Source: an optimization exercise on an open RTL-to-GDS flow (aim: small area and a short achievable clock period). Production flows keep margins and buffers that such runs may drop. RTL that was checked went through simulation tests only; none was proved equivalent to the original. The series may have gaps, and a smaller design here may also do less where the tests do not look. Only the layout flow was run in runs 5 to 7; the RTL was not checked for function there.

**run.sh**
```bash
#!/bin/bash
# synth_recipe.tcl (not shown) runs the flow's synth.tcl, then flattens the netlist and writes it again
# the make line also repeats each setting of config.mk as NAME=value (left out here)
make -C /OpenROAD-flow-scripts/flow DESIGN_CONFIG=/design/flow/config.mk WORK_HOME=/design/flow/orfs CLKGATE_MAP_FILE= SYNTH_SCRIPT=/design/flow/synth_recipe.tcl finish
```
**config.mk**
```make
export PLATFORM = sky130hd
export DESIGN_NAME = Xoroshiro128StarStar
export DESIGN_NICKNAME = Xoroshiro128StarStar
export VERILOG_FILES = /design/flow/design.v
export SDC_FILE = /design/flow/constraint.sdc
export NUM_CORES = 4
export LEC_CHECK = 0
export CAP_MARGIN = 20
export CORE_MARGIN = 2
export CORE_UTILIZATION = 40
export SLEW_MARGIN = 20
```
**constraint.sdc**
```tcl
create_clock -name core_clock -period 5.0 [get_ports {clk}]
set_input_delay 1.0000 -clock core_clock [delete_from_list [all_inputs] [get_ports {clk}]]
set_output_delay 1.0000 -clock core_clock [all_outputs]
set_load 0.01 [all_outputs]
```
**design.v**
```verilog
module Xoroshiro128StarStar (
      output [31:0] io_prngHigh,
      output [31:0] io_prngLow,
      input   io_next,
      input   clk,
      input   reset);
  wire [63:0] _zz_3;
  wire [63:0] _zz_4;
  wire [63:0] _zz_5;
  reg [63:0] s0;
  reg [63:0] s1;
  reg [63:0] p1;
  wire [63:0] s0_;
  wire [63:0] _zz_1;
  wire [63:0] s1_;
  wire [63:0] _zz_2;
  wire [63:0] prng;
  assign _zz_3 = ((s1 ^ s0) <<< 16);
  assign _zz_4 = (s0 <<< 2);
  assign _zz_5 = (p1 <<< 3);
  assign s0_ = (({s0[39 : 0],s0[63 : 40]} ^ (s1 ^ s0)) ^ _zz_3);
  assign _zz_1 = (s1 ^ s0);
  assign s1_ = {_zz_1[26 : 0],_zz_1[63 : 27]};
  assign _zz_2 = (_zz_4 + s0);
  assign prng = (_zz_5 + p1);
  assign io_prngHigh = prng[63 : 32];
  assign io_prngLow = prng[31 : 0];
  always @ (posedge clk or posedge reset) begin
    if (reset) begin
      s0 <= (64'b0000000000000000000000000000000000000000000000000000000000000001);
      s1 <= (64'b0000000000000000000000000000000000000000000000000000000000000000);
      p1 <= (64'b0000000000000000000000000000000000000000000000000000000000000000);
    end else begin
      if(io_next)begin
        s0 <= s0_;
        s1 <= s1_;
        p1 <= {_zz_2[56 : 0],_zz_2[63 : 57]};
      end
    end
  end
endmodule
```
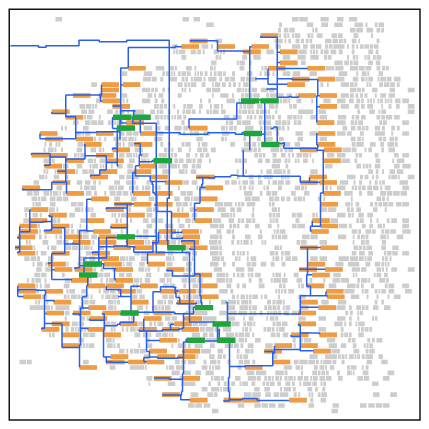
(run_1/clock_wires.png)
Scale: 2 px per µm.
Key: green = clock-net drivers [count 17]; orange = flip-flops [count 192]; blue = clock wires [length 2700 µm]
There are 18 routed clock nets.

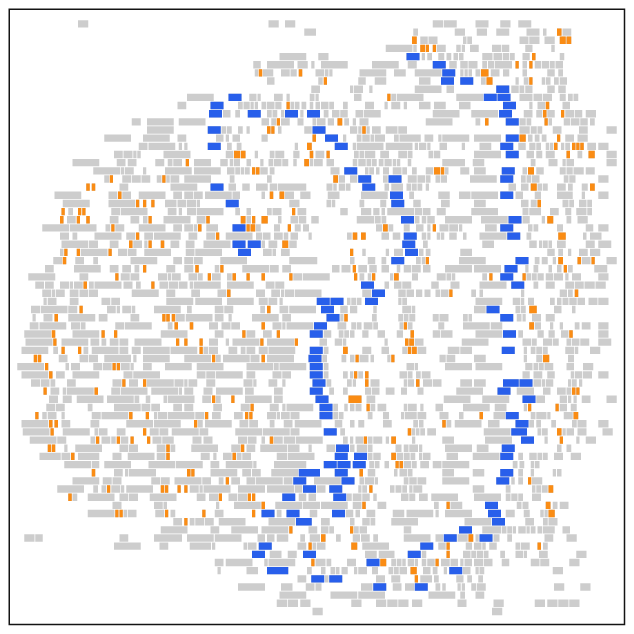
(run_1/gates.png)
Scale: 3 px per µm.
Key: orange = nor cells [cells 260]; blue = fa/ha/maj cells [cells 123]
Cell Count, Final, Fillers Out: 2468
most common cell after layout, fill and taps aside: xnor2_1

==> summary.md, run 1 <==
| Metric | Value |
|---|---|
| Global-route wire length before repair | 75.0 mm |
| Synth Area per Inst | 8.44 µm² |
| Die Ht | 205 µm |
| Slew @ Worst Pin | 0.930 ns |
| Met1 usage | 0.309 |
| Unrepaired setup endpoints after global routing | no |
| Top flop regs | p1 (64), s0 (64), s1 (64) |
| Final hold viol count | 0 |
| Met1 Routed Length | 22.2 mm |
| Critical path arrival | 3.84 ns |
| Ys Warns | 1 |
| Utilization after layout | 0.454 |
| Met3 Use GR | 0.0226 |
| #FFs+latches synth | 192 |
| Hold path startpoint | s0[0] |
| Initial antenna violation count | 0 |
| Setup TNS | 0 ns |
| FFs w/ async S/R, synth | 1.00 |
| Reg area | 4810 µm² |
| DRT Wirelength | 46.6 mm |
| Syn Inst Count | 1906 |
| Setup crit start kind | flip-flop |
| Crit path depth | 13 |
| CTS Hold Bufs | 0 |
| IO buf count | 66 |
| Final Cycle Share | 0.968 |
| Worst Skew | 0.0115 ns |
| Synth Flop Type | dfrtp_1 |
| Max clock buf depth | 2 |
| Initial core utilization | 0.405 |
| Fmax | 0.207 GHz |
| Area of the multi-input gates | 10900 µm² |
| Post-CTS setup buffers | 1 |
| RR Endpoint | p1[3] |
| Hold WC Path Type | flip-flop to flip-flop |
| CP required | 4.00 ns |
| Hold endpoint | s0[0] |
| Highest routed layer | met4 |
| Worst r2r src | s0[2] |
| Initial DRT Pass Iterations | 5 |
| Clock Latency Late Sink | 0.45 ns |
| Fraction of layout cells with a size suffix above 1 | 0.0710 |
| Register area share after synthesis | 0.299 |
| Critical path cell sequence | ha_1, fa_1, a21o_1, a311o_1, nand3_2, nand3_4, o21ai_4, buf_4, o31ai_1, a21oi_2, buf_4, xnor2_1, clkdlybuf4s50_1 |
| Gp weighted congestion | 0.922 |
| TritonCTS clock tree | built |
| Clock slew at reported path FFs | 0.08 ns |
| Worst Reg-to-Reg Cells | 13 |
| Synth unique cells | 78 |
| Critical path's slowest cell | clkdlybuf4s50_1 |
| Fin Hold WS | 0.541 ns |
| Routed Antenna Nets | 0 |
| WHS Path Cells | 1 |
| Fill cell count | 3901 |
| Placeable Area | 39700 µm² |
| Diodes inserted | 0 |
| GR Util met2 | 0.382 |
| CP peak stage delay | 0.55 ns |
| Fin nets | 2056 |
| Cts repair resizes | 15 |
| Area Growth Syn to Fin | 12.1% |
| Overall Global Routing Usage | 0.227 |
| Reg-to-reg slack, setup | 0.85 ns |
| Die X | 205 µm |
| Placement Cell Area | 17200 µm² |
| Row count | 73 |
| Avg WL per Cell | 18.9 µm |
| Met2 wire len | 22.1 mm |
| Critical Path Sink | io_prngHigh[7] |
| Crit Path Max Fanout | 4 |
| CP endpoint kind | output port |
| Grt total ovfl | 0 |
| Max cap viols | 0 |
| DPL Wire Length | 36.9 mm |
| Final slew viol count | 0 |
| Status | complete, no violations |
| CP bufs+invs | 3 |
| DIE AREA | 41800 µm² |
| Critical path class | flip-flop to output port |
| Vias in the first global route | 13.4k |
| Metal3 WL | 1.22 mm |
| # IOs | 67 |
| # clock sinks | 192 |
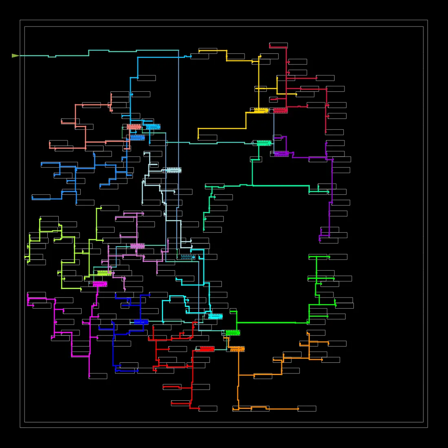
(run_1/cts.png)
H-tree Lvls: 4
Root Buffer: clkbuf_16

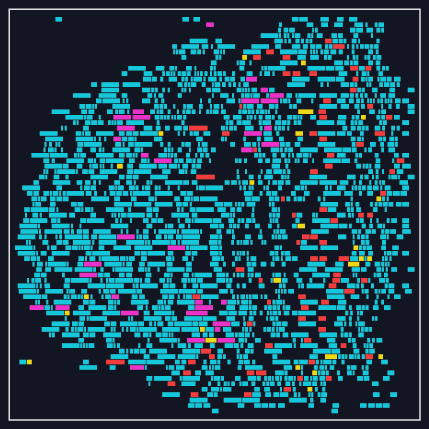
(run_1/sizing.png)
Scale: 2 px per µm.
Key: magenta = x6 and larger [cells 34, most used clkbuf_16]; red = x2 [cells 79, most used mux2_2]; cyan = x1 and smaller [cells 1805, most used xnor2_1]; yellow = x3 and x4 [cells 25, most used buf_4]
Finished Cell Area: 18000 µm²
setup ws final: 0.161 ns
buffers outside the clock class: 85

-- run 1: per-stage QoR --
stage,setup WS (ns)
CTS,0.00155
finish,0.161
global placement,0.108
floorplan,1.09
global route,0.00425
detailed placement,0.0947
-- run 1: placed cells by master (no fill, tap or decap), types with 7 or more instances in the layout --
cell type | synthesis | layout
xnor2_1 | 243 | 243
nor2_1 | 210 | 210
a21oi_1 | 215 | 208
dfrtp_1 | 191 | 189
nand2_1 | 171 | 171
ha_1 | 121 | 118
xor2_1 | 96 | 96
o21ai_0 | 76 | 71
clkdlybuf4s50_1 | 0 | 56
inv_1 | 54 | 53
a21o_1 | 52 | 52
mux2_2 | 41 | 41
nand4_1 | 39 | 39
o21bai_1 | 37 | 37
nor3_1 | 30 | 30
nand3_1 | 32 | 29
o211ai_1 | 19 | 19
clkbuf_16 | 0 | 17
buf_4 | 4 | 15
a211oi_1 | 15 | 14
and3_1 | 13 | 13
nor2b_1 | 12 | 12
a31oi_1 | 10 | 10
or3_1 | 9 | 9
o21a_1 | 9 | 9
o31ai_1 | 9 | 9
dlymetal6s2s_1 | 0 | 8
nand2b_1 | 7 | 7
o2111ai_1 | 7 | 7
-- run 1: layout make-up --
class,instances,area share
clock buffers,18,0.0238
clock inverters,14,0.00999
inverters,55,0.0117
multi-input cells,1579,0.603
flip-flops and latches,192,0.267
well taps,525,0.0364
repair buffers,85,0.0485
-- run 1: kinds of logic after synthesis --
logic type / Yosys count / synth area share
flip-flops: 192 / 0.299
multiplexers: 43 / 0.0299
buffers and inverters: 135 / 0.0329
XOR/XNOR: 339 / 0.185
AND/OR/NAND/NOR: 559 / 0.157
adder cells (fa/ha/maj): 123 / 0.0966
AO/OA/AOI/OAI: 515 / 0.201
-- run 1: synth_stat cells (15+ instances only) --
cell type  instances  area share
a211oi_1          15      0.0070
a21o_1            52       0.024
a21oi_1          215       0.067
clkbuf_1          66       0.015
dfrtp_1          191        0.30
ha_1             121       0.094
inv_1             54       0.013
mux2_2            41       0.029
nand2_1          171       0.040
nand3_1           32       0.010
nand4_1           39       0.015
nor2_1           210       0.049
nor3_1            30      0.0093
o211ai_1          19      0.0089
o21ai_0           76       0.024
o21bai_1          37       0.017
xnor2_1          243        0.13
xor2_1            96       0.052
--- run 2 (changed files replaced; the others as in run 1) ---
removed: run.sh
==> design.v <==
module Xoroshiro128StarStar (
      output [31:0] io_prngHigh,
      output [31:0] io_prngLow,
      input   io_next,
      input   clk,
      input   reset);
  reg [63:0] a0;
  reg [63:0] a1;
  reg c5;
  reg [63:0] q;
  reg [31:0] rlo;
  reg c9;
  reg [34:0] qh;
  reg [63:0] out;
  wire [63:0] t = a0 ^ a1;
  wire [63:0] a0_ = {a0[39:0], a0[63:40]} ^ t ^ (t << 16);
  wire [63:0] a1_ = {t[26:0], t[63:27]};
  wire [32:0] c5s = {1'b0, a0_[31:0]} + {1'b0, a0_[29:0], 2'b00};
  wire c5_ = c5s[32];
  wire [31:0] m5lo = a0[31:0] + {a0[29:0], 2'b00};
  wire [32:0] m5hs = {a0[63:32], 1'b1} + {a0[61:30], c5};
  wire [31:0] m5hi = m5hs[32:1];
  wire [63:0] m5 = {m5hi, m5lo};
  wire [63:0] q_ = {m5[56:0], m5[63:57]};
  wire [32:0] r9 = {1'b0, q[31:0]} + {1'b0, q[28:0], 3'b000};
  wire [32:0] ohs = {qh[34:3], 1'b1} + {qh[31:0], c9};
  wire [31:0] ohi = ohs[32:1];
  assign io_prngHigh = out[63:32];
  assign io_prngLow = out[31:0];
  always @ (posedge clk or posedge reset) begin
    if (reset) begin
      a0 <= 64'h0021002100000001;
      a1 <= 64'h2020002000000400;
      c5 <= 1'b0;
      q <= 64'h0000000282800280;
      rlo <= 32'h1680;
      c9 <= 1'b0;
      qh <= 35'h0;
      out <= 64'h0000000000000000;
    end else if (io_next) begin
      a0 <= a0_;
      a1 <= a1_;
      c5 <= c5_;
      q <= q_;
      rlo <= r9[31:0];
      c9 <= r9[32];
      qh <= q[63:29];
      out <= {ohi, rlo};
    end
  end
endmodule
==> flow/run.sh <==
#!/bin/bash
# Own layout flow: the standard synthesis, then the combinational logic between
# the registers is mapped again by ABC for delay (registers, their names and cells are
# kept as the standard synthesis made them), then the standard ORFS flow from floorplan.
# Each tool's full output goes to a log file in the work folder.
set -euo pipefail
WORK=$(pwd)
FLOWDIR=$WORK/flow
R=$WORK/orfs/results/$FLOW_PLATFORM/Xoroshiro128StarStar/base
PLAT=$FLOW_HOME/platforms/$FLOW_PLATFORM
LIB=$PLAT/lib/sky130_fd_sc_hd__tt_025C_1v80.lib
YOSYS=$(command -v yosys || echo "$FLOW_HOME/../tools/install/yosys/bin/yosys")
D=${ABC_DELAY_PS:-1000}

bash standard.sh synth > "$WORK/log_1_standard_synth.log" 2>&1
cp "$R/1_2_yosys.v" "$WORK/standard_synth.v"

DU=$(sed -n '/DONT_USE_CELLS +=/,/^#/p' "$PLAT/config.mk" | grep -o 'sky130_fd_sc_hd__[a-z0-9_]*' | sed 's/^/-dont_use /' | tr '\n' ' ')
printf 'set_driving_cell sky130_fd_sc_hd__buf_1\nset_load 5\n' > "$WORK/abc.constr"
sed "s/@D@/$D/g" "$FLOWDIR/abc_delay.script" > "$WORK/abc_delay.script"
cat > "$WORK/remap.ys" <<EOY
read_liberty -ignore_miss_func $LIB
delete sky130_fd_sc_hd__dfrtp_* sky130_fd_sc_hd__dfstp_* sky130_fd_sc_hd__conb_1
read_verilog $FLOWDIR/stubs.v
read_verilog $WORK/standard_synth.v
hierarchy -top $FLOW_TOP
flatten
delete t:\\\$scopeinfo
opt_clean
abc -script $WORK/abc_delay.script -liberty $LIB $DU -constr $WORK/abc.constr -D $D
read_liberty -lib -overwrite $LIB
opt_clean -purge
hilomap -singleton -hicell sky130_fd_sc_hd__conb_1 HI -locell sky130_fd_sc_hd__conb_1 LO
splitnets
opt_clean -purge
rename -hide w:*.*
check -assert -mapped
stat -liberty $LIB
write_verilog -noattr -noexpr -nohex -nodec $WORK/remapped.v
EOY
"$YOSYS" -l "$WORK/log_2_remap_yosys.log" "$WORK/remap.ys" > /dev/null
cp "$WORK/remapped.v" "$R/1_2_yosys.v"
rm -f "$R/1_synth.odb" "$R/1_synth.sdc"
bash standard.sh > "$WORK/log_3_standard_flow.log" 2>&1
==> flow/abc_delay.script <==
strash
dch
map -D @D@
buffer
upsize -D @D@
dnsize -D @D@
==> flow/stubs.v <==
(* blackbox *) module sky130_fd_sc_hd__dfrtp_1 (output Q, input CLK, input D, input RESET_B); endmodule
(* blackbox *) module sky130_fd_sc_hd__dfrtp_2 (output Q, input CLK, input D, input RESET_B); endmodule
(* blackbox *) module sky130_fd_sc_hd__dfrtp_4 (output Q, input CLK, input D, input RESET_B); endmodule
(* blackbox *) module sky130_fd_sc_hd__dfstp_1 (output Q, input CLK, input D, input SET_B); endmodule
(* blackbox *) module sky130_fd_sc_hd__dfstp_2 (output Q, input CLK, input D, input SET_B); endmodule
(* blackbox *) module sky130_fd_sc_hd__dfstp_4 (output Q, input CLK, input D, input SET_B); endmodule
(* blackbox *) module sky130_fd_sc_hd__conb_1 (output HI, output LO); endmodule
==> standard.sh <==
#!/bin/bash
# synth_recipe.tcl (not shown) runs the flow's synth.tcl, then flattens the netlist and writes it again
# the make line also repeats each setting of config.mk as NAME=value (left out here)
make -C /OpenROAD-flow-scripts/flow DESIGN_CONFIG=/design/flow/config.mk WORK_HOME=/design/flow/orfs CLKGATE_MAP_FILE= SYNTH_SCRIPT=/design/flow/synth_recipe.tcl "${@:-finish}"
==> config.mk <==
export PLATFORM = sky130hd
export DESIGN_NAME = Xoroshiro128StarStar
export DESIGN_NICKNAME = Xoroshiro128StarStar
export VERILOG_FILES = /design/flow/design.v
export SDC_FILE = /design/flow/constraint.sdc
export NUM_CORES = 4
export LEC_CHECK = 0
export CAP_MARGIN = 20
export CORE_MARGIN = 2
export CORE_UTILIZATION = 40
export SETUP_SLACK_MARGIN = 2.6
export SLEW_MARGIN = 20
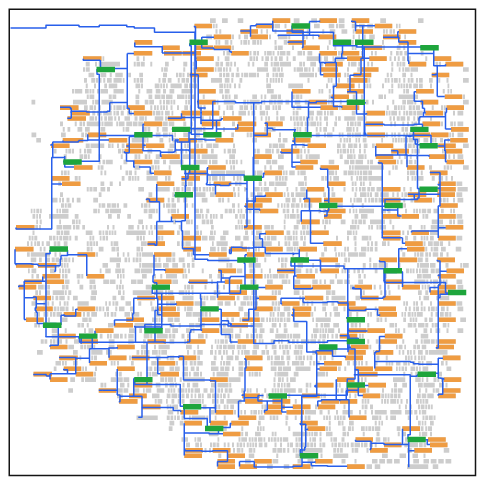
(run_2/clock_wires.png)
Scale: 2 px per µm.
Key: orange = flip-flops [count 325]; blue = clock wires [length 4980 µm]; green = clock-net drivers [count 42]
Position of the flops: widely spread.

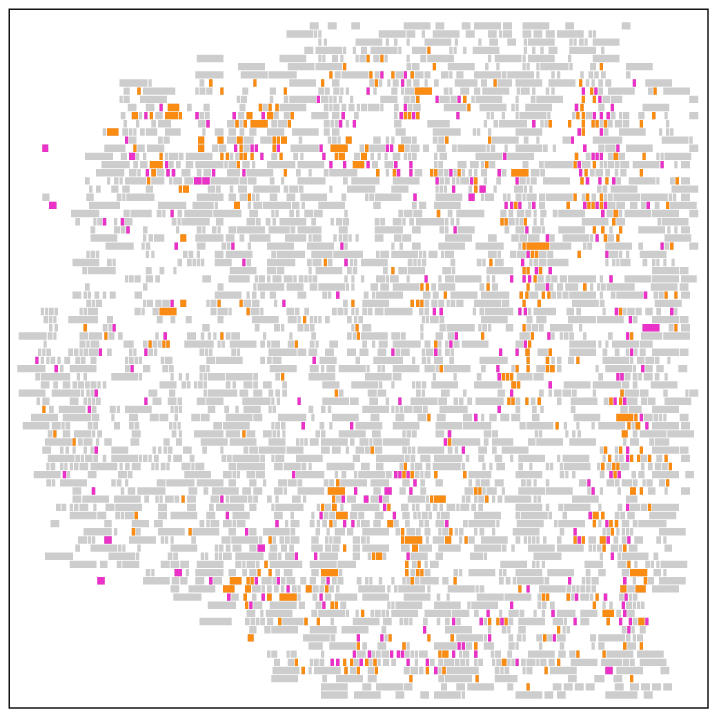
(run_2/gates.png)
Scale: 3 px per µm.
Key: orange = nor cells [cells 365]; magenta = inv cells [cells 265, where widely spread]

==> summary.md, run 2 <==
| Metric | Value |
|---|---|
| Status | complete, no violations |
| Largest net degree at the start of global routing | 164 |
| Ys Warns | 1 |
| Cts bufs inserted | 42 |
| CP endpoint kind | flip-flop |
| DPL Wire Length | 48.9 mm |
| Clock Latency Late Sink | 0.58 ns |
| Critical path arrival | 2.92 ns |
| Pre-CTS setup slack | 2.00 ns |
| Final Cycle Share | 0.486 |
| Final min period | 2.43 ns |
| Area Growth Syn to Fin | 21.1% |
| Fraction of layout cells with a size suffix above 1 | 0.168 |
| DRT Wirelength | 66.7 mm |
| Overall Global Routing Usage | 0.242 |
| DIE AREA | 54000 µm² |
| # clock sinks | 325 |
| Worst Reg-to-Reg Cells | 10 |
| Vias in the first global route | 18.0k |
| Initial antenna violation count | 0 |
| Setup crit start kind | flip-flop |
| Routed vias | 19.6k |
| Max cap viols | 0 |
| Synth Area per Inst | 7.31 µm² |
| CP peak stage delay | 0.51 ns |
| H-tree Lvls | 2 |
| Final slew viol count | 0 |
| Crit Path Max Fanout | 8 |
| Cell Count, Final, Fillers Out | 3677 |
| Placeable Area | 51400 µm² |
| Avg WL per Cell | 18.1 µm |
| Fin nets | 2967 |
| Post-Syn Nets | 2856 |
| Gp weighted congestion | 0.953 |
| Utilization after layout | 0.491 |
| Critical path class | flip-flop to flip-flop |
| Worst Skew | 0.0206 ns |
| # IOs | 67 |
| CTS Hold Bufs | 0 |
| Max clock buf depth | 3 |
| Row count | 83 |
| CP required | 5.49 ns |
| Syn Inst Count | 2853 |
| Slew @ Worst Pin | 0.900 ns |
| Routed Antenna Nets | 0 |
| Fmax | 0.411 GHz |
| Initial DRT Pass Iterations | 5 |
| Slew HR | 0.400 |
| Final setup viols | 0 |
| Die X | 232 µm |
| Vias per cell | 5.33 |
| Critical path's slowest cell | dfrtp_2 |
| Clock slew at reported path FFs | 0.06 ns |
| Fill cell count | 5061 |
| IO buf count | 66 |
| Commonest non-fill, non-tap cells in the layout | nand2_1 (719), nor2_1 (302), dfrtp_1 (248) |
| Die Ht | 232 µm |
| DRC | 0 |
| Global-route wire length before repair | 101 mm |
| Initial core utilization | 0.406 |
| Critical path cell sequence | xnor2_2, nand2_1, nand3b_1, nand2_1, nand3_1, nand4_1, nor3_4, nand4_1, o211a_1, a31oi_1 |
| Final hold viol count | 0 |
| Dpl cells | 3501 |
| Setup ws final | 2.57 ns |
| TritonCTS clock tree | built |
| Post-Syn Area | 20900 µm² |
| Unrepaired setup endpoints after global routing | yes |
| WHS Path Cells | 2 |
| Hold WC Path Type | flip-flop to flip-flop |
| Root Buffer | clkbuf_16 |
| Grt total ovfl | 0 |
| 1st-iter DRT viols | 1552 |
| Most common cell after layout, fill and taps aside | nand2_1 |
-- run 2: metrics by stage --
step	TNS [ns]	area, µm²	hold slack, ns
detailed placement	0	22100	0.457
CTS	0	23700	0.467
global placement	0	22100	0.454
global route	0	25300	0.479
finish	0	25300	0.461
floorplan	-98.29	20900	0.448
-- run 2: per-layer routing --
| metal | vias up | GRT usage | wire length, µm |
|---|---|---|---|
| met5 | - | 0 | 0 |
| met1 | 9338 | 0.343 | 30500 |
| met3 | 98 | 0.0490 | 4180 |
| met4 | 0 | 0.0919 | 2170 |
| li1 | 9635 | - | - |
| met2 | 521 | 0.362 | 29800 |
-- run 2: path summary, 6_finish.rpt --
kind	to	slack, ns	from
max	c5	2.57	a0[30]
min	out[4]	0.46	out[4]
min in group asynchronous	out[53]	0.92	reset
max reg2reg	c5	2.57	a0[30]
max in group asynchronous	q[31]	2.98	reset
min reg2reg	out[4]	0.46	out[4]
-- run 2: layout make-up --
type | count | area (µm²) | share of cell area
multi-input combinational | 2151 | 12100 | 0.479
sequential | 325 | 8230 | 0.326
timing repair buffer | 179 | 1630 | 0.0643
clock buffer | 58 | 1180 | 0.0468
inverter | 265 | 1050 | 0.0417
tap | 680 | 851 | 0.0337
clock inverter | 18 | 226 | 0.00896
antenna | 1 | 2.50 | 0.0000990
-- run 2: critical path: cells and delay by family, from the launching register on --
family	cells	cell delay (ns)
simple gates	7	1.13
compound gates	2	0.38
flops	1	0.51
xor+xnor	1	0.33
-- run 2: timing repair --
item	CTS	global route
setup buffers	24	75
pin swaps	3	60
resized for setup	129	199
setup endpoints to repair	99	64
gates cloned	0	0
--- run 3 (diff from run 2) ---
--- a/config.mk
+++ b/config.mk
@@ -9,4 +9,4 @@
 export CORE_MARGIN = 2
 export CORE_UTILIZATION = 40
-export SETUP_SLACK_MARGIN = 2.6
+export SETUP_SLACK_MARGIN = 2.9
 export SLEW_MARGIN = 20
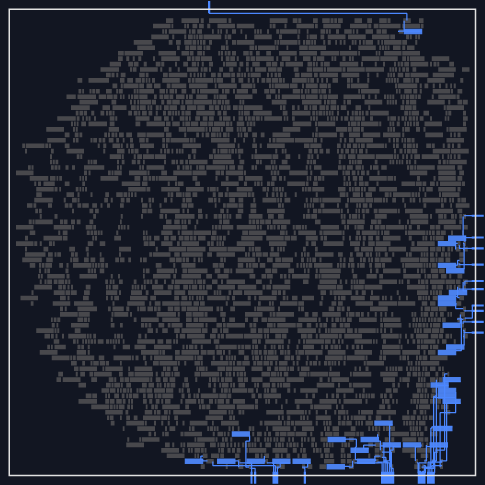
(run_3/port_trees.png)
Scale: 2 px per µm.
Key: blue = io_prngHigh [bits 32, direction output, edge 21 south, 10 east, 1 north, end cells 32, buffers 32, wire 948 µm]
# IOs: 67
IO buf count: 66

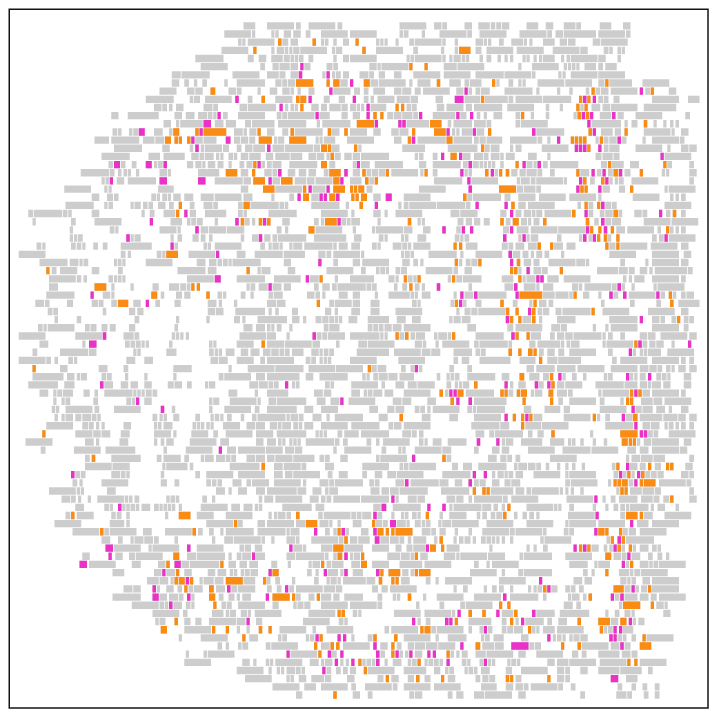
(run_3/gates.png)
Scale: 3 px per µm.
Key: orange = nor cells [cells 365]; magenta = inv cells [cells 265, where widely spread]
Cell Count, Final, Fillers Out: 3806
multi-input gate share of total cell area: 0.482
most common cell after layout, fill and taps aside: nand2_1

==> summary.md, run 3 <==
| Metric | Value |
|---|---|
| Initial core utilization | 0.406 |
| Max cap viols | 0 |
| Post-Syn Nets | 2856 |
| Final hold viol count | 0 |
| Ys Warns | 1 |
| Row count | 83 |
| Worst Skew | 0.0174 ns |
| Avg WL per Cell | 19.0 µm |
| Final Cycle Share | 0.464 |
| Root Buffer | clkbuf_16 |
| Initial DRT Pass Iterations | 8 |
| Largest net degree at the start of global routing | 166 |
| CP required | 5.44 ns |
| Final min period | 2.32 ns |
| Clock Latency Late Sink | 0.59 ns |
| Syn Inst Count | 2853 |
| Cts bufs inserted | 42 |
| Area of the multi-input gates | 13100 µm² |
| Setup crit start kind | flip-flop |
| Overall Global Routing Usage | 0.262 |
| Slew HR | 0.440 |
| Status | complete, no violations |
| Synth Area per Inst | 7.31 µm² |
| DRC | 0 |
| Crit Path Max Fanout | 4 |
| Post-Syn Area | 20900 µm² |
| Critical path class | flip-flop to flip-flop |
| Max clock buf depth | 3 |
| Critical path arrival | 2.76 ns |
| Placeable Area | 51400 µm² |
| Unrepaired setup endpoints after global routing | yes |
| Initial antenna violation count | 0 |
| Final setup viols | 0 |
| Area Growth Syn to Fin | 30.6% |
| 1st-iter DRT viols | 1421 |
| CP endpoint kind | flip-flop |
| H-tree Lvls | 2 |
| Fill cell count | 4910 |
| Gp weighted congestion | 1.02 |
| Global-route wire length before repair | 109 mm |
| Die Ht | 232 µm |
| Die X | 232 µm |
| Vias per cell | 5.36 |
| Setup ws final | 2.68 ns |
| Routed vias | 20.4k |
| DPL Wire Length | 50.7 mm |
| Setup TNS | 0 ns |
| # clock sinks | 325 |
| Slew @ Worst Pin | 0.840 ns |
| Grt total ovfl | 0 |
| Fin nets | 3095 |
| Commonest non-fill, non-tap cells in the layout | nand2_1 (669), nor2_1 (286), dfrtp_1 (238) |
| Final slew viol count | 0 |
| Vias in the first global route | 19.0k |
| Fmax | 0.431 GHz |
| Routed Antenna Nets | 0 |
| Fraction of layout cells with a size suffix above 1 | 0.278 |
| Hold WC Path Type | flip-flop to flip-flop |
| DRT Wirelength | 72.3 mm |
| Clock slew at reported path FFs | 0.06 ns |
| Diodes inserted | 0 |
| Reg area | 8260 µm² |
| TritonCTS clock tree | built |
| Pre-CTS setup slack | 2.19 ns |
| DIE AREA | 54000 µm² |
-- run 3: worst paths after layout --
check / startpoint / end / slack (ns) / depth (start not counted)
setup / recovery: a0[48] / q[4] / 2.68 / 15
hold / removal: out[15] / out[15] / 0.47 / 2
setup reg to reg: a0[48] / q[4] / 2.68 / 15
hold reg to reg: out[15] / out[15] / 0.47 / 2
max in group asynchronous: reset / a0[21] / 3.20 / 3
min in group asynchronous: reset / out[48] / 0.94 / 3
-- run 3: repair_timing --
action | CTS | global route
hold buffers | 0 | 0
gates cloned | 0 | 0
buffers inserted | 147 | 82
resized for setup | 609 | 213
endpoints found under the setup margin | 157 | 166
pin swaps | 97 | 110
-- run 3: layout make-up --
cell class | instances | area share
inverter | 265 | 0.0390
multi-input combinational | 2151 | 0.482
timing repair buffer | 307 | 0.0908
clock inverter | 25 | 0.0113
sequential | 325 | 0.303
tap | 680 | 0.0312
clock buffer | 53 | 0.0431
-- run 3: stage by stage --
stage	utilization	cells	area, µm²	hold slack [ns]
6_report	0.530	3806	27200	0.467
5_1_grt	0.530	3806	27200	0.496
4_1_cts	0.501	3724	25800	0.469
3_5_place_dp	0.429	3499	22000	0.458
3_3_place_gp	0.429	3499	22000	0.453
2_1_floorplan	-	2853	20900	0.448
-- run 3: per-layer routing --
metal | wire [µm] | vias to the layer above | GRT usage
met4 | 2720 | 0 | 0.0935
met5 | 0 | - | 0
li1 | - | 9890 | -
met3 | 4860 | 129 | 0.0630
met1 | 32400 | 9810 | 0.361
met2 | 32300 | 585 | 0.401
-- run 3: worst max-delay path, cell delays in order (launching register included) --
cell        delay, ns
dfstp_2          0.62
clkinvlp_4       0.19
nand2_2          0.12
nand2_4          0.07
a21oi_2          0.12
a21oi_2          0.06
nor2_1           0.14
o21ai_2          0.09
nand2_2          0.14
nand3_4          0.12
nand3_4          0.15
nand3_4          0.09
nand2_4          0.10
nand2_2          0.05
nand3_1          0.05
o21ai_1          0.07
--- run 4 (diff from run 3) ---
--- a/config.mk
+++ b/config.mk
@@ -9,4 +9,6 @@
 export CORE_MARGIN = 2
 export CORE_UTILIZATION = 40
+export CTS_CLUSTER_DIAMETER = 100
+export CTS_CLUSTER_SIZE = 30
 export SETUP_SLACK_MARGIN = 2.9
 export SLEW_MARGIN = 20
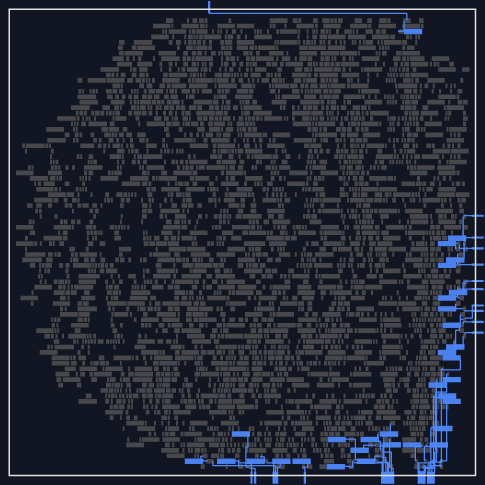
(run_4/port_trees.png)
Scale: 2 px per µm.
Key: blue = io_prngHigh [bits 32, direction output, edge 21 south, 10 east, 1 north, end cells 32, buffers 32, wire 969 µm]

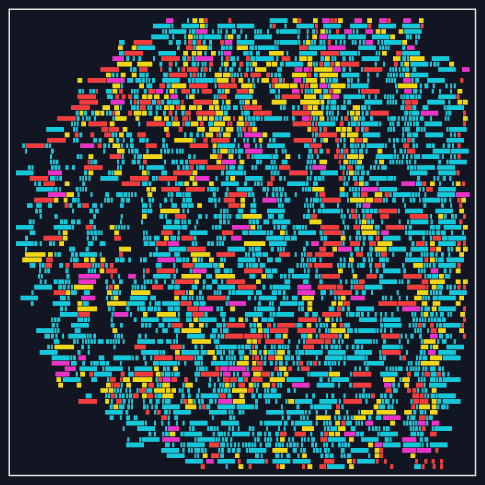
(run_4/sizing.png)
Scale: 2 px per µm.
Key: magenta = x6 and larger [cells 92, most used buf_6]; red = x2 [cells 408, most used dfrtp_2]; cyan = x1 and smaller [cells 2231, most used nand2_1]; yellow = x3 and x4 [cells 399, most used buf_4]

==> summary.md, run 4 <==
| Metric | Value |
|---|---|
| Status | complete, no violations |
| Final Cycle Share | 0.467 |
| RR Endpoint | c5 |
| IO buf count | 66 |
| Final slew viol count | 0 |
| Die Ht | 232 µm |
| Final hold viol count | 0 |
| Critical path's slowest cell | dfstp_4 |
| Final min period | 2.34 ns |
| Critical path arrival | 2.83 ns |
| Fin nets | 3120 |
| DPL Wire Length | 50.7 mm |
| Slew @ Worst Pin | 0.837 ns |
| CP peak stage delay | 0.53 ns |
| Synth Area per Inst | 7.31 µm² |
| Slew HR | 0.442 |
| Fill cell count | 4947 |
| DRT Wirelength | 73.0 mm |
| Area Growth Syn to Fin | 29.5% |
| Setup crit start kind | flip-flop |
| Reg-to-reg slack, setup | 2.66 ns |
| Diodes inserted | 0 |
| Fraction of layout cells with a size suffix above 1 | 0.287 |
| Most common cell after layout, fill and taps aside | nand2_1 |
| Critical path class | flip-flop to flip-flop |
| # clock sinks | 325 |
| Hold WC Path Type | flip-flop to flip-flop |
| # IOs | 67 |
| H-tree Lvls | 1 |
| Hold path startpoint | out[31] |
| Placeable Area | 51400 µm² |
| Cts bufs inserted | 19 |
| Routed vias | 20.5k |
| Reg area | 8260 µm² |
| Initial core utilization | 0.406 |
| CP required | 5.50 ns |
| Vias per cell | 5.38 |
| Grt total ovfl | 0 |
| Fmax | 0.428 GHz |
| WHS Path Cells | 2 |
| Initial antenna violation count | 1 |
| DRC | 0 |
| Clock Latency Late Sink | 0.59 ns |
| Post-Syn Area | 20900 µm² |
| Clock slew at reported path FFs | 0.12 ns |
| Final setup viols | 0 |
| Worst Skew | 0.0315 ns |
| Post-Syn Nets | 2856 |
| 1st-iter DRT viols | 1544 |
| Avg WL per Cell | 19.2 µm |
| Hold endpoint | out[31] |
| Crit Path Max Fanout | 4 |
| Vias in the first global route | 19.0k |
| Root Buffer | clkbuf_16 |
| Largest net degree at the start of global routing | 166 |
| Routed Antenna Nets | 0 |
| TritonCTS clock tree | built |
| Die X | 232 µm |
| Gp weighted congestion | 1.02 |
| Worst Reg-to-Reg Cells | 10 |
| Initial DRT Pass Iterations | 5 |
| Ys Warns | 1 |
| Commonest non-fill, non-tap cells in the layout | nand2_1 (665), nor2_1 (278), buf_4 (240) |
| Syn Inst Count | 2853 |
| Area of the multi-input gates | 13200 µm² |
| Worst r2r src | a0[0] |
| Dpl cells | 3499 |
| CP endpoint kind | flip-flop |
| Global-route wire length before repair | 110 mm |
| Critical path cell sequence | buf_8, buf_4, clkinvlp_4, nand3_1, nand4_1, nand4_1, nor3_2, nand4_1, o211a_1, a31oi_1 |
| Unrepaired setup endpoints after global routing | yes |
| DIE AREA | 54000 µm² |
| Most common cell on crit path | nand4_1 |
| Max clock buf depth | 3 |
| Cell Count, Final, Fillers Out | 3810 |
| Max cap viols | 0 |
| CTS Hold Bufs | 0 |
| Row count | 83 |
| Overall Global Routing Usage | 0.262 |
[run 4: worst max-delay path: cells and delay by family (launching register included)]
kind                   cells  cell delay (ns)
buffers and inverters      3             0.45
DFF                        1             0.53
AOI/OAI and AO/OA          2             0.35
and+or+nand+nor            5             0.92
[run 4: area by class of cell]
cell class / count / area share
multi-input combinational: 2151 / 0.490
sequential: 325 / 0.305
timing repair buffer: 355 / 0.109
inverter: 265 / 0.0398
tap: 680 / 0.0315
clock buffer: 21 / 0.0179
clock inverter: 13 / 0.00713
[run 4: worst max-delay path by stage]
stage / from / to / slack [ns]
finish: a0[0] / c5 / 2.66
global placement: io_next / a0[38] / 2.19
global route: a0[10] / q[35] / 2.57
detailed placement: io_next / a0[38] / 2.19
CTS: qh[6] / out[49] / 2.76
floorplan: reset / a0[10] / -0.32
[run 4: repair_timing]
item | in CTS | in global routing
resized for setup | 621 | 249
endpoints found under the setup margin | 156 | 161
setup buffers | 186 | 91
pin swaps | 101 | 129
cloned | 0 | 0
[run 4: per-layer routing]
layer / GRT usage / wire, µm
met5: 0 / 18
met4: 0.0875 / 2350
met3: 0.0384 / 4330
met2: 0.404 / 33000
met1: 0.374 / 33200
[run 4: through the flow]
stage	hold slack [ns]	worst slack, ns	instance area [µm²]	utilization	setup TNS (ns)
floorplan	0.448	-0.321	20900	-	-98.29
global placement	0.453	2.19	22000	0.429	0
detailed placement	0.458	2.19	22000	0.429	0
CTS	0.482	2.76	25400	0.494	0
global route	0.508	2.57	27000	0.526	0
finish	0.479	2.66	27000	0.526	0
--- run 5 (diff from run 4) ---
--- a/design.v
+++ b/design.v
@@ -6,5 +6,5 @@
       input   reset);
   reg [63:0] a0;
-  reg [63:0] a1;
+  reg [63:0] at;
   reg c5;
   reg [63:0] q;
@@ -13,7 +13,6 @@
   reg [34:0] qh;
   reg [63:0] out;
-  wire [63:0] t = a0 ^ a1;
-  wire [63:0] a0_ = {a0[39:0], a0[63:40]} ^ t ^ (t << 16);
-  wire [63:0] a1_ = {t[26:0], t[63:27]};
+  wire [63:0] a0_ = {a0[39:0], a0[63:40]} ^ at ^ (at << 16);
+  wire [63:0] at_ = a0_ ^ {at[26:0], at[63:27]};
   wire [32:0] c5s = {1'b0, a0_[31:0]} + {1'b0, a0_[29:0], 2'b00};
   wire c5_ = c5s[32];
@@ -31,5 +30,5 @@
     if (reset) begin
       a0 <= 64'h0021002100000001;
-      a1 <= 64'h2020002000000400;
+      at <= 64'h2001000100000401;
       c5 <= 1'b0;
       q <= 64'h0000000282800280;
@@ -40,5 +39,5 @@
     end else if (io_next) begin
       a0 <= a0_;
-      a1 <= a1_;
+      at <= at_;
       c5 <= c5_;
       q <= q_;
--- a/config.mk
+++ b/config.mk
@@ -9,6 +9,4 @@
 export CORE_MARGIN = 2
 export CORE_UTILIZATION = 40
-export CTS_CLUSTER_DIAMETER = 100
-export CTS_CLUSTER_SIZE = 30
 export SETUP_SLACK_MARGIN = 2.9
 export SLEW_MARGIN = 20
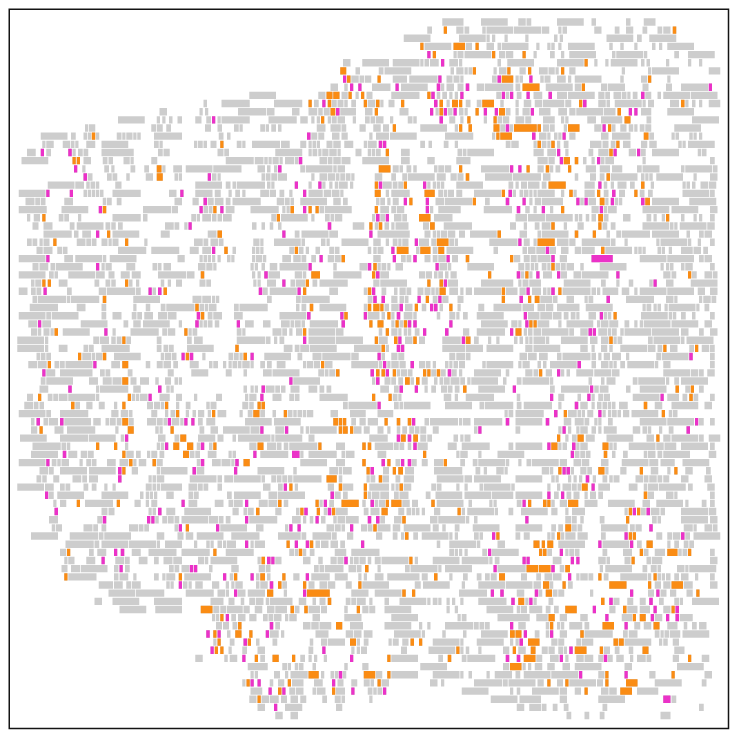
(run_5/gates.png)
Scale: 3 px per µm.
Key: orange = nor cells [cells 418, where widely spread]; magenta = inv cells [cells 342, where widely spread]
multi-input gate share of total cell area: 0.490
Cell Count, Final, Fillers Out: 4138

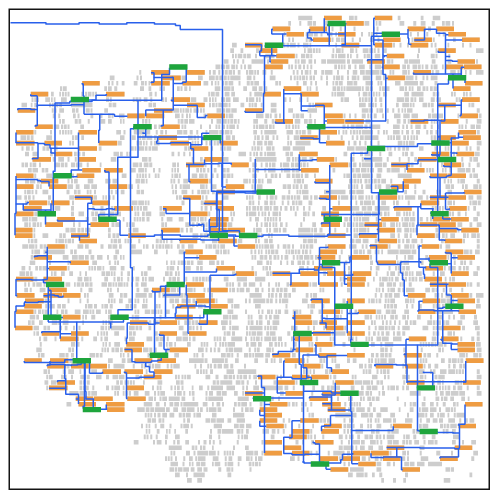
(run_5/clock_wires.png)
Scale: 2 px per µm.
Key: green = clock-net drivers [count 41]; blue = clock wires [length 5050 µm]; orange = flip-flops [count 325]
Position of the flops: widely spread. There are 42 routed clock nets.

==> summary.md, run 5 <==
| Metric | Value |
|---|---|
| Met2 wire len | 33.7 mm |
| Routed vias | 22.6k |
| Initial core utilization | 0.403 |
| Die Ht | 239 µm |
| Slew HR | 0.492 |
| Highest routed layer | met4 |
| Ys Warns | 1 |
| Final setup viols | 0 |
| Row count | 86 |
| DRC | 0 |
| Syn Inst Count | 3209 |
| Vias per cell | 5.47 |
| Clock Latency Late Sink | 0.59 ns |
| Avg WL per Cell | 18.2 µm |
| DIE AREA | 57200 µm² |
| Overall Global Routing Usage | 0.257 |
| Synth Area per Inst | 6.90 µm² |
| Hold WC Path Type | flip-flop to flip-flop |
| Max clock buf depth | 3 |
| Final min period | 2.22 ns |
| IO buf count | 66 |
| Status | complete, no violations |
| Worst Skew | 0.0285 ns |
| CP endpoint kind | flip-flop |
| Metal3 WL | 3.83 mm |
| Crit path from | a0[37] |
| Largest net degree at the start of global routing | 139 |
| Critical path class | flip-flop to flip-flop |
| Setup crit start kind | flip-flop |
| Post-Syn Nets | 3212 |
| # clock sinks | 325 |
| Initial DRT Pass Iterations | 6 |
| Met1 Routed Length | 34.7 mm |
| Diodes inserted | 0 |
| Utilization after layout | 0.498 |
| Clock slew at reported path FFs | 0.06 ns |
| Cts bufs inserted | 41 |
| Final Cycle Share | 0.444 |
| DRT Wirelength | 75.1 mm |
| Fraction of layout cells with a size suffix above 1 | 0.216 |
| TritonCTS clock tree | built |
| DPL Wire Length | 54.5 mm |
| Critical path arrival | 2.71 ns |
| Crit Path Max Fanout | 5 |
| Routed Antenna Nets | 0 |
| CP required | 5.49 ns |
| Fmax | 0.450 GHz |
| Gp weighted congestion | 0.982 |
| Fin nets | 3405 |
| Max cap viols | 0 |
| Final slew viol count | 0 |
| H-tree Lvls | 2 |
| Initial antenna violation count | 0 |
| Root Buffer | clkbuf_16 |
| Area Growth Syn to Fin | 23.4% |
| Die X | 239 µm |
| Fill cell count | 5469 |
| Post-Syn Area | 22100 µm² |
| Final hold viol count | 0 |
| Unrepaired setup endpoints after global routing | yes |
| CTS Hold Bufs | 0 |
| 1st-iter DRT viols | 1756 |
| Slew @ Worst Pin | 0.759 ns |
| Hold path startpoint | at[52] |
| Grt total ovfl | 0 |
| Vias in the first global route | 21.2k |
| Most common cell after layout, fill and taps aside | nand2_1 |
| Global-route wire length before repair | 117 mm |
| Commonest non-fill, non-tap cells in the layout | nand2_1 (762), inv_1 (316), nor2_1 (309) |
| Placeable Area | 54900 µm² |
| # IOs | 67 |
| Worst r2r src | a0[37] |
| Dpl cells | 3874 |
## run 5: what timing repair did
action | 4_1_cts | 5_1_grt
resized for setup | 461 | 233
pin swaps | 59 | 95
buffers inserted | 121 | 68
setup endpoints to repair | 161 | 172
## run 5: cell type report
class	count	area (µm²)	share of cell area
Inverter	342	1310	0.0479
Tap cell	704	881	0.0322
Clock inverter	19	315	0.0115
Timing Repair Buffer	268	2030	0.0743
Multi-Input combinational cell	2424	13400	0.490
Sequential cell	325	8240	0.302
Clock buffer	56	1150	0.0422
## run 5: metrics by stage
stage	worst slack, ns	instance area [µm²]	TNS, ns	hold WS [ns]
2_1_floorplan	-0.320	22200	-97.72	0.435
3_3_place_gp	2.17	23300	0	0.446
3_5_place_dp	2.17	23300	0	0.455
4_1_cts	2.78	26000	0	0.459
5_1_grt	2.65	27300	0	0.488
6_report	2.78	27300	0	0.462
## run 5: metal layers
layer	track usage	up-vias
li1	-	11100
met4	0.0981	0
met2	0.407	659
met1	0.360	10700
met5	0	-
met3	0.0320	146
## run 5: path summary, 6_finish.rpt
| check | end | slack [ns] | depth (start not counted) |
|---|---|---|---|
| hold / removal | at[25] | 0.46 | 1 |
| setup / recovery | q[52] | 2.78 | 9 |
| min in group asynchronous | qh[23] | 0.76 | 2 |
| max in group asynchronous | q[15] | 3.26 | 3 |
| hold reg to reg | at[25] | 0.46 | 1 |
| setup reg to reg | q[52] | 2.78 | 9 |
## run 5: worst max-delay path: stages (launching register included)
cell      delay (ns)
dfstp_2         0.64
inv_2           0.05
a31o_1          0.21
a21oi_4         0.19
nand4_1         0.21
nand3_4         0.16
a31oi_4         0.12
o211ai_1        0.14
o211ai_1        0.20
a31oi_1         0.20
--- run 6 (diff from run 5) ---
--- a/design.v
+++ b/design.v
@@ -5,12 +5,20 @@
       input   clk,
       input   reset);
-  reg [63:0] a0;
-  reg [63:0] at;
-  reg c5;
-  reg [63:0] q;
-  reg [31:0] rlo;
-  reg c9;
-  reg [34:0] qh;
-  reg [63:0] out;
+  reg [63:0] a0_r;
+  wire [63:0] a0 = a0_r ^ 64'h21002100000001;
+  reg [63:0] at_r;
+  wire [63:0] at = at_r ^ 64'h2001000100000401;
+  reg c5_r;
+  wire c5 = c5_r ^ 1'h0;
+  reg [63:0] q_r;
+  wire [63:0] q = q_r ^ 64'h282800280;
+  reg [31:0] rlo_r;
+  wire [31:0] rlo = rlo_r ^ 32'h1680;
+  reg c9_r;
+  wire c9 = c9_r ^ 1'h0;
+  reg [34:0] qh_r;
+  wire [34:0] qh = qh_r ^ 35'h0;
+  reg [63:0] out_r;
+  wire [63:0] out = out_r ^ 64'h0;
   wire [63:0] a0_ = {a0[39:0], a0[63:40]} ^ at ^ (at << 16);
   wire [63:0] at_ = a0_ ^ {at[26:0], at[63:27]};
@@ -29,21 +37,21 @@
   always @ (posedge clk or posedge reset) begin
     if (reset) begin
-      a0 <= 64'h0021002100000001;
-      at <= 64'h2001000100000401;
-      c5 <= 1'b0;
-      q <= 64'h0000000282800280;
-      rlo <= 32'h1680;
-      c9 <= 1'b0;
-      qh <= 35'h0;
-      out <= 64'h0000000000000000;
+      a0_r <= 64'h0;
+      at_r <= 64'h0;
+      c5_r <= 1'h0;
+      q_r <= 64'h0;
+      rlo_r <= 32'h0;
+      c9_r <= 1'h0;
+      qh_r <= 35'h0;
+      out_r <= 64'h0;
     end else if (io_next) begin
-      a0 <= a0_;
-      at <= at_;
-      c5 <= c5_;
-      q <= q_;
-      rlo <= r9[31:0];
-      c9 <= r9[32];
-      qh <= q[63:29];
-      out <= {ohi, rlo};
+      a0_r <= a0_ ^ 64'h21002100000001;
+      at_r <= at_ ^ 64'h2001000100000401;
+      c5_r <= c5_ ^ 1'h0;
+      q_r <= q_ ^ 64'h282800280;
+      rlo_r <= r9[31:0] ^ 32'h1680;
+      c9_r <= r9[32] ^ 1'h0;
+      qh_r <= q[63:29] ^ 35'h0;
+      out_r <= {ohi, rlo} ^ 64'h0;
     end
   end
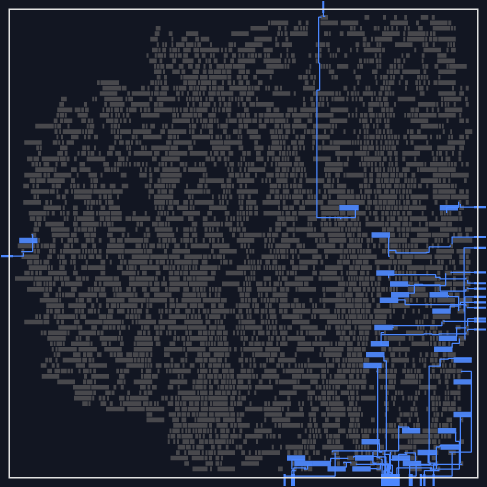
(run_6/port_trees.png)
Scale: 2 px per µm.
Key: blue = io_prngHigh [bits 32, direction output, edge 18 south, 12 east, 1 north, 1 west, end cells 32, buffers 32, wire 1410 µm]

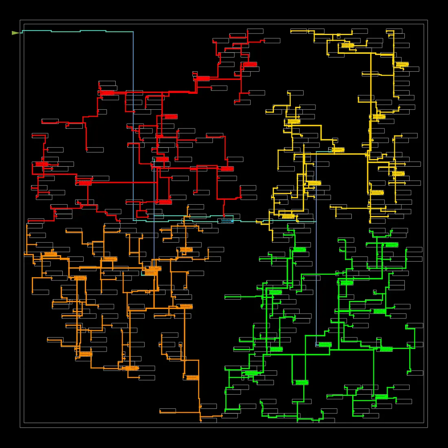
(run_6/cts.png)
cts bufs inserted: 40
# clock sinks: 325

==> summary.md, run 6 <==
| Metric | Value |
|---|---|
| Status | complete, no violations |
| Die X | 234 µm |
| WHS Path Cells | 1 |
| RR Endpoint | q_r[0] |
| Placeable Area | 52300 µm² |
| Post-Syn Area | 21100 µm² |
| Grt total ovfl | 0 |
| Final min period | 2.34 ns |
| Avg WL per Cell | 18.7 µm |
| Worst r2r src | a0_r[46] |
| Fmax | 0.427 GHz |
| Setup TNS | 0 ns |
| Reg-to-reg slack, setup | 2.66 ns |
| Final hold viol count | 0 |
| 1st-iter DRT viols | 1716 |
| Vias in the first global route | 20.1k |
| Finished Cell Area | 28200 µm² |
| Hold endpoint | out_r[7] |
| IO buf count | 66 |
| Clock slew at reported path FFs | 0.06 ns |
| Clock Latency Late Sink | 0.57 ns |
| CP endpoint kind | flip-flop |
| Diodes inserted | 0 |
| TritonCTS clock tree | built |
| Area Growth Syn to Fin | 33.8% |
| Fin nets | 3254 |
| CP required | 5.49 ns |
| Fin Hold WS | 0.447 ns |
| Gp weighted congestion | 0.981 |
| Setup crit start kind | flip-flop |
| DRT Wirelength | 74.3 mm |
| Post-Syn Nets | 2936 |
| Crit Path Max Fanout | 5 |
| Slew @ Worst Pin | 0.634 ns |
| Row count | 84 |
| Critical path arrival | 2.83 ns |
| Worst Reg-to-Reg Cells | 10 |
| Synth Area per Inst | 7.18 µm² |
| Critical path class | flip-flop to flip-flop |
| Initial DRT Pass Iterations | 5 |
| Unrepaired setup endpoints after global routing | yes |
| Overall Global Routing Usage | 0.264 |
| Slew HR | 0.577 |
| DIE AREA | 54500 µm² |
| Largest net degree at the start of global routing | 149 |
| Die Ht | 234 µm |
| DPL Wire Length | 50.2 mm |
| Final setup viols | 0 |
| Hold WC Path Type | flip-flop to flip-flop |
| Syn Inst Count | 2933 |
| Final slew viol count | 0 |
| Most common cell after layout, fill and taps aside | nand2_1 |
| Global-route wire length before repair | 113 mm |
| Worst Skew | 0.0168 ns |
| Routed Antenna Nets | 0 |
| Fraction of layout cells with a size suffix above 1 | 0.304 |
| Initial antenna violation count | 1 |
| DRC | 0 |
| Commonest non-fill, non-tap cells in the layout | nand2_1 (573), nor2_1 (311), buf_4 (269) |
| Max cap viols | 0 |
| Placement Cell Area | 22300 µm² |
| Initial core utilization | 0.403 |
| Crit path from | a0_r[46] |
| H-tree Lvls | 2 |
| Ys Warns | 1 |
| CTS Hold Bufs | 0 |
| Max clock buf depth | 3 |
| # IOs | 67 |
| Hold path startpoint | rlo_r[7] |
| Final Cycle Share | 0.469 |
| Root Buffer | clkbuf_16 |
| Vias per cell | 5.44 |
| Routed vias | 21.6k |
[run 6: layout make-up]
class	instances	area [µm²]
Tap cell	688	861
Clock buffer	58	1190
Clock inverter	16	170
Multi-Input combinational cell	2184	13500
Inverter	330	1290
Fill cell	4926	24200
Sequential cell	325	8250
Timing Repair Buffer	370	2940
[run 6: what timing repair did]
item                                    in CTS  in global routing
cloned                                       1                  0
endpoints found under the setup margin     194                154
pin swaps                                   88                147
buffers inserted                           155                137
gates resized for setup                    606                355
[run 6: per-layer routing]
layer,global-route usage,routed length [µm],up-vias
li1,-,-,10300
met1,0.372,33500,10400
met2,0.415,33600,682
met3,0.0323,4460,151
met4,0.0936,2660,0
met5,0,0,-
[run 6: worst max path at each step]
| stage | end | slack, ns | cells past startpoint |
|---|---|---|---|
| global route | rlo_r[29] | 2.54 | 14 |
| CTS | rlo_r[30] | 2.78 | 11 |
| global placement | at_r[46] | 2.14 | 6 |
| floorplan | a0_r[0] | -0.34 | 1 |
| finish | q_r[0] | 2.66 | 10 |
| detailed placement | at_r[62] | 2.12 | 6 |
[run 6: critical path, stage by stage, from the launching register on]
cell and delay [ns]:
dfrtp_2 0.53, nor2_4 0.08, buf_6 0.13, nor2_4 0.16
nand4_4 0.18, o211ai_2 0.21, nand3_2 0.15, a41oi_4 0.29
nand4_1 0.19, a31o_1 0.22, a31oi_1 0.12
[run 6: through the flow]
step | setup slack [ns] | utilization | std cells
global placement | 2.14 | 0.426 | 3603
finish | 2.66 | 0.539 | 3971
global route | 2.54 | 0.539 | 3971
floorplan | -0.337 | - | 2933
detailed placement | 2.12 | 0.426 | 3603
CTS | 2.78 | 0.493 | 3833
--- run 7 (diff from run 6) ---
--- a/config.mk
+++ b/config.mk
@@ -9,4 +9,5 @@
 export CORE_MARGIN = 2
 export CORE_UTILIZATION = 40
+export CTS_BUF_LIST = sky130_fd_sc_hd__clkbuf_4 sky130_fd_sc_hd__clkbuf_8
 export SETUP_SLACK_MARGIN = 2.9
 export SLEW_MARGIN = 20
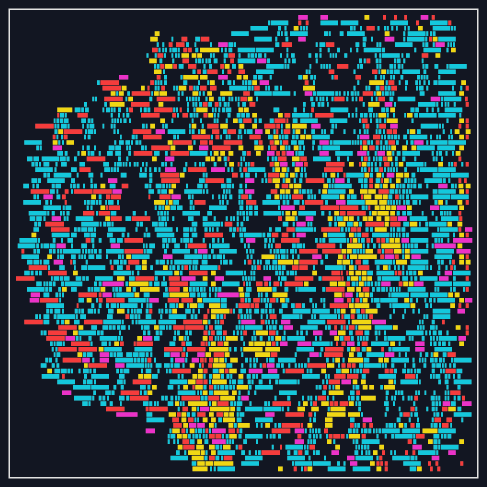
(run_7/sizing.png)
Scale: 2 px per µm.
Key: cyan = x1 and smaller [cells 2289, most used nand2_1]; red = x2 [cells 475, most used dfrtp_2]; magenta = x6 and larger [cells 131, most used clkbuf_8]; yellow = x3 and x4 [cells 428, most used buf_4]

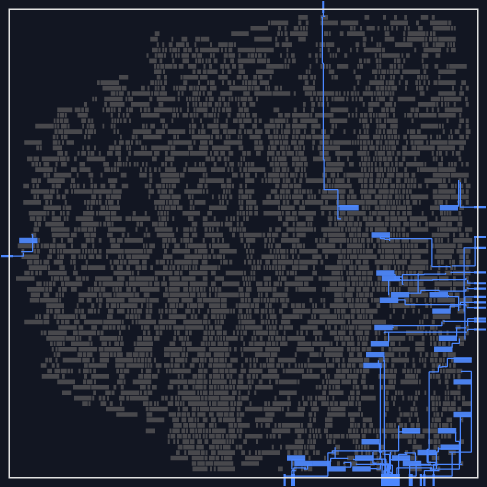
(run_7/port_trees.png)
Scale: 2 px per µm.
Key: blue = io_prngHigh [bits 32, direction output, edge 18 south, 12 east, 1 north, 1 west, end cells 32, buffers 32, wire 1450 µm]

==> summary.md, run 7 <==
| Metric | Value |
|---|---|
| Grt total ovfl | 0 |
| Max clock buf depth | 3 |
| DPL Wire Length | 50.2 mm |
| Area Growth Syn to Fin | 33.3% |
| Routed vias | 21.8k |
| Die Ht | 234 µm |
| Final min period | 2.39 ns |
| Final setup viols | 0 |
| # IOs | 67 |
| TritonCTS clock tree | built |
| CTS Hold Bufs | 0 |
| Critical path cell sequence | buf_6, nor2_4, nor2_2, nand3_2, o211ai_1, nand4_1, buf_4, a21oi_4, nand2_2, nand4_1, nand4_1, nand2_1 |
| Reg-to-reg slack, setup | 2.61 ns |
| IO buf count | 66 |
| Syn Inst Count | 2933 |
| Critical path's slowest cell | dfrtp_1 |
| Worst Skew | 0.0374 ns |
| Utilization after layout | 0.537 |
| CP peak stage delay | 0.41 ns |
| WHS Path Cells | 1 |
| Commonest non-fill, non-tap cells in the layout | nand2_1 (582), nor2_1 (312), buf_4 (276) |
| Status | complete, no violations |
| DIE AREA | 54500 µm² |
| Final hold viol count | 0 |
| Fill cell count | 4928 |
| Hold WC Path Type | flip-flop to flip-flop |
| DRC | 0 |
| Die X | 234 µm |
| Placeable Area | 52300 µm² |
| Initial core utilization | 0.403 |
| Avg WL per Cell | 18.8 µm |
| Most common cell after layout, fill and taps aside | nand2_1 |
| Synth Area per Inst | 7.18 µm² |
| Critical path arrival | 3.00 ns |
| Setup crit start kind | flip-flop |
| Ys Warns | 1 |
| Clock Latency Late Sink | 0.68 ns |
==> run 7: critical path: cells and delay by family (launching register included) <==
kind | cells | cell delay [ns]
flops | 1 | 0.41
compound gates | 2 | 0.60
simple gates | 8 | 0.98
buf+inv | 2 | 0.34
==> run 7: final cells by class <==
class | instances | share of cell area
Tap cell | 688 | 0.0306
Sequential cell | 325 | 0.294
Inverter | 330 | 0.0463
Timing Repair inverter | 1 | 0.000401
Clock inverter | 17 | 0.00610
Antenna cell | 1 | 0.0000891
Clock buffer | 89 | 0.0409
Multi-Input combinational cell | 2184 | 0.476
Timing Repair Buffer | 377 | 0.106
==> run 7: worst paths after layout <==
kind / to / startpoint
max in group asynchronous: a0_r[19] / reset
min reg2reg: out_r[7] / rlo_r[7]
min: out_r[7] / rlo_r[7]
min in group asynchronous: out_r[55] / reset
max: out_r[55] / qh_r[8]
max reg2reg: out_r[55] / qh_r[8]
==> run 7: timing repair <==
item	4_1_cts	5_1_grt
cloned	0	1
buffers inserted	174	127
setup endpoints to repair	154	161
resized for setup	619	314
pin swaps	83	144
==> run 7: metal layers <==
metal  GRT usage  up-vias  routed length (µm)
li1            -    10400                   -
met2       0.413      770               34100
met5           0        -                  14
met4      0.0963        2                3070
met3      0.0408      169                4910
met1       0.363    10400               33200
==> run 7: through the flow <==
stage	hold slack (ns)	instances	worst slack (ns)	area (µm²)
final	0.455	4012	2.61	28100
after global routing	0.468	4011	2.53	28100
after CTS	0.451	3883	2.69	25900
after detailed placement	0.437	3603	2.12	22300
after global placement	0.434	3603	2.14	22300
after floorplan	0.422	2933	-0.337	21100
--- run 8 (diff from run 7) ---
==> design.v (replaced) <==
module Xoroshiro128StarStar (
      output [31:0] io_prngHigh,
      output [31:0] io_prngLow,
      input   io_next,
      input   clk,
      input   reset);
  reg [63:0] a0_r;
  wire [63:0] a0 = a0_r ^ 64'h21002100000001;
  reg [63:0] at_r;
  wire [63:0] at = at_r ^ 64'h2001000100000401;
  reg c16_r;
  wire c16 = c16_r ^ 1'h0;
  reg g1_r;
  wire g1 = g1_r ^ 1'h0;
  reg p1_r;
  wire p1 = p1_r ^ 1'h0;
  reg g2_r;
  wire g2 = g2_r ^ 1'h0;
  reg p2_r;
  wire p2 = p2_r ^ 1'h0;
  reg [63:0] q_r;
  wire [63:0] q = q_r ^ 64'h282800280;
  reg [31:0] rlo_r;
  wire [31:0] rlo = rlo_r ^ 32'h1680;
  reg c9_r;
  wire c9 = c9_r ^ 1'h0;
  reg h2_r;
  wire h2 = h2_r ^ 1'h0;
  reg k2_r;
  wire k2 = k2_r ^ 1'h0;
  reg [34:0] qh_r;
  wire [34:0] qh = qh_r ^ 35'h0;
  reg [63:0] out_r;
  wire [63:0] out = out_r ^ 64'h0;
  wire [63:0] a0_ = {a0[39:0], a0[63:40]} ^ at ^ (at << 16);
  wire [63:0] at_ = a0_ ^ {at[26:0], at[63:27]};
  wire [63:0] a4_ = a0_ << 2;
  wire [16:0] s0x = {1'b0, a0_[15:0]} + {1'b0, a4_[15:0]};
  wire [16:0] s1x = {1'b0, a0_[31:16]} + {1'b0, a4_[31:16]};
  wire [16:0] s2x = {1'b0, a0_[47:32]} + {1'b0, a4_[47:32]};
  wire n_c16 = s0x[16];
  wire n_g1 = s1x[16];
  wire n_p1 = &(a0_[31:16] ^ a4_[31:16]);
  wire n_g2 = s2x[16];
  wire n_p2 = &(a0_[47:32] ^ a4_[47:32]);
  wire [63:0] a4 = a0 << 2;
  wire c32 = g1 | (p1 & c16);
  wire c48 = g2 | (p2 & g1) | (p2 & p1 & c16);
  wire [15:0] m0 = a0[15:0] + a4[15:0];
  wire [16:0] m1 = {a0[31:16], 1'b1} + {a4[31:16], c16};
  wire [16:0] m2 = {a0[47:32], 1'b1} + {a4[47:32], c32};
  wire [16:0] m3 = {a0[63:48], 1'b1} + {a4[63:48], c48};
  wire [63:0] m5 = {m3[16:1], m2[16:1], m1[16:1], m0};
  wire [63:0] q_ = {m5[56:0], m5[63:57]};
  wire [63:0] q8 = q << 3;
  wire [32:0] r9 = {1'b0, q[31:0]} + {1'b0, q8[31:0]};
  wire [16:0] r2 = {1'b0, q[47:32]} + {1'b0, q8[47:32]};
  wire n_h2 = r2[16];
  wire n_k2 = &(q[47:32] ^ q8[47:32]);
  wire [34:0] qh8 = qh << 3;
  wire c948 = h2 | (k2 & c9);
  wire [16:0] o2s = {qh[18:3], 1'b1} + {qh8[18:3], c9};
  wire [16:0] o3s = {qh[34:19], 1'b1} + {qh8[34:19], c948};
  wire [15:0] o2 = o2s[16:1];
  wire [15:0] o3 = o3s[16:1];
  assign io_prngHigh = out[63:32];
  assign io_prngLow = out[31:0];
  always @ (posedge clk or posedge reset) begin
    if (reset) begin
      a0_r <= 64'h0;
      at_r <= 64'h0;
      c16_r <= 1'h0;
      g1_r <= 1'h0;
      p1_r <= 1'h0;
      g2_r <= 1'h0;
      p2_r <= 1'h0;
      q_r <= 64'h0;
      rlo_r <= 32'h0;
      c9_r <= 1'h0;
      h2_r <= 1'h0;
      k2_r <= 1'h0;
      qh_r <= 35'h0;
      out_r <= 64'h0;
    end else if (io_next) begin
      a0_r <= a0_ ^ 64'h21002100000001;
      at_r <= at_ ^ 64'h2001000100000401;
      c16_r <= n_c16 ^ 1'h0;
      g1_r <= n_g1 ^ 1'h0;
      p1_r <= n_p1 ^ 1'h0;
      g2_r <= n_g2 ^ 1'h0;
      p2_r <= n_p2 ^ 1'h0;
      q_r <= q_ ^ 64'h282800280;
      rlo_r <= r9[31:0] ^ 32'h1680;
      c9_r <= r9[32] ^ 1'h0;
      h2_r <= n_h2 ^ 1'h0;
      k2_r <= n_k2 ^ 1'h0;
      qh_r <= q[63:29] ^ 35'h0;
      out_r <= {o3, o2, rlo} ^ 64'h0;
    end
  end
endmodule
--- a/config.mk
+++ b/config.mk
@@ -9,5 +9,4 @@
 export CORE_MARGIN = 2
 export CORE_UTILIZATION = 40
-export CTS_BUF_LIST = sky130_fd_sc_hd__clkbuf_4 sky130_fd_sc_hd__clkbuf_8
-export SETUP_SLACK_MARGIN = 2.9
+export SETUP_SLACK_MARGIN = 3.05
 export SLEW_MARGIN = 20
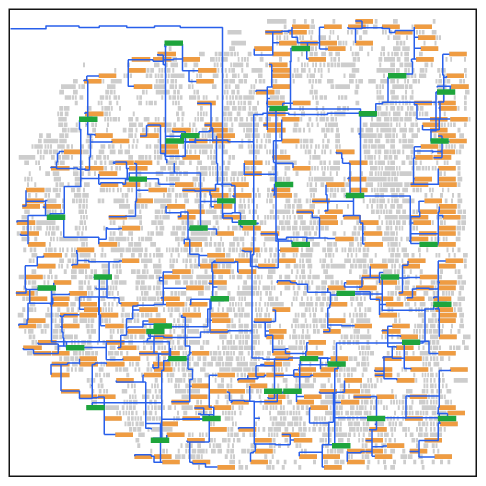
(run_8/clock_wires.png)
Scale: 2 px per µm.
Key: orange = flip-flops [count 331]; blue = clock wires [length 5140 µm]; green = clock-net drivers [count 40]
Position of the flops: widely spread.
Worst Skew: 0.0183 ns
Clock Latency Late Sink: 0.57 ns

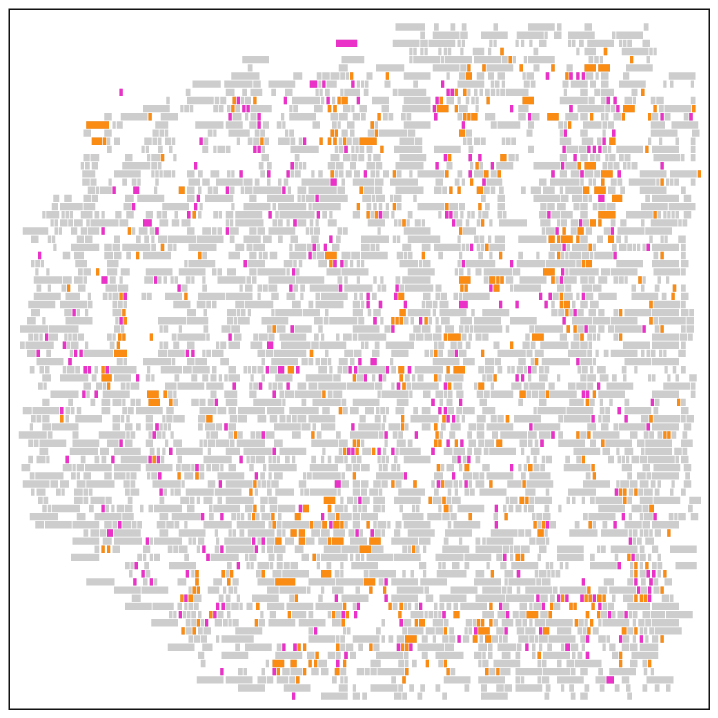
(run_8/gates.png)
Scale: 3 px per µm.
Key: magenta = inv cells [cells 320, where widely spread]; orange = nor cells [cells 380, where widely spread]

==> summary.md, run 8 <==
| Metric | Value |
|---|---|
| Status | complete, no violations |
| Row count | 83 |
| Gp weighted congestion | 1.02 |
| Global-route wire length before repair | 112 mm |
| Final setup viols | 0 |
| Critical path class | flip-flop to output port |
| Synth Area per Inst | 7.09 µm² |
| Setup ws final | 2.85 ns |
| Crit path max-delay family | flip-flops |
| CP required | 4.00 ns |
| Overall Global Routing Usage | 0.264 |
| Placeable Area | 51500 µm² |
| Root Buffer | clkbuf_16 |
| Largest net degree at the start of global routing | 115 |
| Avg WL per Cell | 19.0 µm |
| Most common cell after layout, fill and taps aside | nand2_1 |
| Vias per cell | 5.47 |
| Slew HR | 0.470 |
| Routed vias | 21.5k |
| Fin nets | 3223 |
| DRC | 0 |
| CP endpoint kind | output port |
| Final min period | 2.15 ns |
| DRT Wirelength | 74.6 mm |
| Setup crit start kind | flip-flop |
| CTS Hold Bufs | 0 |
| Fmax | 0.464 GHz |
| IO buf count | 66 |
| Max cap viols | 0 |
| Dpl cells | 3620 |
| CP peak stage delay | 0.42 ns |
| Critical path's slowest cell | dfrtp_1 |
| Finished Cell Area | 27200 µm² |
| Critical path arrival | 1.15 ns |
| Utilization after layout | 0.529 |
| Area Growth Syn to Fin | 30.0% |
| Die X | 233 µm |
| Cts bufs inserted | 40 |
| Hold WC Path Type | flip-flop to flip-flop |
| Initial core utilization | 0.407 |
| DPL Wire Length | 52.0 mm |
| Syn Inst Count | 2952 |
| # clock sinks | 331 |
| Die Ht | 233 µm |
| Critical path cell sequence | buf_2 |
| Post-Syn Area | 20900 µm² |
| Routed Antenna Nets | 0 |
| Final hold viol count | 0 |
| TritonCTS clock tree | built |
| Max clock buf depth | 3 |
| Clock slew at reported path FFs | 0.06 ns |
| DIE AREA | 54200 µm² |
| Crit Path Max Fanout | 2 |
| # IOs | 67 |
| Final Cycle Share | 0.431 |
| Pre-CTS setup slack | 1.83 ns |
| Initial DRT Pass Iterations | 6 |
| Placement Cell Area | 22200 µm² |
| Commonest non-fill, non-tap cells in the layout | nand2_1 (678), nor2_1 (293), inv_1 (256) |
| Unrepaired setup endpoints after global routing | yes |
| H-tree Lvls | 2 |
| Vias in the first global route | 19.6k |
| Cell Count, Final, Fillers Out | 3931 |
| Slew @ Worst Pin | 0.791 ns |
| Fraction of layout cells with a size suffix above 1 | 0.272 |
| Post-Syn Nets | 2955 |
| CP bufs+invs | 1 |
| Ys Warns | 1 |
| Initial antenna violation count | 0 |
| Grt total ovfl | 0 |
| 1st-iter DRT viols | 1785 |
| Final slew viol count | 0 |
==> run 8: stage by stage <==
| step | setup TNS [ns] | hold slack (ns) |
|---|---|---|
| 4_1_cts | 0 | 0.452 |
| 5_1_grt | 0 | 0.477 |
| 3_3_place_gp | 0 | 0.437 |
| 2_1_floorplan | -139.24 | 0.422 |
| 6_report | 0 | 0.446 |
| 3_5_place_dp | 0 | 0.443 |
==> run 8: layout make-up <==
cell class                      instances  area (µm²)
Inverter                              318        1240
Antenna cell                            1        2.50
Fill cell                            4960       24300
Sequential cell                       331        8400
Clock buffer                           62        1260
Timing Repair Buffer                  315        2500
Tap cell                              680         851
Timing Repair inverter                  2        13.8
Multi-Input combinational cell       2212       12800
Clock inverter                         10         136
==> run 8: metal layers <==
layer	part of all wire	vias up	global-route usage
li1	-	10300	-
met2	0.46	654	0.415
met5	0	-	0
met3	0.058	141	0.0381
met1	0.45	10400	0.369
met4	0.037	0	0.0949
==> run 8: timing repair <==
| item | CTS | global route |
|---|---|---|
| cloned | 3 | 1 |
| endpoints found under the setup margin | 342 | 178 |
| pin swaps | 43 | 128 |
| setup buffers | 81 | 153 |
| resized for setup | 466 | 402 |
==> run 8: final timing paths <==
check	startpoint	to	slack, ns	depth (start not counted)
max in group asynchronous	reset	a0_r[12]	3.27	3
min	rlo_r[9]	out_r[9]	0.45	1
max	out_r[59]	io_prngHigh[27]	2.85	1
min in group asynchronous	reset	out_r[62]	0.94	2
min reg2reg	rlo_r[9]	out_r[9]	0.45	1
max reg2reg	c16_r	q_r[54]	2.91	12
--- run 9 (diff from run 8) ---
--- a/config.mk
+++ b/config.mk
@@ -9,4 +9,4 @@
 export CORE_MARGIN = 2
 export CORE_UTILIZATION = 40
-export SETUP_SLACK_MARGIN = 3.05
+export SETUP_SLACK_MARGIN = 2.9
 export SLEW_MARGIN = 20
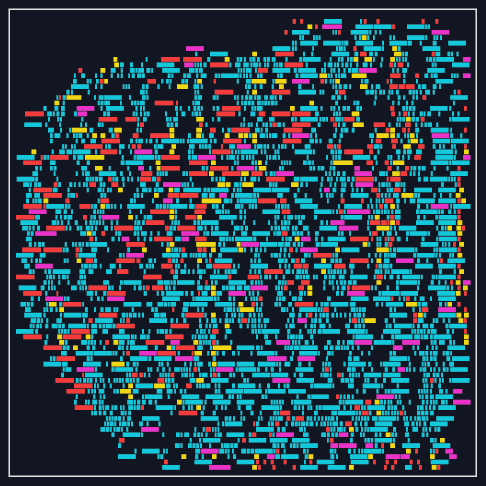
(run_9/sizing.png)
Scale: 2 px per µm.
Key: yellow = x3 and x4 [cells 170, most used buf_4]; cyan = x1 and smaller [cells 2559, most used nand2_1]; red = x2 [cells 323, most used dfrtp_2]; magenta = x6 and larger [cells 79, most used clkbuf_16]

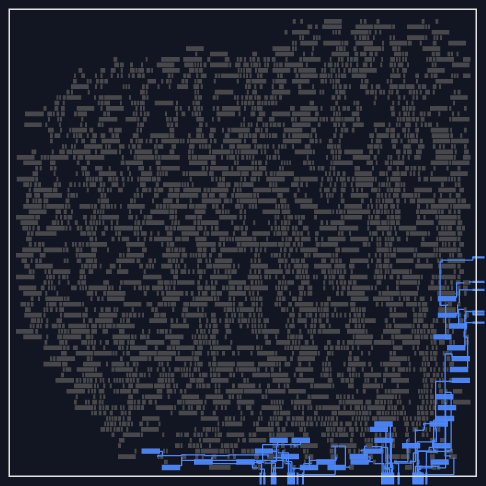
(run_9/port_trees.png)
Scale: 2 px per µm.
Key: blue = io_prngHigh [bits 32, direction output, edge 26 south, 6 east, end cells 32, buffers 32, wire 1200 µm]

==> summary.md, run 9 <==
| Metric | Value |
|---|---|
| Cts repair resizes | 354 |
| IO buf count | 66 |
| CP peak stage delay | 0.43 ns |
| Area Growth Syn to Fin | 20.6% |
| # IOs | 67 |
| Die X | 233 µm |
| Synth Area per Inst | 7.09 µm² |
| Final min period | 2.14 ns |
| Final Cycle Share | 0.429 |
| TritonCTS clock tree | built |
| Vias per cell | 5.42 |
| Crit path depth | 1 |
| Pre-CTS setup slack | 1.94 ns |
| Routed Antenna Nets | 0 |
| Critical path's slowest cell | dfrtp_1 |
| Crit path max-delay family | flip-flops |
| DRC | 0 |
| Post-Syn Nets | 2955 |
| Worst Skew | 0.0183 ns |
| Die Ht | 233 µm |
| Critical Path Sink | io_prngHigh[6] |
| Fraction of layout cells with a size suffix above 1 | 0.183 |
| Initial antenna violation count | 0 |
| GR Util met2 | 0.419 |
| Post-CTS setup buffers | 41 |
| Met1 usage | 0.374 |
| # clock sinks | 331 |
| Final slew viol count | 0 |
| Global route hottest layer | met2 |
| Cts bufs inserted | 41 |
| Vias in the first global route | 19.1k |
| DPL Wire Length | 52.4 mm |
| Unrepaired setup endpoints after global routing | yes |
| Crit path from | out_r[38] |
| Setup crit start kind | flip-flop |
| Final hold viol count | 0 |
| Worst r2r src | a0_r[21] |
| Slew @ Worst Pin | 0.668 ns |
| Fmax | 0.466 GHz |
| Crit Path Max Fanout | 2 |
| Root Buffer | clkbuf_16 |
| Max clock buf depth | 3 |
| Slew HR | 0.552 |
| Critical path class | flip-flop to output port |
| Avg WL per Cell | 19.3 µm |
| Global-route wire length before repair | 111 mm |
| Max cap viols | 0 |
| DRT Wirelength | 73.7 mm |
| Finished Cell Area | 25200 µm² |
| Initial core utilization | 0.407 |
| Reg-to-reg slack, setup | 2.93 ns |
| Critical path cell sequence | buf_6 |
| Overall Global Routing Usage | 0.265 |
| Commonest non-fill, non-tap cells in the layout | nand2_1 (740), nor2_1 (321), inv_1 (284) |
| CTS Hold Bufs | 0 |
| Clock slew at reported path FFs | 0.05 ns |
| Fill cell count | 5228 |
| Most common cell after layout, fill and taps aside | nand2_1 |
| Ys Warns | 1 |
| Grt total ovfl | 0 |
| Post-Syn Area | 20900 µm² |
| Largest net degree at the start of global routing | 113 |
| Syn Inst Count | 2952 |
| Worst Reg-to-Reg Cells | 10 |
| DIE AREA | 54200 µm² |
| CP bufs+invs | 1 |
| Clock Latency Late Sink | 0.58 ns |
| Final setup viols | 0 |
| Met3 Use GR | 0.0342 |
| H-tree Lvls | 2 |
| Utilization after layout | 0.490 |
| Routed vias | 20.7k |
| Placement Cell Area | 22200 µm² |
| Status | complete, no violations |
| Fin nets | 3104 |
| CP required | 4.00 ns |
| Row count | 83 |
| Fin Hold WS | 0.447 ns |
| 1st-iter DRT viols | 1739 |
| Placeable Area | 51500 µm² |
| Critical path arrival | 1.14 ns |
| Hold WC Path Type | flip-flop to flip-flop |
| RR Endpoint | q_r[36] |
| Initial DRT Pass Iterations | 6 |
| CP endpoint kind | output port |
| Diodes inserted | 0 |
| Gp weighted congestion | 0.961 |
| Setup ws final | 2.86 ns |
==> run 9: changes by cell type in the layout (fill, tap and decap cells not counted), moves of 16 or more <==
cell	previous run	this run
nand2_2	75	38
inv_2	49	24
nand2_4	33	8
buf_4	215	117
nor2_1	293	321
nor2_4	26	10
inv_1	256	284
nand2_1	678	740
==> run 9: cell type report <==
type	count	area (µm²)	area share
tap	680	851	0.0337
sequential	331	8380	0.332
inverter	318	1240	0.0490
timing repair inverter	2	13.8	0.000545
clock buffer	59	1180	0.0469
timing repair buffer	195	1540	0.0609
clock inverter	14	136	0.00540
multi-input combinational	2212	11900	0.471
==> run 9: worst min path at each step <==
stage               slack (ns)  cells past startpoint  startpoint        end
finish                    0.45                      1   rlo_r[12]  out_r[12]
global route              0.48                      1    rlo_r[9]   out_r[9]
CTS                       0.45                      1   rlo_r[12]  out_r[12]
detailed placement        0.44                      1   rlo_r[12]  out_r[12]
global placement          0.44                      1    rlo_r[7]   out_r[7]
floorplan                 0.42                      1    rlo_r[9]   out_r[9]
==> run 9: worst reg2reg max path, cell delays in order (launching register included) <==
cell      delay (ns)
dfrtp_2         0.46
inv_1           0.13
nand2_1         0.21
o211ai_1        0.17
o21ai_2         0.22
nand4_1         0.20
nand3_2         0.15
nand2_2         0.09
a21oi_1         0.18
nand4_1         0.10
o221ai_1        0.09
==> run 9: stage by stage <==
| stage | cells | TNS (ns) |
|---|---|---|
| 2_1_floorplan | 2952 | -139.24 |
| 5_1_grt | 3811 | 0 |
| 6_report | 3811 | 0 |
| 3_3_place_gp | 3618 | 0 |
| 3_5_place_dp | 3618 | 0 |
| 4_1_cts | 3734 | 0 |
==> run 9: layer usage <==
metal / routed length [µm] / part of all wire / up-vias
li1: - / - / 10100
met2: 32700 / 0.44 / 649
met5: 0 / 0 / -
met4: 2850 / 0.039 / 0
met1: 33300 / 0.45 / 9814
met3: 4850 / 0.066 / 151
--- run 10 (diff from run 9) ---
--- a/config.mk
+++ b/config.mk
@@ -9,4 +9,6 @@
 export CORE_MARGIN = 2
 export CORE_UTILIZATION = 40
-export SETUP_SLACK_MARGIN = 2.9
+export CTS_CLUSTER_DIAMETER = 80
+export CTS_CLUSTER_SIZE = 24
+export SETUP_SLACK_MARGIN = 2.95
 export SLEW_MARGIN = 20
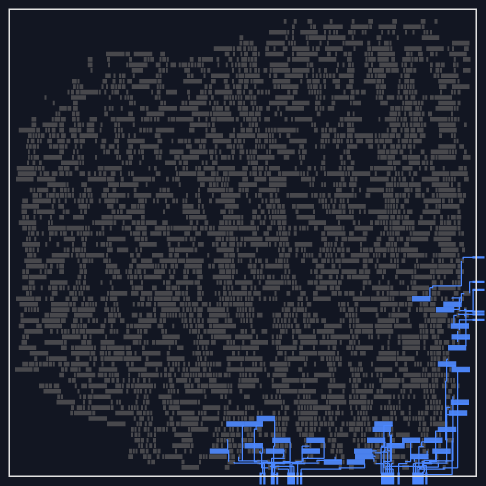
(run_10/port_trees.png)
Scale: 2 px per µm.
Key: blue = io_prngHigh [bits 32, direction output, edge 26 south, 6 east, end cells 32, buffers 32, wire 1130 µm]

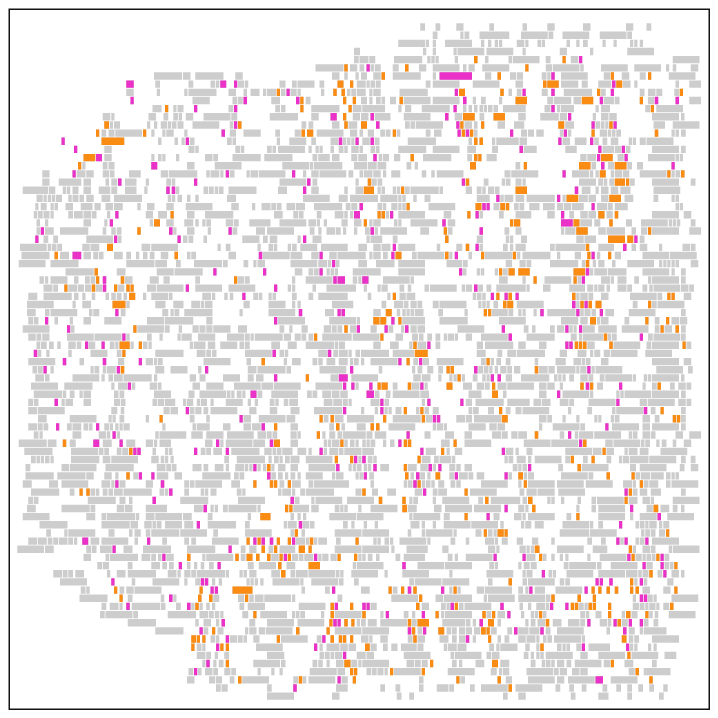
(run_10/gates.png)
Scale: 3 px per µm.
Key: magenta = inv cells [cells 319, where widely spread]; orange = nor cells [cells 380, where widely spread]
multi-input gate share of total cell area: 0.477
Cell Count, Final, Fillers Out: 3850

==> summary.md, run 10 <==
| Metric | Value |
|---|---|
| Status | complete, no violations |
| Critical path arrival | 1.15 ns |
| DIE AREA | 54200 µm² |
| IO buf count | 66 |
| Critical path's slowest cell | dfrtp_1 |
| Final hold viol count | 0 |
| Cts bufs inserted | 28 |
| Critical path cell sequence | buf_2 |
| Final setup viols | 0 |
| Root Buffer | clkbuf_16 |
| Post-Syn Nets | 2955 |
| Final Cycle Share | 0.431 |
| Critical path class | flip-flop to output port |
| # IOs | 67 |
| Post-Syn Area | 20900 µm² |
| CP endpoint kind | output port |
| Slew HR | 0.563 |
| CTS Hold Bufs | 0 |
| # clock sinks | 331 |
| Unrepaired setup endpoints after global routing | yes |
| Setup crit start kind | flip-flop |
| CP bufs+invs | 1 |
| Worst Skew | 0.0188 ns |
| Final slew viol count | 0 |
| Syn Inst Count | 2952 |
| Routed Antenna Nets | 0 |
| Fraction of layout cells with a size suffix above 1 | 0.228 |
| Gp weighted congestion | 0.946 |
| Area Growth Syn to Fin | 24.1% |
| Synth Area per Inst | 7.09 µm² |
| Commonest non-fill, non-tap cells in the layout | nand2_1 (705), nor2_1 (304), inv_1 (266) |
| Fmax | 0.464 GHz |
| DPL Wire Length | 53.1 mm |
| DRT Wirelength | 74.5 mm |
| Area of the multi-input gates | 12400 µm² |
| Hold WC Path Type | flip-flop to flip-flop |
| Overall Global Routing Usage | 0.263 |
| 1st-iter DRT viols | 1618 |
| TritonCTS clock tree | built |
| Global-route wire length before repair | 111 mm |
| Max clock buf depth | 3 |
| Slew @ Worst Pin | 0.653 ns |
| H-tree Lvls | 1 |
| Max cap viols | 0 |
| Initial DRT Pass Iterations | 5 |
| Routed vias | 21.1k |
| DRC | 0 |
| Placeable Area | 51500 µm² |
| Initial antenna violation count | 0 |
| Ys Warns | 1 |
| Crit path max-delay family | flip-flops |
| CP peak stage delay | 0.41 ns |
| Die Ht | 233 µm |
| Row count | 83 |
| Largest net degree at the start of global routing | 177 |
| Crit Path Max Fanout | 2 |
| Fill cell count | 5178 |
| Vias in the first global route | 19.2k |
-- run 10: what timing repair did --
action / CTS / global route
resized for setup: 399 / 326
pin swaps: 16 / 84
setup endpoints to repair: 262 / 137
gates cloned: 1 / 4
buffers inserted: 44 / 133
-- run 10: routing by layer --
metal,global-route usage,part of all wire
met5,0,0
met4,0.0719,0.034
met3,0.0268,0.053
met2,0.427,0.46
met1,0.371,0.45
-- run 10: layout make-up --
type	count	area share
Inverter	318	0.0488
Clock inverter	21	0.0108
Timing Repair inverter	1	0.000433
Sequential cell	331	0.323
Timing Repair Buffer	256	0.0788
Multi-Input combinational cell	2212	0.477
Tap cell	680	0.0327
Clock buffer	31	0.0286
-- run 10: path summary, 6_finish.rpt --
| path | from | slack [ns] | depth (start not counted) | to |
|---|---|---|---|---|
| worst max-delay path | out_r[40] | 2.85 | 1 | io_prngHigh[8] |
| worst min-delay path | rlo_r[12] | 0.45 | 1 | out_r[12] |
| worst max register to register | q_r[13] | 2.96 | 10 | rlo_r[30] |
| worst min register to register | rlo_r[12] | 0.45 | 1 | out_r[12] |
| max in group asynchronous | reset | 3.14 | 3 | q_r[16] |
| min in group asynchronous | reset | 0.85 | 2 | qh_r[18] |
-- run 10: metrics by stage --
| step | utilization | setup slack (ns) | hold slack [ns] | area [µm²] |
|---|---|---|---|---|
| floorplan | - | -0.421 | 0.422 | 21000 |
| global placement | 0.431 | 1.86 | 0.438 | 22200 |
| detailed placement | 0.431 | 1.88 | 0.439 | 22200 |
| CTS | 0.461 | 2.79 | 0.454 | 23700 |
| global route | 0.504 | 2.80 | 0.481 | 26000 |
| finish | 0.504 | 2.85 | 0.452 | 26000 |
--- run 11 (diff from run 10) ---
--- a/config.mk
+++ b/config.mk
@@ -9,6 +9,7 @@
 export CORE_MARGIN = 2
 export CORE_UTILIZATION = 40
-export CTS_CLUSTER_DIAMETER = 80
-export CTS_CLUSTER_SIZE = 24
-export SETUP_SLACK_MARGIN = 2.95
+export CTS_CLUSTER_DIAMETER = 60
+export CTS_CLUSTER_SIZE = 20
+export PLACE_DENSITY = 0.75
+export SETUP_SLACK_MARGIN = 2.9
 export SLEW_MARGIN = 20
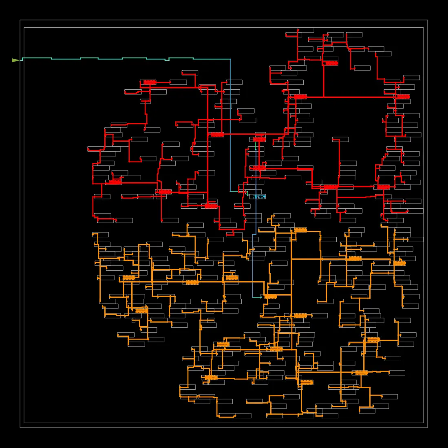
(run_11/cts.png)
H-tree Lvls: 1
num sequential: 331

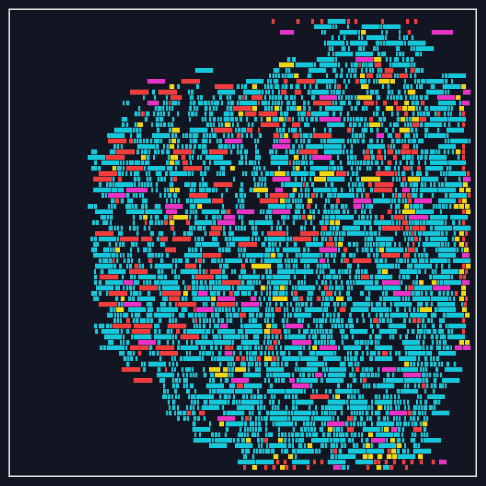
(run_11/sizing.png)
Scale: 2 px per µm.
Key: magenta = x6 and larger [cells 66, most used clkbuf_16]; red = x2 [cells 274, most used dfrtp_2]; yellow = x3 and x4 [cells 135, most used buf_4]; cyan = x1 and smaller [cells 2607, most used nand2_1]

==> summary.md, run 11 <==
| Metric | Value |
|---|---|
| Fmax | 0.469 GHz |
| Gp weighted congestion | 1.02 |
| Ys Warns | 1 |
| Overall Global Routing Usage | 0.229 |
| Most common cell after layout, fill and taps aside | nand2_1 |
| TritonCTS clock tree | built |
| Critical path cell sequence | buf_2 |
| Clock slew at reported path FFs | 0.08 ns |
| Avg WL per Cell | 17.6 µm |
| Vias per cell | 5.45 |
| Initial core utilization | 0.407 |
| Syn Inst Count | 2952 |
| Status | complete, no violations |
| Placeable Area | 51500 µm² |
| Commonest non-fill, non-tap cells in the layout | nand2_1 (746), nor2_1 (327), inv_1 (289) |
| Slew @ Worst Pin | 0.773 ns |
| Crit path max-delay family | flip-flops |
| IO buf count | 66 |
| WHS Path Cells | 1 |
| Initial DRT Pass Iterations | 9 |
| Final hold viol count | 0 |
| Synth Area per Inst | 7.09 µm² |
| CTS Hold Bufs | 0 |
| Setup crit start kind | flip-flop |
| Cts bufs inserted | 28 |
| Max cap viols | 0 |
| CP peak stage delay | 0.40 ns |
| Critical path's slowest cell | dfrtp_1 |
| CP endpoint kind | output port |
| DPL Wire Length | 47.0 mm |
| Die Ht | 233 µm |
| Final setup viols | 0 |
| Hold endpoint | out_r[9] |
| Die X | 233 µm |
| CP required | 4.00 ns |
| Worst Skew | 0.0142 ns |
| 1st-iter DRT viols | 2042 |
| Dpl cells | 3617 |
| Root Buffer | clkbuf_16 |
| Final Cycle Share | 0.427 |
| Diodes inserted | 0 |
| Final min period | 2.13 ns |
| Worst Reg-to-Reg Cells | 8 |
| Hold path startpoint | rlo_r[9] |
| Unrepaired setup endpoints after global routing | yes |
| Max clock buf depth | 3 |
| Critical path arrival | 1.13 ns |
| Critical path class | flip-flop to output port |
| CP bufs+invs | 1 |
| Area Growth Syn to Fin | 16.7% |
| Routed Antenna Nets | 0 |
| Row count | 83 |
| Largest net degree at the start of global routing | 175 |
| Fin nets | 3063 |
| Slew HR | 0.483 |
| RR Endpoint | g2_r |
| Routed vias | 20.5k |
| Crit Path Max Fanout | 2 |
| Grt total ovfl | 0 |
| Reg-to-reg slack, setup | 2.88 ns |
| DIE AREA | 54200 µm² |
| Post-Syn Area | 20900 µm² |
| Cell Count, Final, Fillers Out | 3762 |
| DRT Wirelength | 66.1 mm |
| Worst r2r src | at_r[46] |
| Hold WC Path Type | flip-flop to flip-flop |
| Vias in the first global route | 18.5k |
| # clock sinks | 331 |
| Crit path from | out_r[31] |
| # IOs | 67 |
| DRC | 0 |
| Fraction of layout cells with a size suffix above 1 | 0.154 |
| Initial antenna violation count | 2 |
| Setup TNS | 0 ns |
| Final slew viol count | 0 |
| Clock Latency Late Sink | 0.59 ns |
| Post-Syn Nets | 2955 |
| Global-route wire length before repair | 99.2 mm |
run 11: worst max-delay path by stage:
stage                      to  cells after the start  slack, ns
3_3_place_gp        out_r[62]                      8       2.14
5_1_grt             out_r[47]                     13       2.79
4_1_cts        io_prngHigh[8]                      1       2.83
6_report       io_prngLow[31]                      1       2.87
2_1_floorplan         a0_r[0]                      1      -0.42
3_5_place_dp         a0_r[63]                      6       2.09
run 11: layout make-up:
type / instances / area, µm²
inverter: 318 / 1230
clock buffer: 30 / 728
fill: 5072 / 27100
tap: 680 / 851
timing repair buffer: 168 / 1320
multi-input combinational: 2212 / 11700
clock inverter: 22 / 259
timing repair inverter: 1 / 11.3
sequential: 331 / 8360
run 11: metal layers:
layer | vias to the layer above | routed length, µm | global-route usage
met3 | 151 | 4900 | 0.0298
met2 | 756 | 30100 | 0.367
met4 | 2 | 2930 | 0.0896
li1 | 9972 | - | -
met5 | - | 40 | 0
met1 | 9626 | 28200 | 0.313
run 11: metrics by stage:
| step | instance area (µm²) | utilization | setup WS (ns) | hold WS, ns |
|---|---|---|---|---|
| floorplan | 21000 | - | -0.421 | 0.422 |
| global placement | 22200 | 0.432 | 2.14 | 0.431 |
| detailed placement | 22200 | 0.432 | 2.09 | 0.437 |
| CTS | 23300 | 0.452 | 2.83 | 0.452 |
| global route | 24400 | 0.475 | 2.79 | 0.475 |
| finish | 24400 | 0.475 | 2.87 | 0.454 |
run 11: timing repair:
item / 4_1_cts / 5_1_grt
buffers inserted: 26 / 63
pin swaps: 4 / 36
gates resized for setup: 309 / 191
endpoints found under the setup margin: 124 / 267
cloned: 0 / 4
--- run 12 (diff from run 11) ---
--- a/config.mk
+++ b/config.mk
@@ -8,5 +8,5 @@
 export CAP_MARGIN = 20
 export CORE_MARGIN = 2
-export CORE_UTILIZATION = 40
+export CORE_UTILIZATION = 50
 export CTS_CLUSTER_DIAMETER = 60
 export CTS_CLUSTER_SIZE = 20
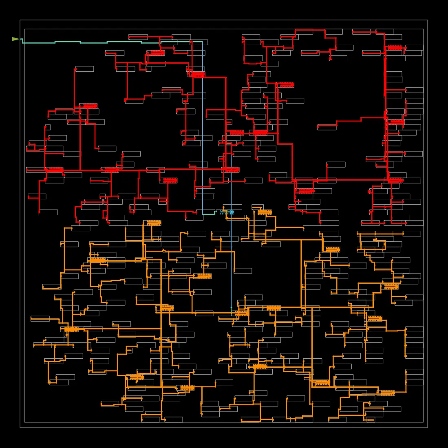
(run_12/cts.png)
cts bufs inserted: 31
# clock sinks: 331

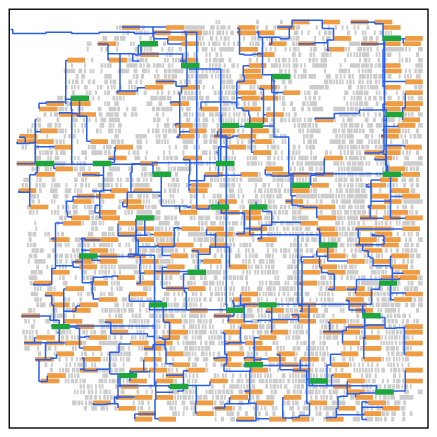
(run_12/clock_wires.png)
Scale: 2 px per µm.
Key: orange = flip-flops [count 331]; green = clock-net drivers [count 31]; blue = clock wires [length 4540 µm]
Position of the flops: widely spread. There are 32 routed clock nets.
Worst Skew: 0.0384 ns
Clock Latency Late Sink: 0.61 ns

==> summary.md, run 12 <==
| Metric | Value |
|---|---|
| Most common cell after layout, fill and taps aside | nand2_1 |
| Pre-CTS setup slack | 2.00 ns |
| Max clock buf depth | 3 |
| DRC | 0 |
| Ys Warns | 1 |
| Global-route wire length before repair | 105 mm |
| Diodes inserted | 0 |
| Slew @ Worst Pin | 0.690 ns |
| Initial core utilization | 0.509 |
| CP required | 4.00 ns |
| Post-Syn Area | 20900 µm² |
| Fmax | 0.461 GHz |
| Crit Path Max Fanout | 2 |
| Fill cell count | 3750 |
| Fraction of layout cells with a size suffix above 1 | 0.189 |
| Synth Area per Inst | 7.09 µm² |
| Vias per cell | 5.71 |
| Final setup viols | 0 |
| Status | complete, no violations |
| Root Buffer | clkbuf_16 |
| Setup ws final | 2.83 ns |
| H-tree Lvls | 1 |
| Final slew viol count | 0 |
| Unrepaired setup endpoints after global routing | yes |
| Avg WL per Cell | 18.9 µm |
| CP bufs+invs | 1 |
| Gp weighted congestion | 0.987 |
| Max cap viols | 0 |
| Area Growth Syn to Fin | 18.7% |
| Die X | 209 µm |
| Critical path's slowest cell | dfrtp_1 |
| 1st-iter DRT viols | 2349 |
| Finished Cell Area | 24900 µm² |
| TritonCTS clock tree | built |
| Routed Antenna Nets | 0 |
| Placement Cell Area | 22100 µm² |
| Vias in the first global route | 18.8k |
| Fin nets | 3092 |
| Critical path arrival | 1.17 ns |
| Die Ht | 209 µm |
| CTS Hold Bufs | 0 |
| Syn Inst Count | 2952 |
| Initial DRT Pass Iterations | 6 |
| DIE AREA | 43500 µm² |
| DPL Wire Length | 50.2 mm |
| Final Cycle Share | 0.434 |
-- run 12: cell types whose count changed in the layout (fill, tap and decap cells not counted), sizes merged --
cell      before  now
clkinvlp       6    9
clkinv         7    5
buf          164  192
clkbuf        33   36
inv          326  325
-- run 12: path summary, 6_finish.rpt --
check | start | slack [ns] | depth (start not counted) | endpoint
min in group asynchronous | reset | 0.94 | 2 | qh_r[19]
max in group asynchronous | reset | 3.05 | 3 | a0_r[4]
max | out_r[40] | 2.83 | 1 | io_prngHigh[8]
min reg2reg | rlo_r[9] | 0.44 | 1 | out_r[9]
min | rlo_r[9] | 0.44 | 1 | out_r[9]
max reg2reg | at_r[43] | 2.88 | 11 | g2_r
-- run 12: per-stage QoR --
| step | util | std cells |
|---|---|---|
| finish | 0.605 | 3645 |
| CTS | 0.568 | 3558 |
| floorplan | - | 2952 |
| global placement | 0.537 | 3469 |
| detailed placement | 0.537 | 3469 |
| global route | 0.605 | 3645 |
-- run 12: cell type report --
type | instances | area [µm²] | area share
Sequential cell | 331 | 8380 | 0.337
Tap cell | 532 | 666 | 0.0268
Timing Repair Buffer | 194 | 1480 | 0.0596
Timing Repair inverter | 1 | 5.00 | 0.000201
Clock buffer | 35 | 811 | 0.0326
Clock inverter | 22 | 246 | 0.00992
Inverter | 318 | 1230 | 0.0496
Multi-Input combinational cell | 2212 | 12000 | 0.484
-- run 12: routing by layer --
metal  GRT usage  up-vias  wire (µm)
met4       0.106        0       2750
li1            -    10000          -
met2       0.478      722      31000
met5           0        -          0
met3      0.0269      122       4340
met1       0.443     9938      30800
-- run 12: what timing repair did --
| action | 4_1_cts | 5_1_grt |
|---|---|---|
| setup buffers | 32 | 85 |
| setup endpoints to repair | 187 | 153 |
| pin swaps | 7 | 60 |
| gates resized for setup | 335 | 265 |
| gates cloned | 0 | 2 |
--- run 13 (diff from run 12) ---
==> flow/abc_delay.script (replaced) <==
strash
dch
map -D @D@
strash
dch
map -D @D@
buffer
upsize -D @D@
dnsize -D @D@
--- a/config.mk
+++ b/config.mk
@@ -8,8 +8,7 @@
 export CAP_MARGIN = 20
 export CORE_MARGIN = 2
-export CORE_UTILIZATION = 50
+export CORE_UTILIZATION = 40
 export CTS_CLUSTER_DIAMETER = 60
 export CTS_CLUSTER_SIZE = 20
-export PLACE_DENSITY = 0.75
 export SETUP_SLACK_MARGIN = 2.9
 export SLEW_MARGIN = 20
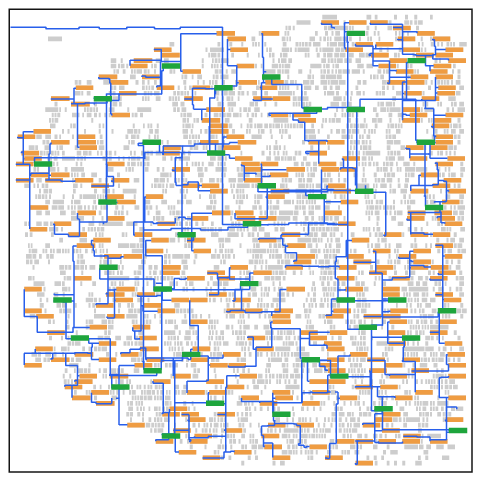
(run_13/clock_wires.png)
Scale: 2 px per µm.
Key: blue = clock wires [length 5210 µm]; orange = flip-flops [count 331]; green = clock-net drivers [count 39]
Position of the flops: widely spread. There are 40 routed clock nets.

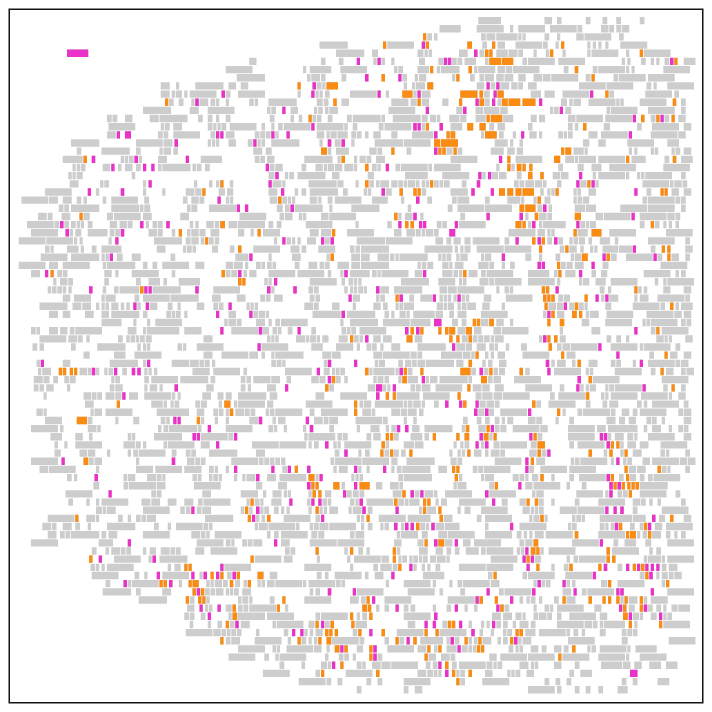
(run_13/gates.png)
Scale: 3 px per µm.
Key: magenta = inv cells [cells 328, where widely spread]; orange = nor cells [cells 376]

==> summary.md, run 13 <==
| Metric | Value |
|---|---|
| CTS Hold Bufs | 0 |
| Clock slew at reported path FFs | 0.08 ns |
| Post-Syn Nets | 2872 |
| # clock sinks | 331 |
| Vias in the first global route | 18.4k |
| Crit Path Max Fanout | 2 |
| DPL Wire Length | 50.2 mm |
| Routed vias | 20.0k |
| Placement Cell Area | 21900 µm² |
| Final min period | 2.13 ns |
| Finished Cell Area | 24800 µm² |
| Pre-CTS setup slack | 2.18 ns |
| Fill cell count | 5168 |
| Status | complete, no violations |
| IO buf count | 66 |
| Fmax | 0.468 GHz |
| Crit path depth | 1 |
| Max clock buf depth | 3 |
| CP required | 4.00 ns |
| Final Cycle Share | 0.427 |
| Initial core utilization | 0.402 |
| Commonest non-fill, non-tap cells in the layout | nand2_1 (675), nor2_1 (312), inv_1 (296) |
| Slew HR | 0.482 |
| Most common cell after layout, fill and taps aside | nand2_1 |
| Global-route wire length before repair | 106 mm |
| Die Ht | 231 µm |
| Initial antenna violation count | 0 |
| DRT Wirelength | 68.7 mm |
| Initial DRT Pass Iterations | 7 |
| Fin nets | 3022 |
| Global route hottest layer | met2 |
| Worst Reg-to-Reg Cells | 5 |
| Hold endpoint | out_r[9] |
| Ys Warns | 1 |
| TritonCTS clock tree | built |
| Cts bufs inserted | 39 |
| Area of the multi-input gates | 11500 µm² |
| Dpl cells | 3548 |
| Largest net degree at the start of global routing | 157 |
| Worst r2r src | at_r[19] |
[run 13: cell count changes in the layout (fill, tap and decap cells not counted), moves of 10 or more]
cell,before,now
nand2_1,735,675
a21oi_1,147,187
a31oi_1,60,31
nand4_1,59,37
inv_1,277,296
dfrtp_1,252,270
dfrtp_2,79,61
a22oi_1,20,34
xor2_1,95,82
buf_4,118,106
nand3_1,108,96
o211ai_1,24,14
[run 13: metal layers]
layer / up-vias / routed length (µm) / share of wire
met1: 9531 / 32200 / 0.47
met4: 0 / 2380 / 0.035
met5: - / 0 / 0
li1: 9823 / - / -
met3: 113 / 3690 / 0.054
met2: 543 / 30400 / 0.44
[run 13: how the worst max path moves through the flow]
stage                     startpoint        endpoint  slack [ns]
after global routing         q_r[14]       rlo_r[30]        2.78
after global placement       io_next            k2_r        2.19
after CTS                   at_r[40]            g2_r        2.80
after floorplan                reset         a0_r[0]       -0.42
after detailed placement     io_next            k2_r        2.18
final                      out_r[20]  io_prngLow[20]        2.87
[run 13: layout make-up]
| type | instances | area share |
|---|---|---|
| multi-input combinational | 2132 | 0.464 |
| clock inverter | 24 | 0.0123 |
| clock buffer | 44 | 0.0414 |
| sequential | 331 | 0.338 |
| timing repair buffer | 187 | 0.0590 |
| inverter | 328 | 0.0510 |
| tap | 680 | 0.0344 |
[run 13: per-stage QoR]
stage          hold slack (ns)  utilization  TNS, ns
2_1_floorplan            0.422            -  -139.24
3_3_place_gp             0.435        0.429        0
3_5_place_dp             0.441        0.429        0
4_1_cts                  0.454        0.461        0
5_1_grt                  0.469        0.485        0
6_report                 0.449        0.485        0
[run 13: what timing repair did]
action,CTS,global route
pin swaps,12,50
gates resized for setup,345,207
setup endpoints to repair,147,144
cloned,0,0
buffers inserted,46,64
--- run 14 (diff from run 13) ---
==> flow/abc_delay.script (replaced) <==
strash
dch
map -D @D@
buffer
upsize -D @D@
dnsize -D @D@
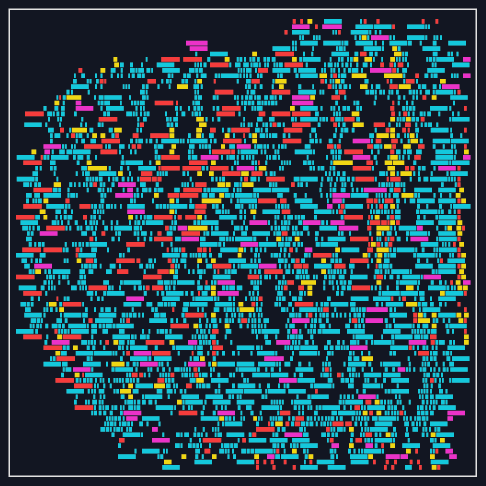
(run_14/sizing.png)
Scale: 2 px per µm.
Key: red = x2 [cells 329, most used dfrtp_2]; yellow = x3 and x4 [cells 191, most used buf_4]; cyan = x1 and smaller [cells 2532, most used nand2_1]; magenta = x6 and larger [cells 80, most used clkbuf_16]

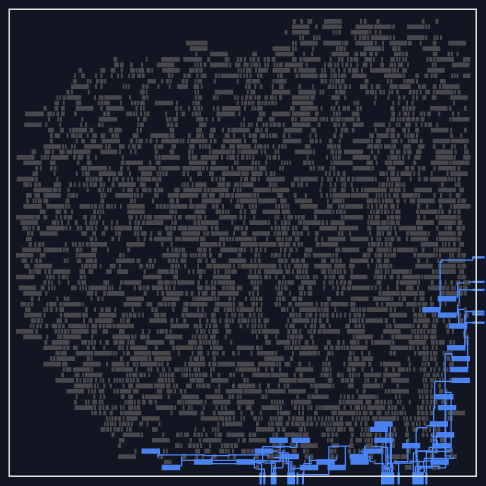
(run_14/port_trees.png)
Scale: 2 px per µm.
Key: blue = io_prngHigh [bits 32, direction output, edge 26 south, 6 east, end cells 32, buffers 32, wire 1170 µm]

==> summary.md, run 14 <==
| Metric | Value |
|---|---|
| Status | complete, no violations |
| Crit Path Max Fanout | 2 |
| # clock sinks | 331 |
| Critical path's slowest cell | dfrtp_1 |
| Global-route wire length before repair | 111 mm |
| CP endpoint kind | output port |
| Syn Inst Count | 2952 |
| Pre-CTS setup slack | 1.94 ns |
| Root Buffer | clkbuf_16 |
| Critical path class | flip-flop to output port |
| TritonCTS clock tree | built |
| Grt total ovfl | 0 |
| Worst Skew | 0.0213 ns |
| Ys Warns | 1 |
| Crit path max-delay family | flip-flops |
| Post-Syn Area | 20900 µm² |
| Reg-to-reg slack, setup | 2.95 ns |
| Largest net degree at the start of global routing | 113 |
| Unrepaired setup endpoints after global routing | yes |
| Area Growth Syn to Fin | 21.4% |
| Die X | 233 µm |
| CTS Hold Bufs | 0 |
| Overall Global Routing Usage | 0.265 |
| H-tree Lvls | 2 |
| Post-Syn Nets | 2955 |
| Routed Antenna Nets | 0 |
| Cts bufs inserted | 38 |
| CP required | 4.00 ns |
| Max cap viols | 0 |
| DIE AREA | 54200 µm² |
| Slew HR | 0.549 |
| Routed vias | 20.7k |
| Worst r2r src | at_r[17] |
| Final min period | 2.15 ns |
| Placeable Area | 51500 µm² |
| Vias per cell | 5.44 |
| Commonest non-fill, non-tap cells in the layout | nand2_1 (729), nor2_1 (316), inv_1 (279) |
| Synth Area per Inst | 7.09 µm² |
| Initial DRT Pass Iterations | 6 |
| Fraction of layout cells with a size suffix above 1 | 0.192 |
| Gp weighted congestion | 0.961 |
| Fmax | 0.465 GHz |
| Reg area | 8380 µm² |
| Final hold viol count | 0 |
| Hold endpoint | out_r[12] |
| Diodes inserted | 0 |
| Fin nets | 3107 |
| Initial core utilization | 0.407 |
| Most common cell after layout, fill and taps aside | nand2_1 |
| RR Endpoint | p2_r |
| DRT Wirelength | 73.8 mm |
| Die Ht | 233 µm |
| CP bufs+invs | 1 |
| Initial antenna violation count | 0 |
| Avg WL per Cell | 19.4 µm |
| # IOs | 67 |
| Critical path arrival | 1.15 ns |
| Final setup viols | 0 |
| WHS Path Cells | 1 |
| Area of the multi-input gates | 12000 µm² |
| Max clock buf depth | 3 |
| Slew @ Worst Pin | 0.677 ns |
| Critical path cell sequence | buf_6 |
| Clock slew at reported path FFs | 0.07 ns |
| Finished Cell Area | 25400 µm² |
| Row count | 83 |
| Setup crit start kind | flip-flop |
| 1st-iter DRT viols | 1844 |
| Utilization after layout | 0.494 |
| Worst Reg-to-Reg Cells | 10 |
| DRC | 0 |
| Final Cycle Share | 0.430 |
| Placement Cell Area | 22200 µm² |
| Hold WC Path Type | flip-flop to flip-flop |
| Setup ws final | 2.85 ns |
| DPL Wire Length | 52.4 mm |
| IO buf count | 66 |
| Vias in the first global route | 19.0k |
| Fill cell count | 5204 |
| Final slew viol count | 0 |
| CP peak stage delay | 0.44 ns |
| Hold path startpoint | rlo_r[12] |
| Clock Latency Late Sink | 0.58 ns |
[run 14: cell types whose count changed in the layout (fill, tap and decap cells not counted), sizes merged, moves of 10 or more]
cell / delta
a21oi: -44
a31oi: +28
nor2: +12
nand3: +11
nand4: +25
xor2: +21
nand2: +68
inv: -12
a22oi: -15
o211ai: +10
buf: +11
o21ai: -12
nor3: -10
a21boi: -10
[run 14: worst max-delay path by stage]
stage | startpoint | endpoint | slack (ns) | cells past startpoint
floorplan | reset | a0_r[0] | -0.42 | 1
global placement | io_next | k2_r | 1.91 | 7
detailed placement | io_next | k2_r | 1.94 | 7
CTS | out_r[38] | io_prngHigh[6] | 2.83 | 1
global route | a0_r[4] | q_r[22] | 2.80 | 9
finish | out_r[38] | io_prngHigh[6] | 2.85 | 1
[run 14: timing repair]
action | CTS | global route
hold endpoints to repair | 0 | 0
gates resized for setup | 356 | 244
cloned | 2 | 3
pin swaps | 9 | 59
buffers inserted | 42 | 79
setup endpoints to repair | 291 | 248
[run 14: cell type report]
class                           instances  share of cell area
Clock inverter                         24              0.0124
Timing Repair inverter                  2            0.000541
Timing Repair Buffer                  201              0.0619
Tap cell                              680              0.0335
Inverter                              318              0.0484
Sequential cell                       331               0.329
Multi-Input combinational cell       2212               0.472
Clock buffer                           44              0.0420
[run 14: worst register-to-register path: stages, from the launching register on]
cell     delay (ns)
dfrtp_2        0.46
inv_1          0.11
nand2_1        0.07
nand2_1        0.06
nand2_1        0.07
and2_1         0.23
nor2_1         0.16
nor2_1         0.07
nor4_1         0.29
nand4_1        0.18
o32ai_1        0.25
[run 14: routing by layer]
layer  track usage  wire length (µm)  part of all wire  vias to the layer above
li1              -                 -                 -                    10100
met1         0.377             34200              0.46                     9929
met2         0.417             32800              0.44                      611
met3        0.0324              4100             0.055                      125
met4        0.0898              2700             0.037                        0
met5             0                 0                 0                        -
[run 14: stage by stage]
stage	hold WS (ns)	setup TNS [ns]	cells
after floorplan	0.422	-139.24	2952
after global placement	0.436	0	3618
after detailed placement	0.437	0	3618
after CTS	0.437	0	3730
after global routing	0.450	0	3812
final	0.440	0	3812
--- run 15 (diff from run 14) ---
==> flow/abc_delay.script (replaced) <==
strash
dch
map -D @D@
strash
dch
map -D @D@
strash
dch
map -D @D@
buffer
upsize -D @D@
dnsize -D @D@
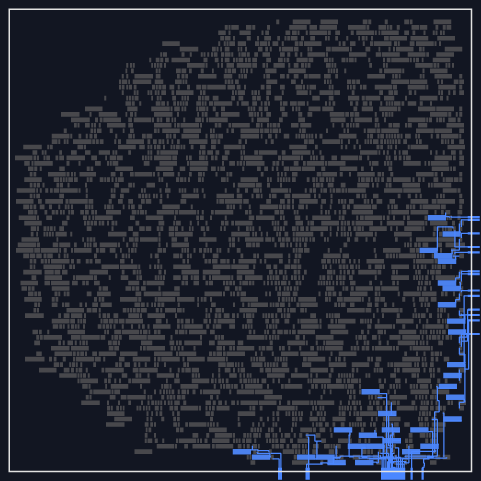
(run_15/port_trees.png)
Scale: 2 px per µm.
Key: blue = io_prngHigh [bits 32, direction output, edge 19 south, 13 east, end cells 32, buffers 32, wire 959 µm]

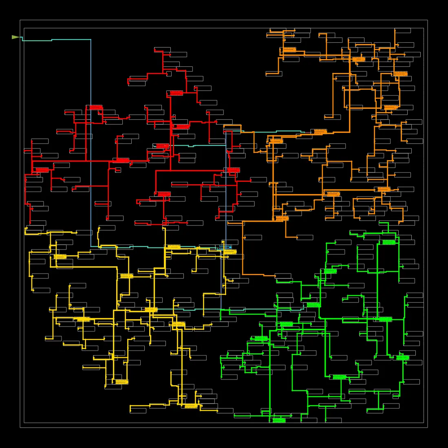
(run_15/cts.png)
cts bufs inserted: 36
H-tree Lvls: 2

==> summary.md, run 15 <==
| Metric | Value |
|---|---|
| Synth Area per Inst | 7.15 µm² |
| Placeable Area | 50400 µm² |
| Worst Skew | 0.0206 ns |
| Critical path cell sequence | buf_2 |
| RR Endpoint | rlo_r[10] |
| Avg WL per Cell | 18.3 µm |
| Gp weighted congestion | 0.962 |
| Critical path arrival | 1.14 ns |
| Dpl cells | 3534 |
| Routed Antenna Nets | 0 |
| # IOs | 67 |
| Initial DRT Pass Iterations | 6 |
| Final setup viols | 0 |
| Pre-CTS setup slack | 2.04 ns |
| CP required | 4.00 ns |
| Routed vias | 20.0k |
| Cell Count, Final, Fillers Out | 3710 |
| Hold endpoint | out_r[9] |
| Final min period | 2.14 ns |
| Area Growth Syn to Fin | 20.0% |
| 1st-iter DRT viols | 1825 |
| DRT Wirelength | 67.9 mm |
| Slew HR | 0.474 |
| Commonest non-fill, non-tap cells in the layout | nand2_1 (648), nor2_1 (335), inv_1 (309) |
| Hold path startpoint | rlo_r[9] |
| CP peak stage delay | 0.43 ns |
| Area of the multi-input gates | 11400 µm² |
| CP bufs+invs | 1 |
| Post-Syn Area | 20500 µm² |
| # clock sinks | 331 |
| Vias in the first global route | 18.4k |
| Clock slew at reported path FFs | 0.07 ns |
| WHS Path Cells | 1 |
| DIE AREA | 53100 µm² |
| Clock Latency Late Sink | 0.56 ns |
| Status | complete, no violations |
| Max cap viols | 0 |
| Fill cell count | 4968 |
| Reg area | 8370 µm² |
| DRC | 0 |
| Final slew viol count | 0 |
| Final Cycle Share | 0.429 |
| Fin nets | 3014 |
| Fraction of layout cells with a size suffix above 1 | 0.176 |
| Utilization after layout | 0.488 |
| Most common cell after layout, fill and taps aside | nand2_1 |
| Unrepaired setup endpoints after global routing | yes |
| Setup ws final | 2.86 ns |
[run 15: changes by cell type in the layout (fill, tap and decap cells not counted), sizes merged, moves of 11 or more]
cell / previous run / this run
a22oi: 21 / 40
nand4: 63 / 39
xnor2: 57 / 46
o211ai: 25 / 13
xor2: 109 / 92
o21ai: 269 / 281
inv: 325 / 351
a31oi: 66 / 37
a21oi: 160 / 200
buf: 197 / 181
nand3: 131 / 105
nand2: 786 / 696
nor2: 355 / 373
[run 15: per-layer routing]
metal,track usage,part of all wire,up-vias
met1,0.352,0.47,9542
li1,-,-,9775
met3,0.0508,0.058,96
met4,0.0847,0.030,0
met2,0.371,0.44,538
met5,0,0,-
[run 15: final cells by class]
type                    count  share of cell area
clock inverters            20             0.00941
clock buffers              44              0.0403
flip-flops and latches    331               0.340
multi-input cells        2112               0.463
inverters                 345              0.0539
repair buffers            185              0.0593
well taps                 672              0.0342
diodes                      1            0.000102
[run 15: how the worst max path moves through the flow]
stage | to | startpoint | slack [ns]
3_5_place_dp | p2_r | io_next | 2.04
5_1_grt | io_prngLow[25] | out_r[25] | 2.80
6_report | io_prngLow[25] | out_r[25] | 2.86
2_1_floorplan | a0_r[0] | reset | -0.42
4_1_cts | io_prngLow[25] | out_r[25] | 2.82
3_3_place_gp | p2_r | io_next | 2.08
[run 15: through the flow]
| step | TNS [ns] | instance area, µm² |
|---|---|---|
| final | 0 | 24600 |
| after global routing | 0 | 24600 |
| after CTS | 0 | 23100 |
| after detailed placement | 0 | 21800 |
| after global placement | 0 | 21800 |
| after floorplan | -139.24 | 20500 |
[run 15: timing repair]
item	CTS	global route
setup endpoints to repair	151	181
setup buffers	29	79
gates resized for setup	306	259
endpoints found under the hold margin	0	0
gates cloned	0	3
pin swaps	3	43

==> screenshots <==
CTS result over the die.
shot_01.png
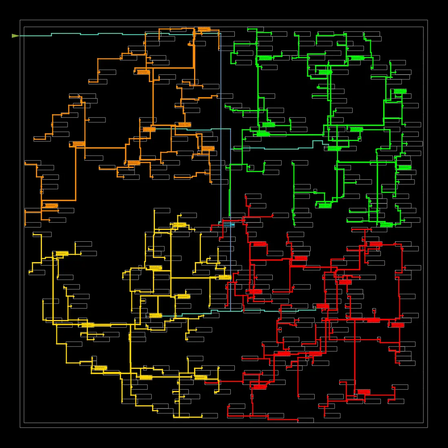
shot_02.png
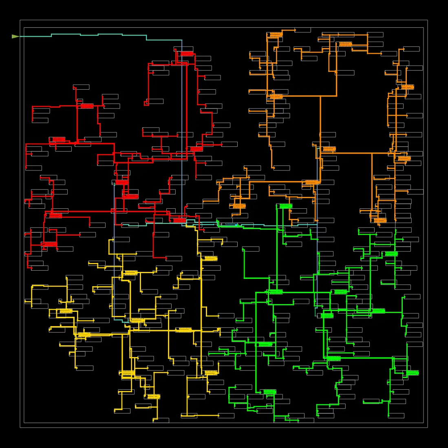
shot_03.png
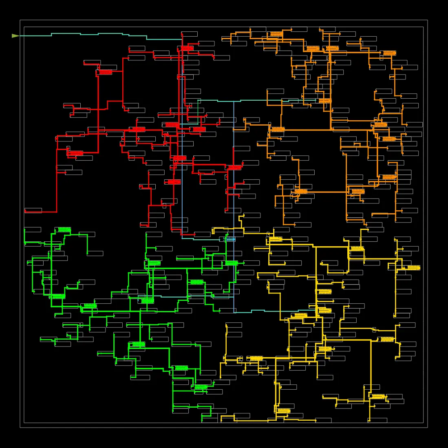
shot_04.png
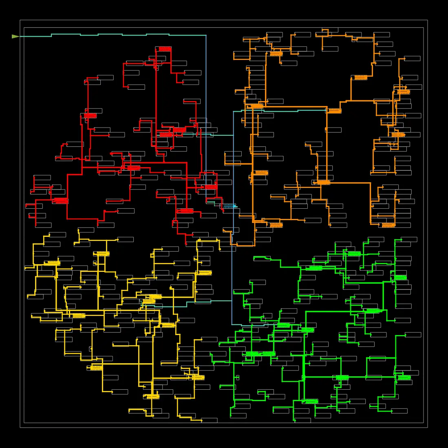
shot_05.png
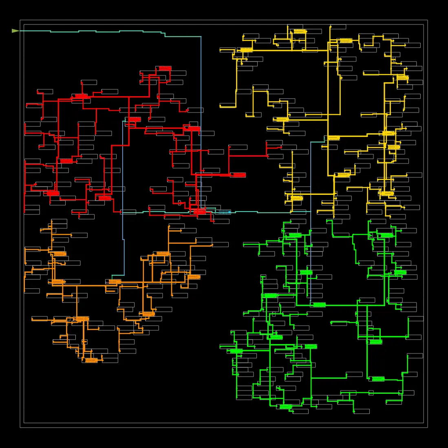
shot_06.png
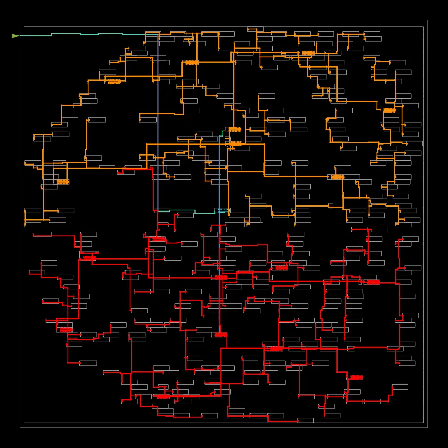
- shot_06.png = run 4
- shot_04.png = run 8
- shot_01.png = run 3
- shot_03.png = run 2
- shot_05.png = run 5
- shot_02.png = run 14

==> separate check: timing with driven ports <==
The flow's constraints put no driver on any port. The routed layouts listed below were extracted and timed again, unchanged, in two steps.
Step 1 assumes that a clkbuf_16 drives the clock port and a buf_2 every other input.
Step 2, shift: input delay + t, output delay - t, t = (earliest + latest rising clock arrival at the registers) / 2. This alone moves slack from input paths to output paths.
Three values: ideal ports, drivers, drivers and shift; two values: the first two.
| run | shift t [ns] | setup slack, ns | worst register clock-pin slew, ns | worst slew at a driven data input, ns |
|---|---|---|---|---|
| run 1 | 0.496 | 0.161 / 0.110 / 0.606 | 0.08 / 0.08 | 0.04 |
| run 2 | 0.623 | 2.569 / 2.569 / 2.137 | 0.06 / 0.06 | 0.05 |
| run 3 | 0.637 | 2.682 / 2.682 / 2.331 | 0.06 / 0.06 | 0.07 |
| run 4 | 0.631 | 2.664 / 2.664 / 2.376 | 0.12 / 0.12 | 0.06 |
| run 5 | 0.629 | 2.778 / 2.778 / 2.336 | 0.06 / 0.06 | 0.06 |
| run 6 | 0.621 | 2.655 / 2.655 / 2.342 | 0.06 / 0.06 | 0.06 |
| run 7 | 0.717 | 2.613 / 2.613 / 2.323 | 0.07 / 0.07 | 0.06 |
| run 8 | 0.619 | 2.845 / 2.790 / 2.424 | 0.06 / 0.06 | 0.23 |
| run 9 | 0.627 | 2.855 / 2.799 / 2.340 | 0.06 / 0.06 | 0.25 |
| run 10 | 0.655 | 2.846 / 2.780 / 2.195 | 0.10 / 0.10 | 0.26 |
| run 11 | 0.635 | 2.866 / 2.812 / 2.353 | 0.09 / 0.09 | 0.06 |
| run 12 | 0.649 | 2.832 / 2.776 / 2.273 | 0.08 / 0.08 | 0.17 |
| run 13 | 0.625 | 2.865 / 2.809 / 2.349 | 0.08 / 0.08 | 0.06 |
| run 14 | 0.626 | 2.848 / 2.788 / 2.354 | 0.07 / 0.07 | 0.25 |
| run 15 | 0.611 | 2.856 / 2.795 / 2.302 | 0.07 / 0.07 | 0.09 |
After both steps every run listed still meets setup and hold. For run 10, which loses most, drivers alone change the setup slack by -0.066 ns; drivers and shift together by -0.651 ns.
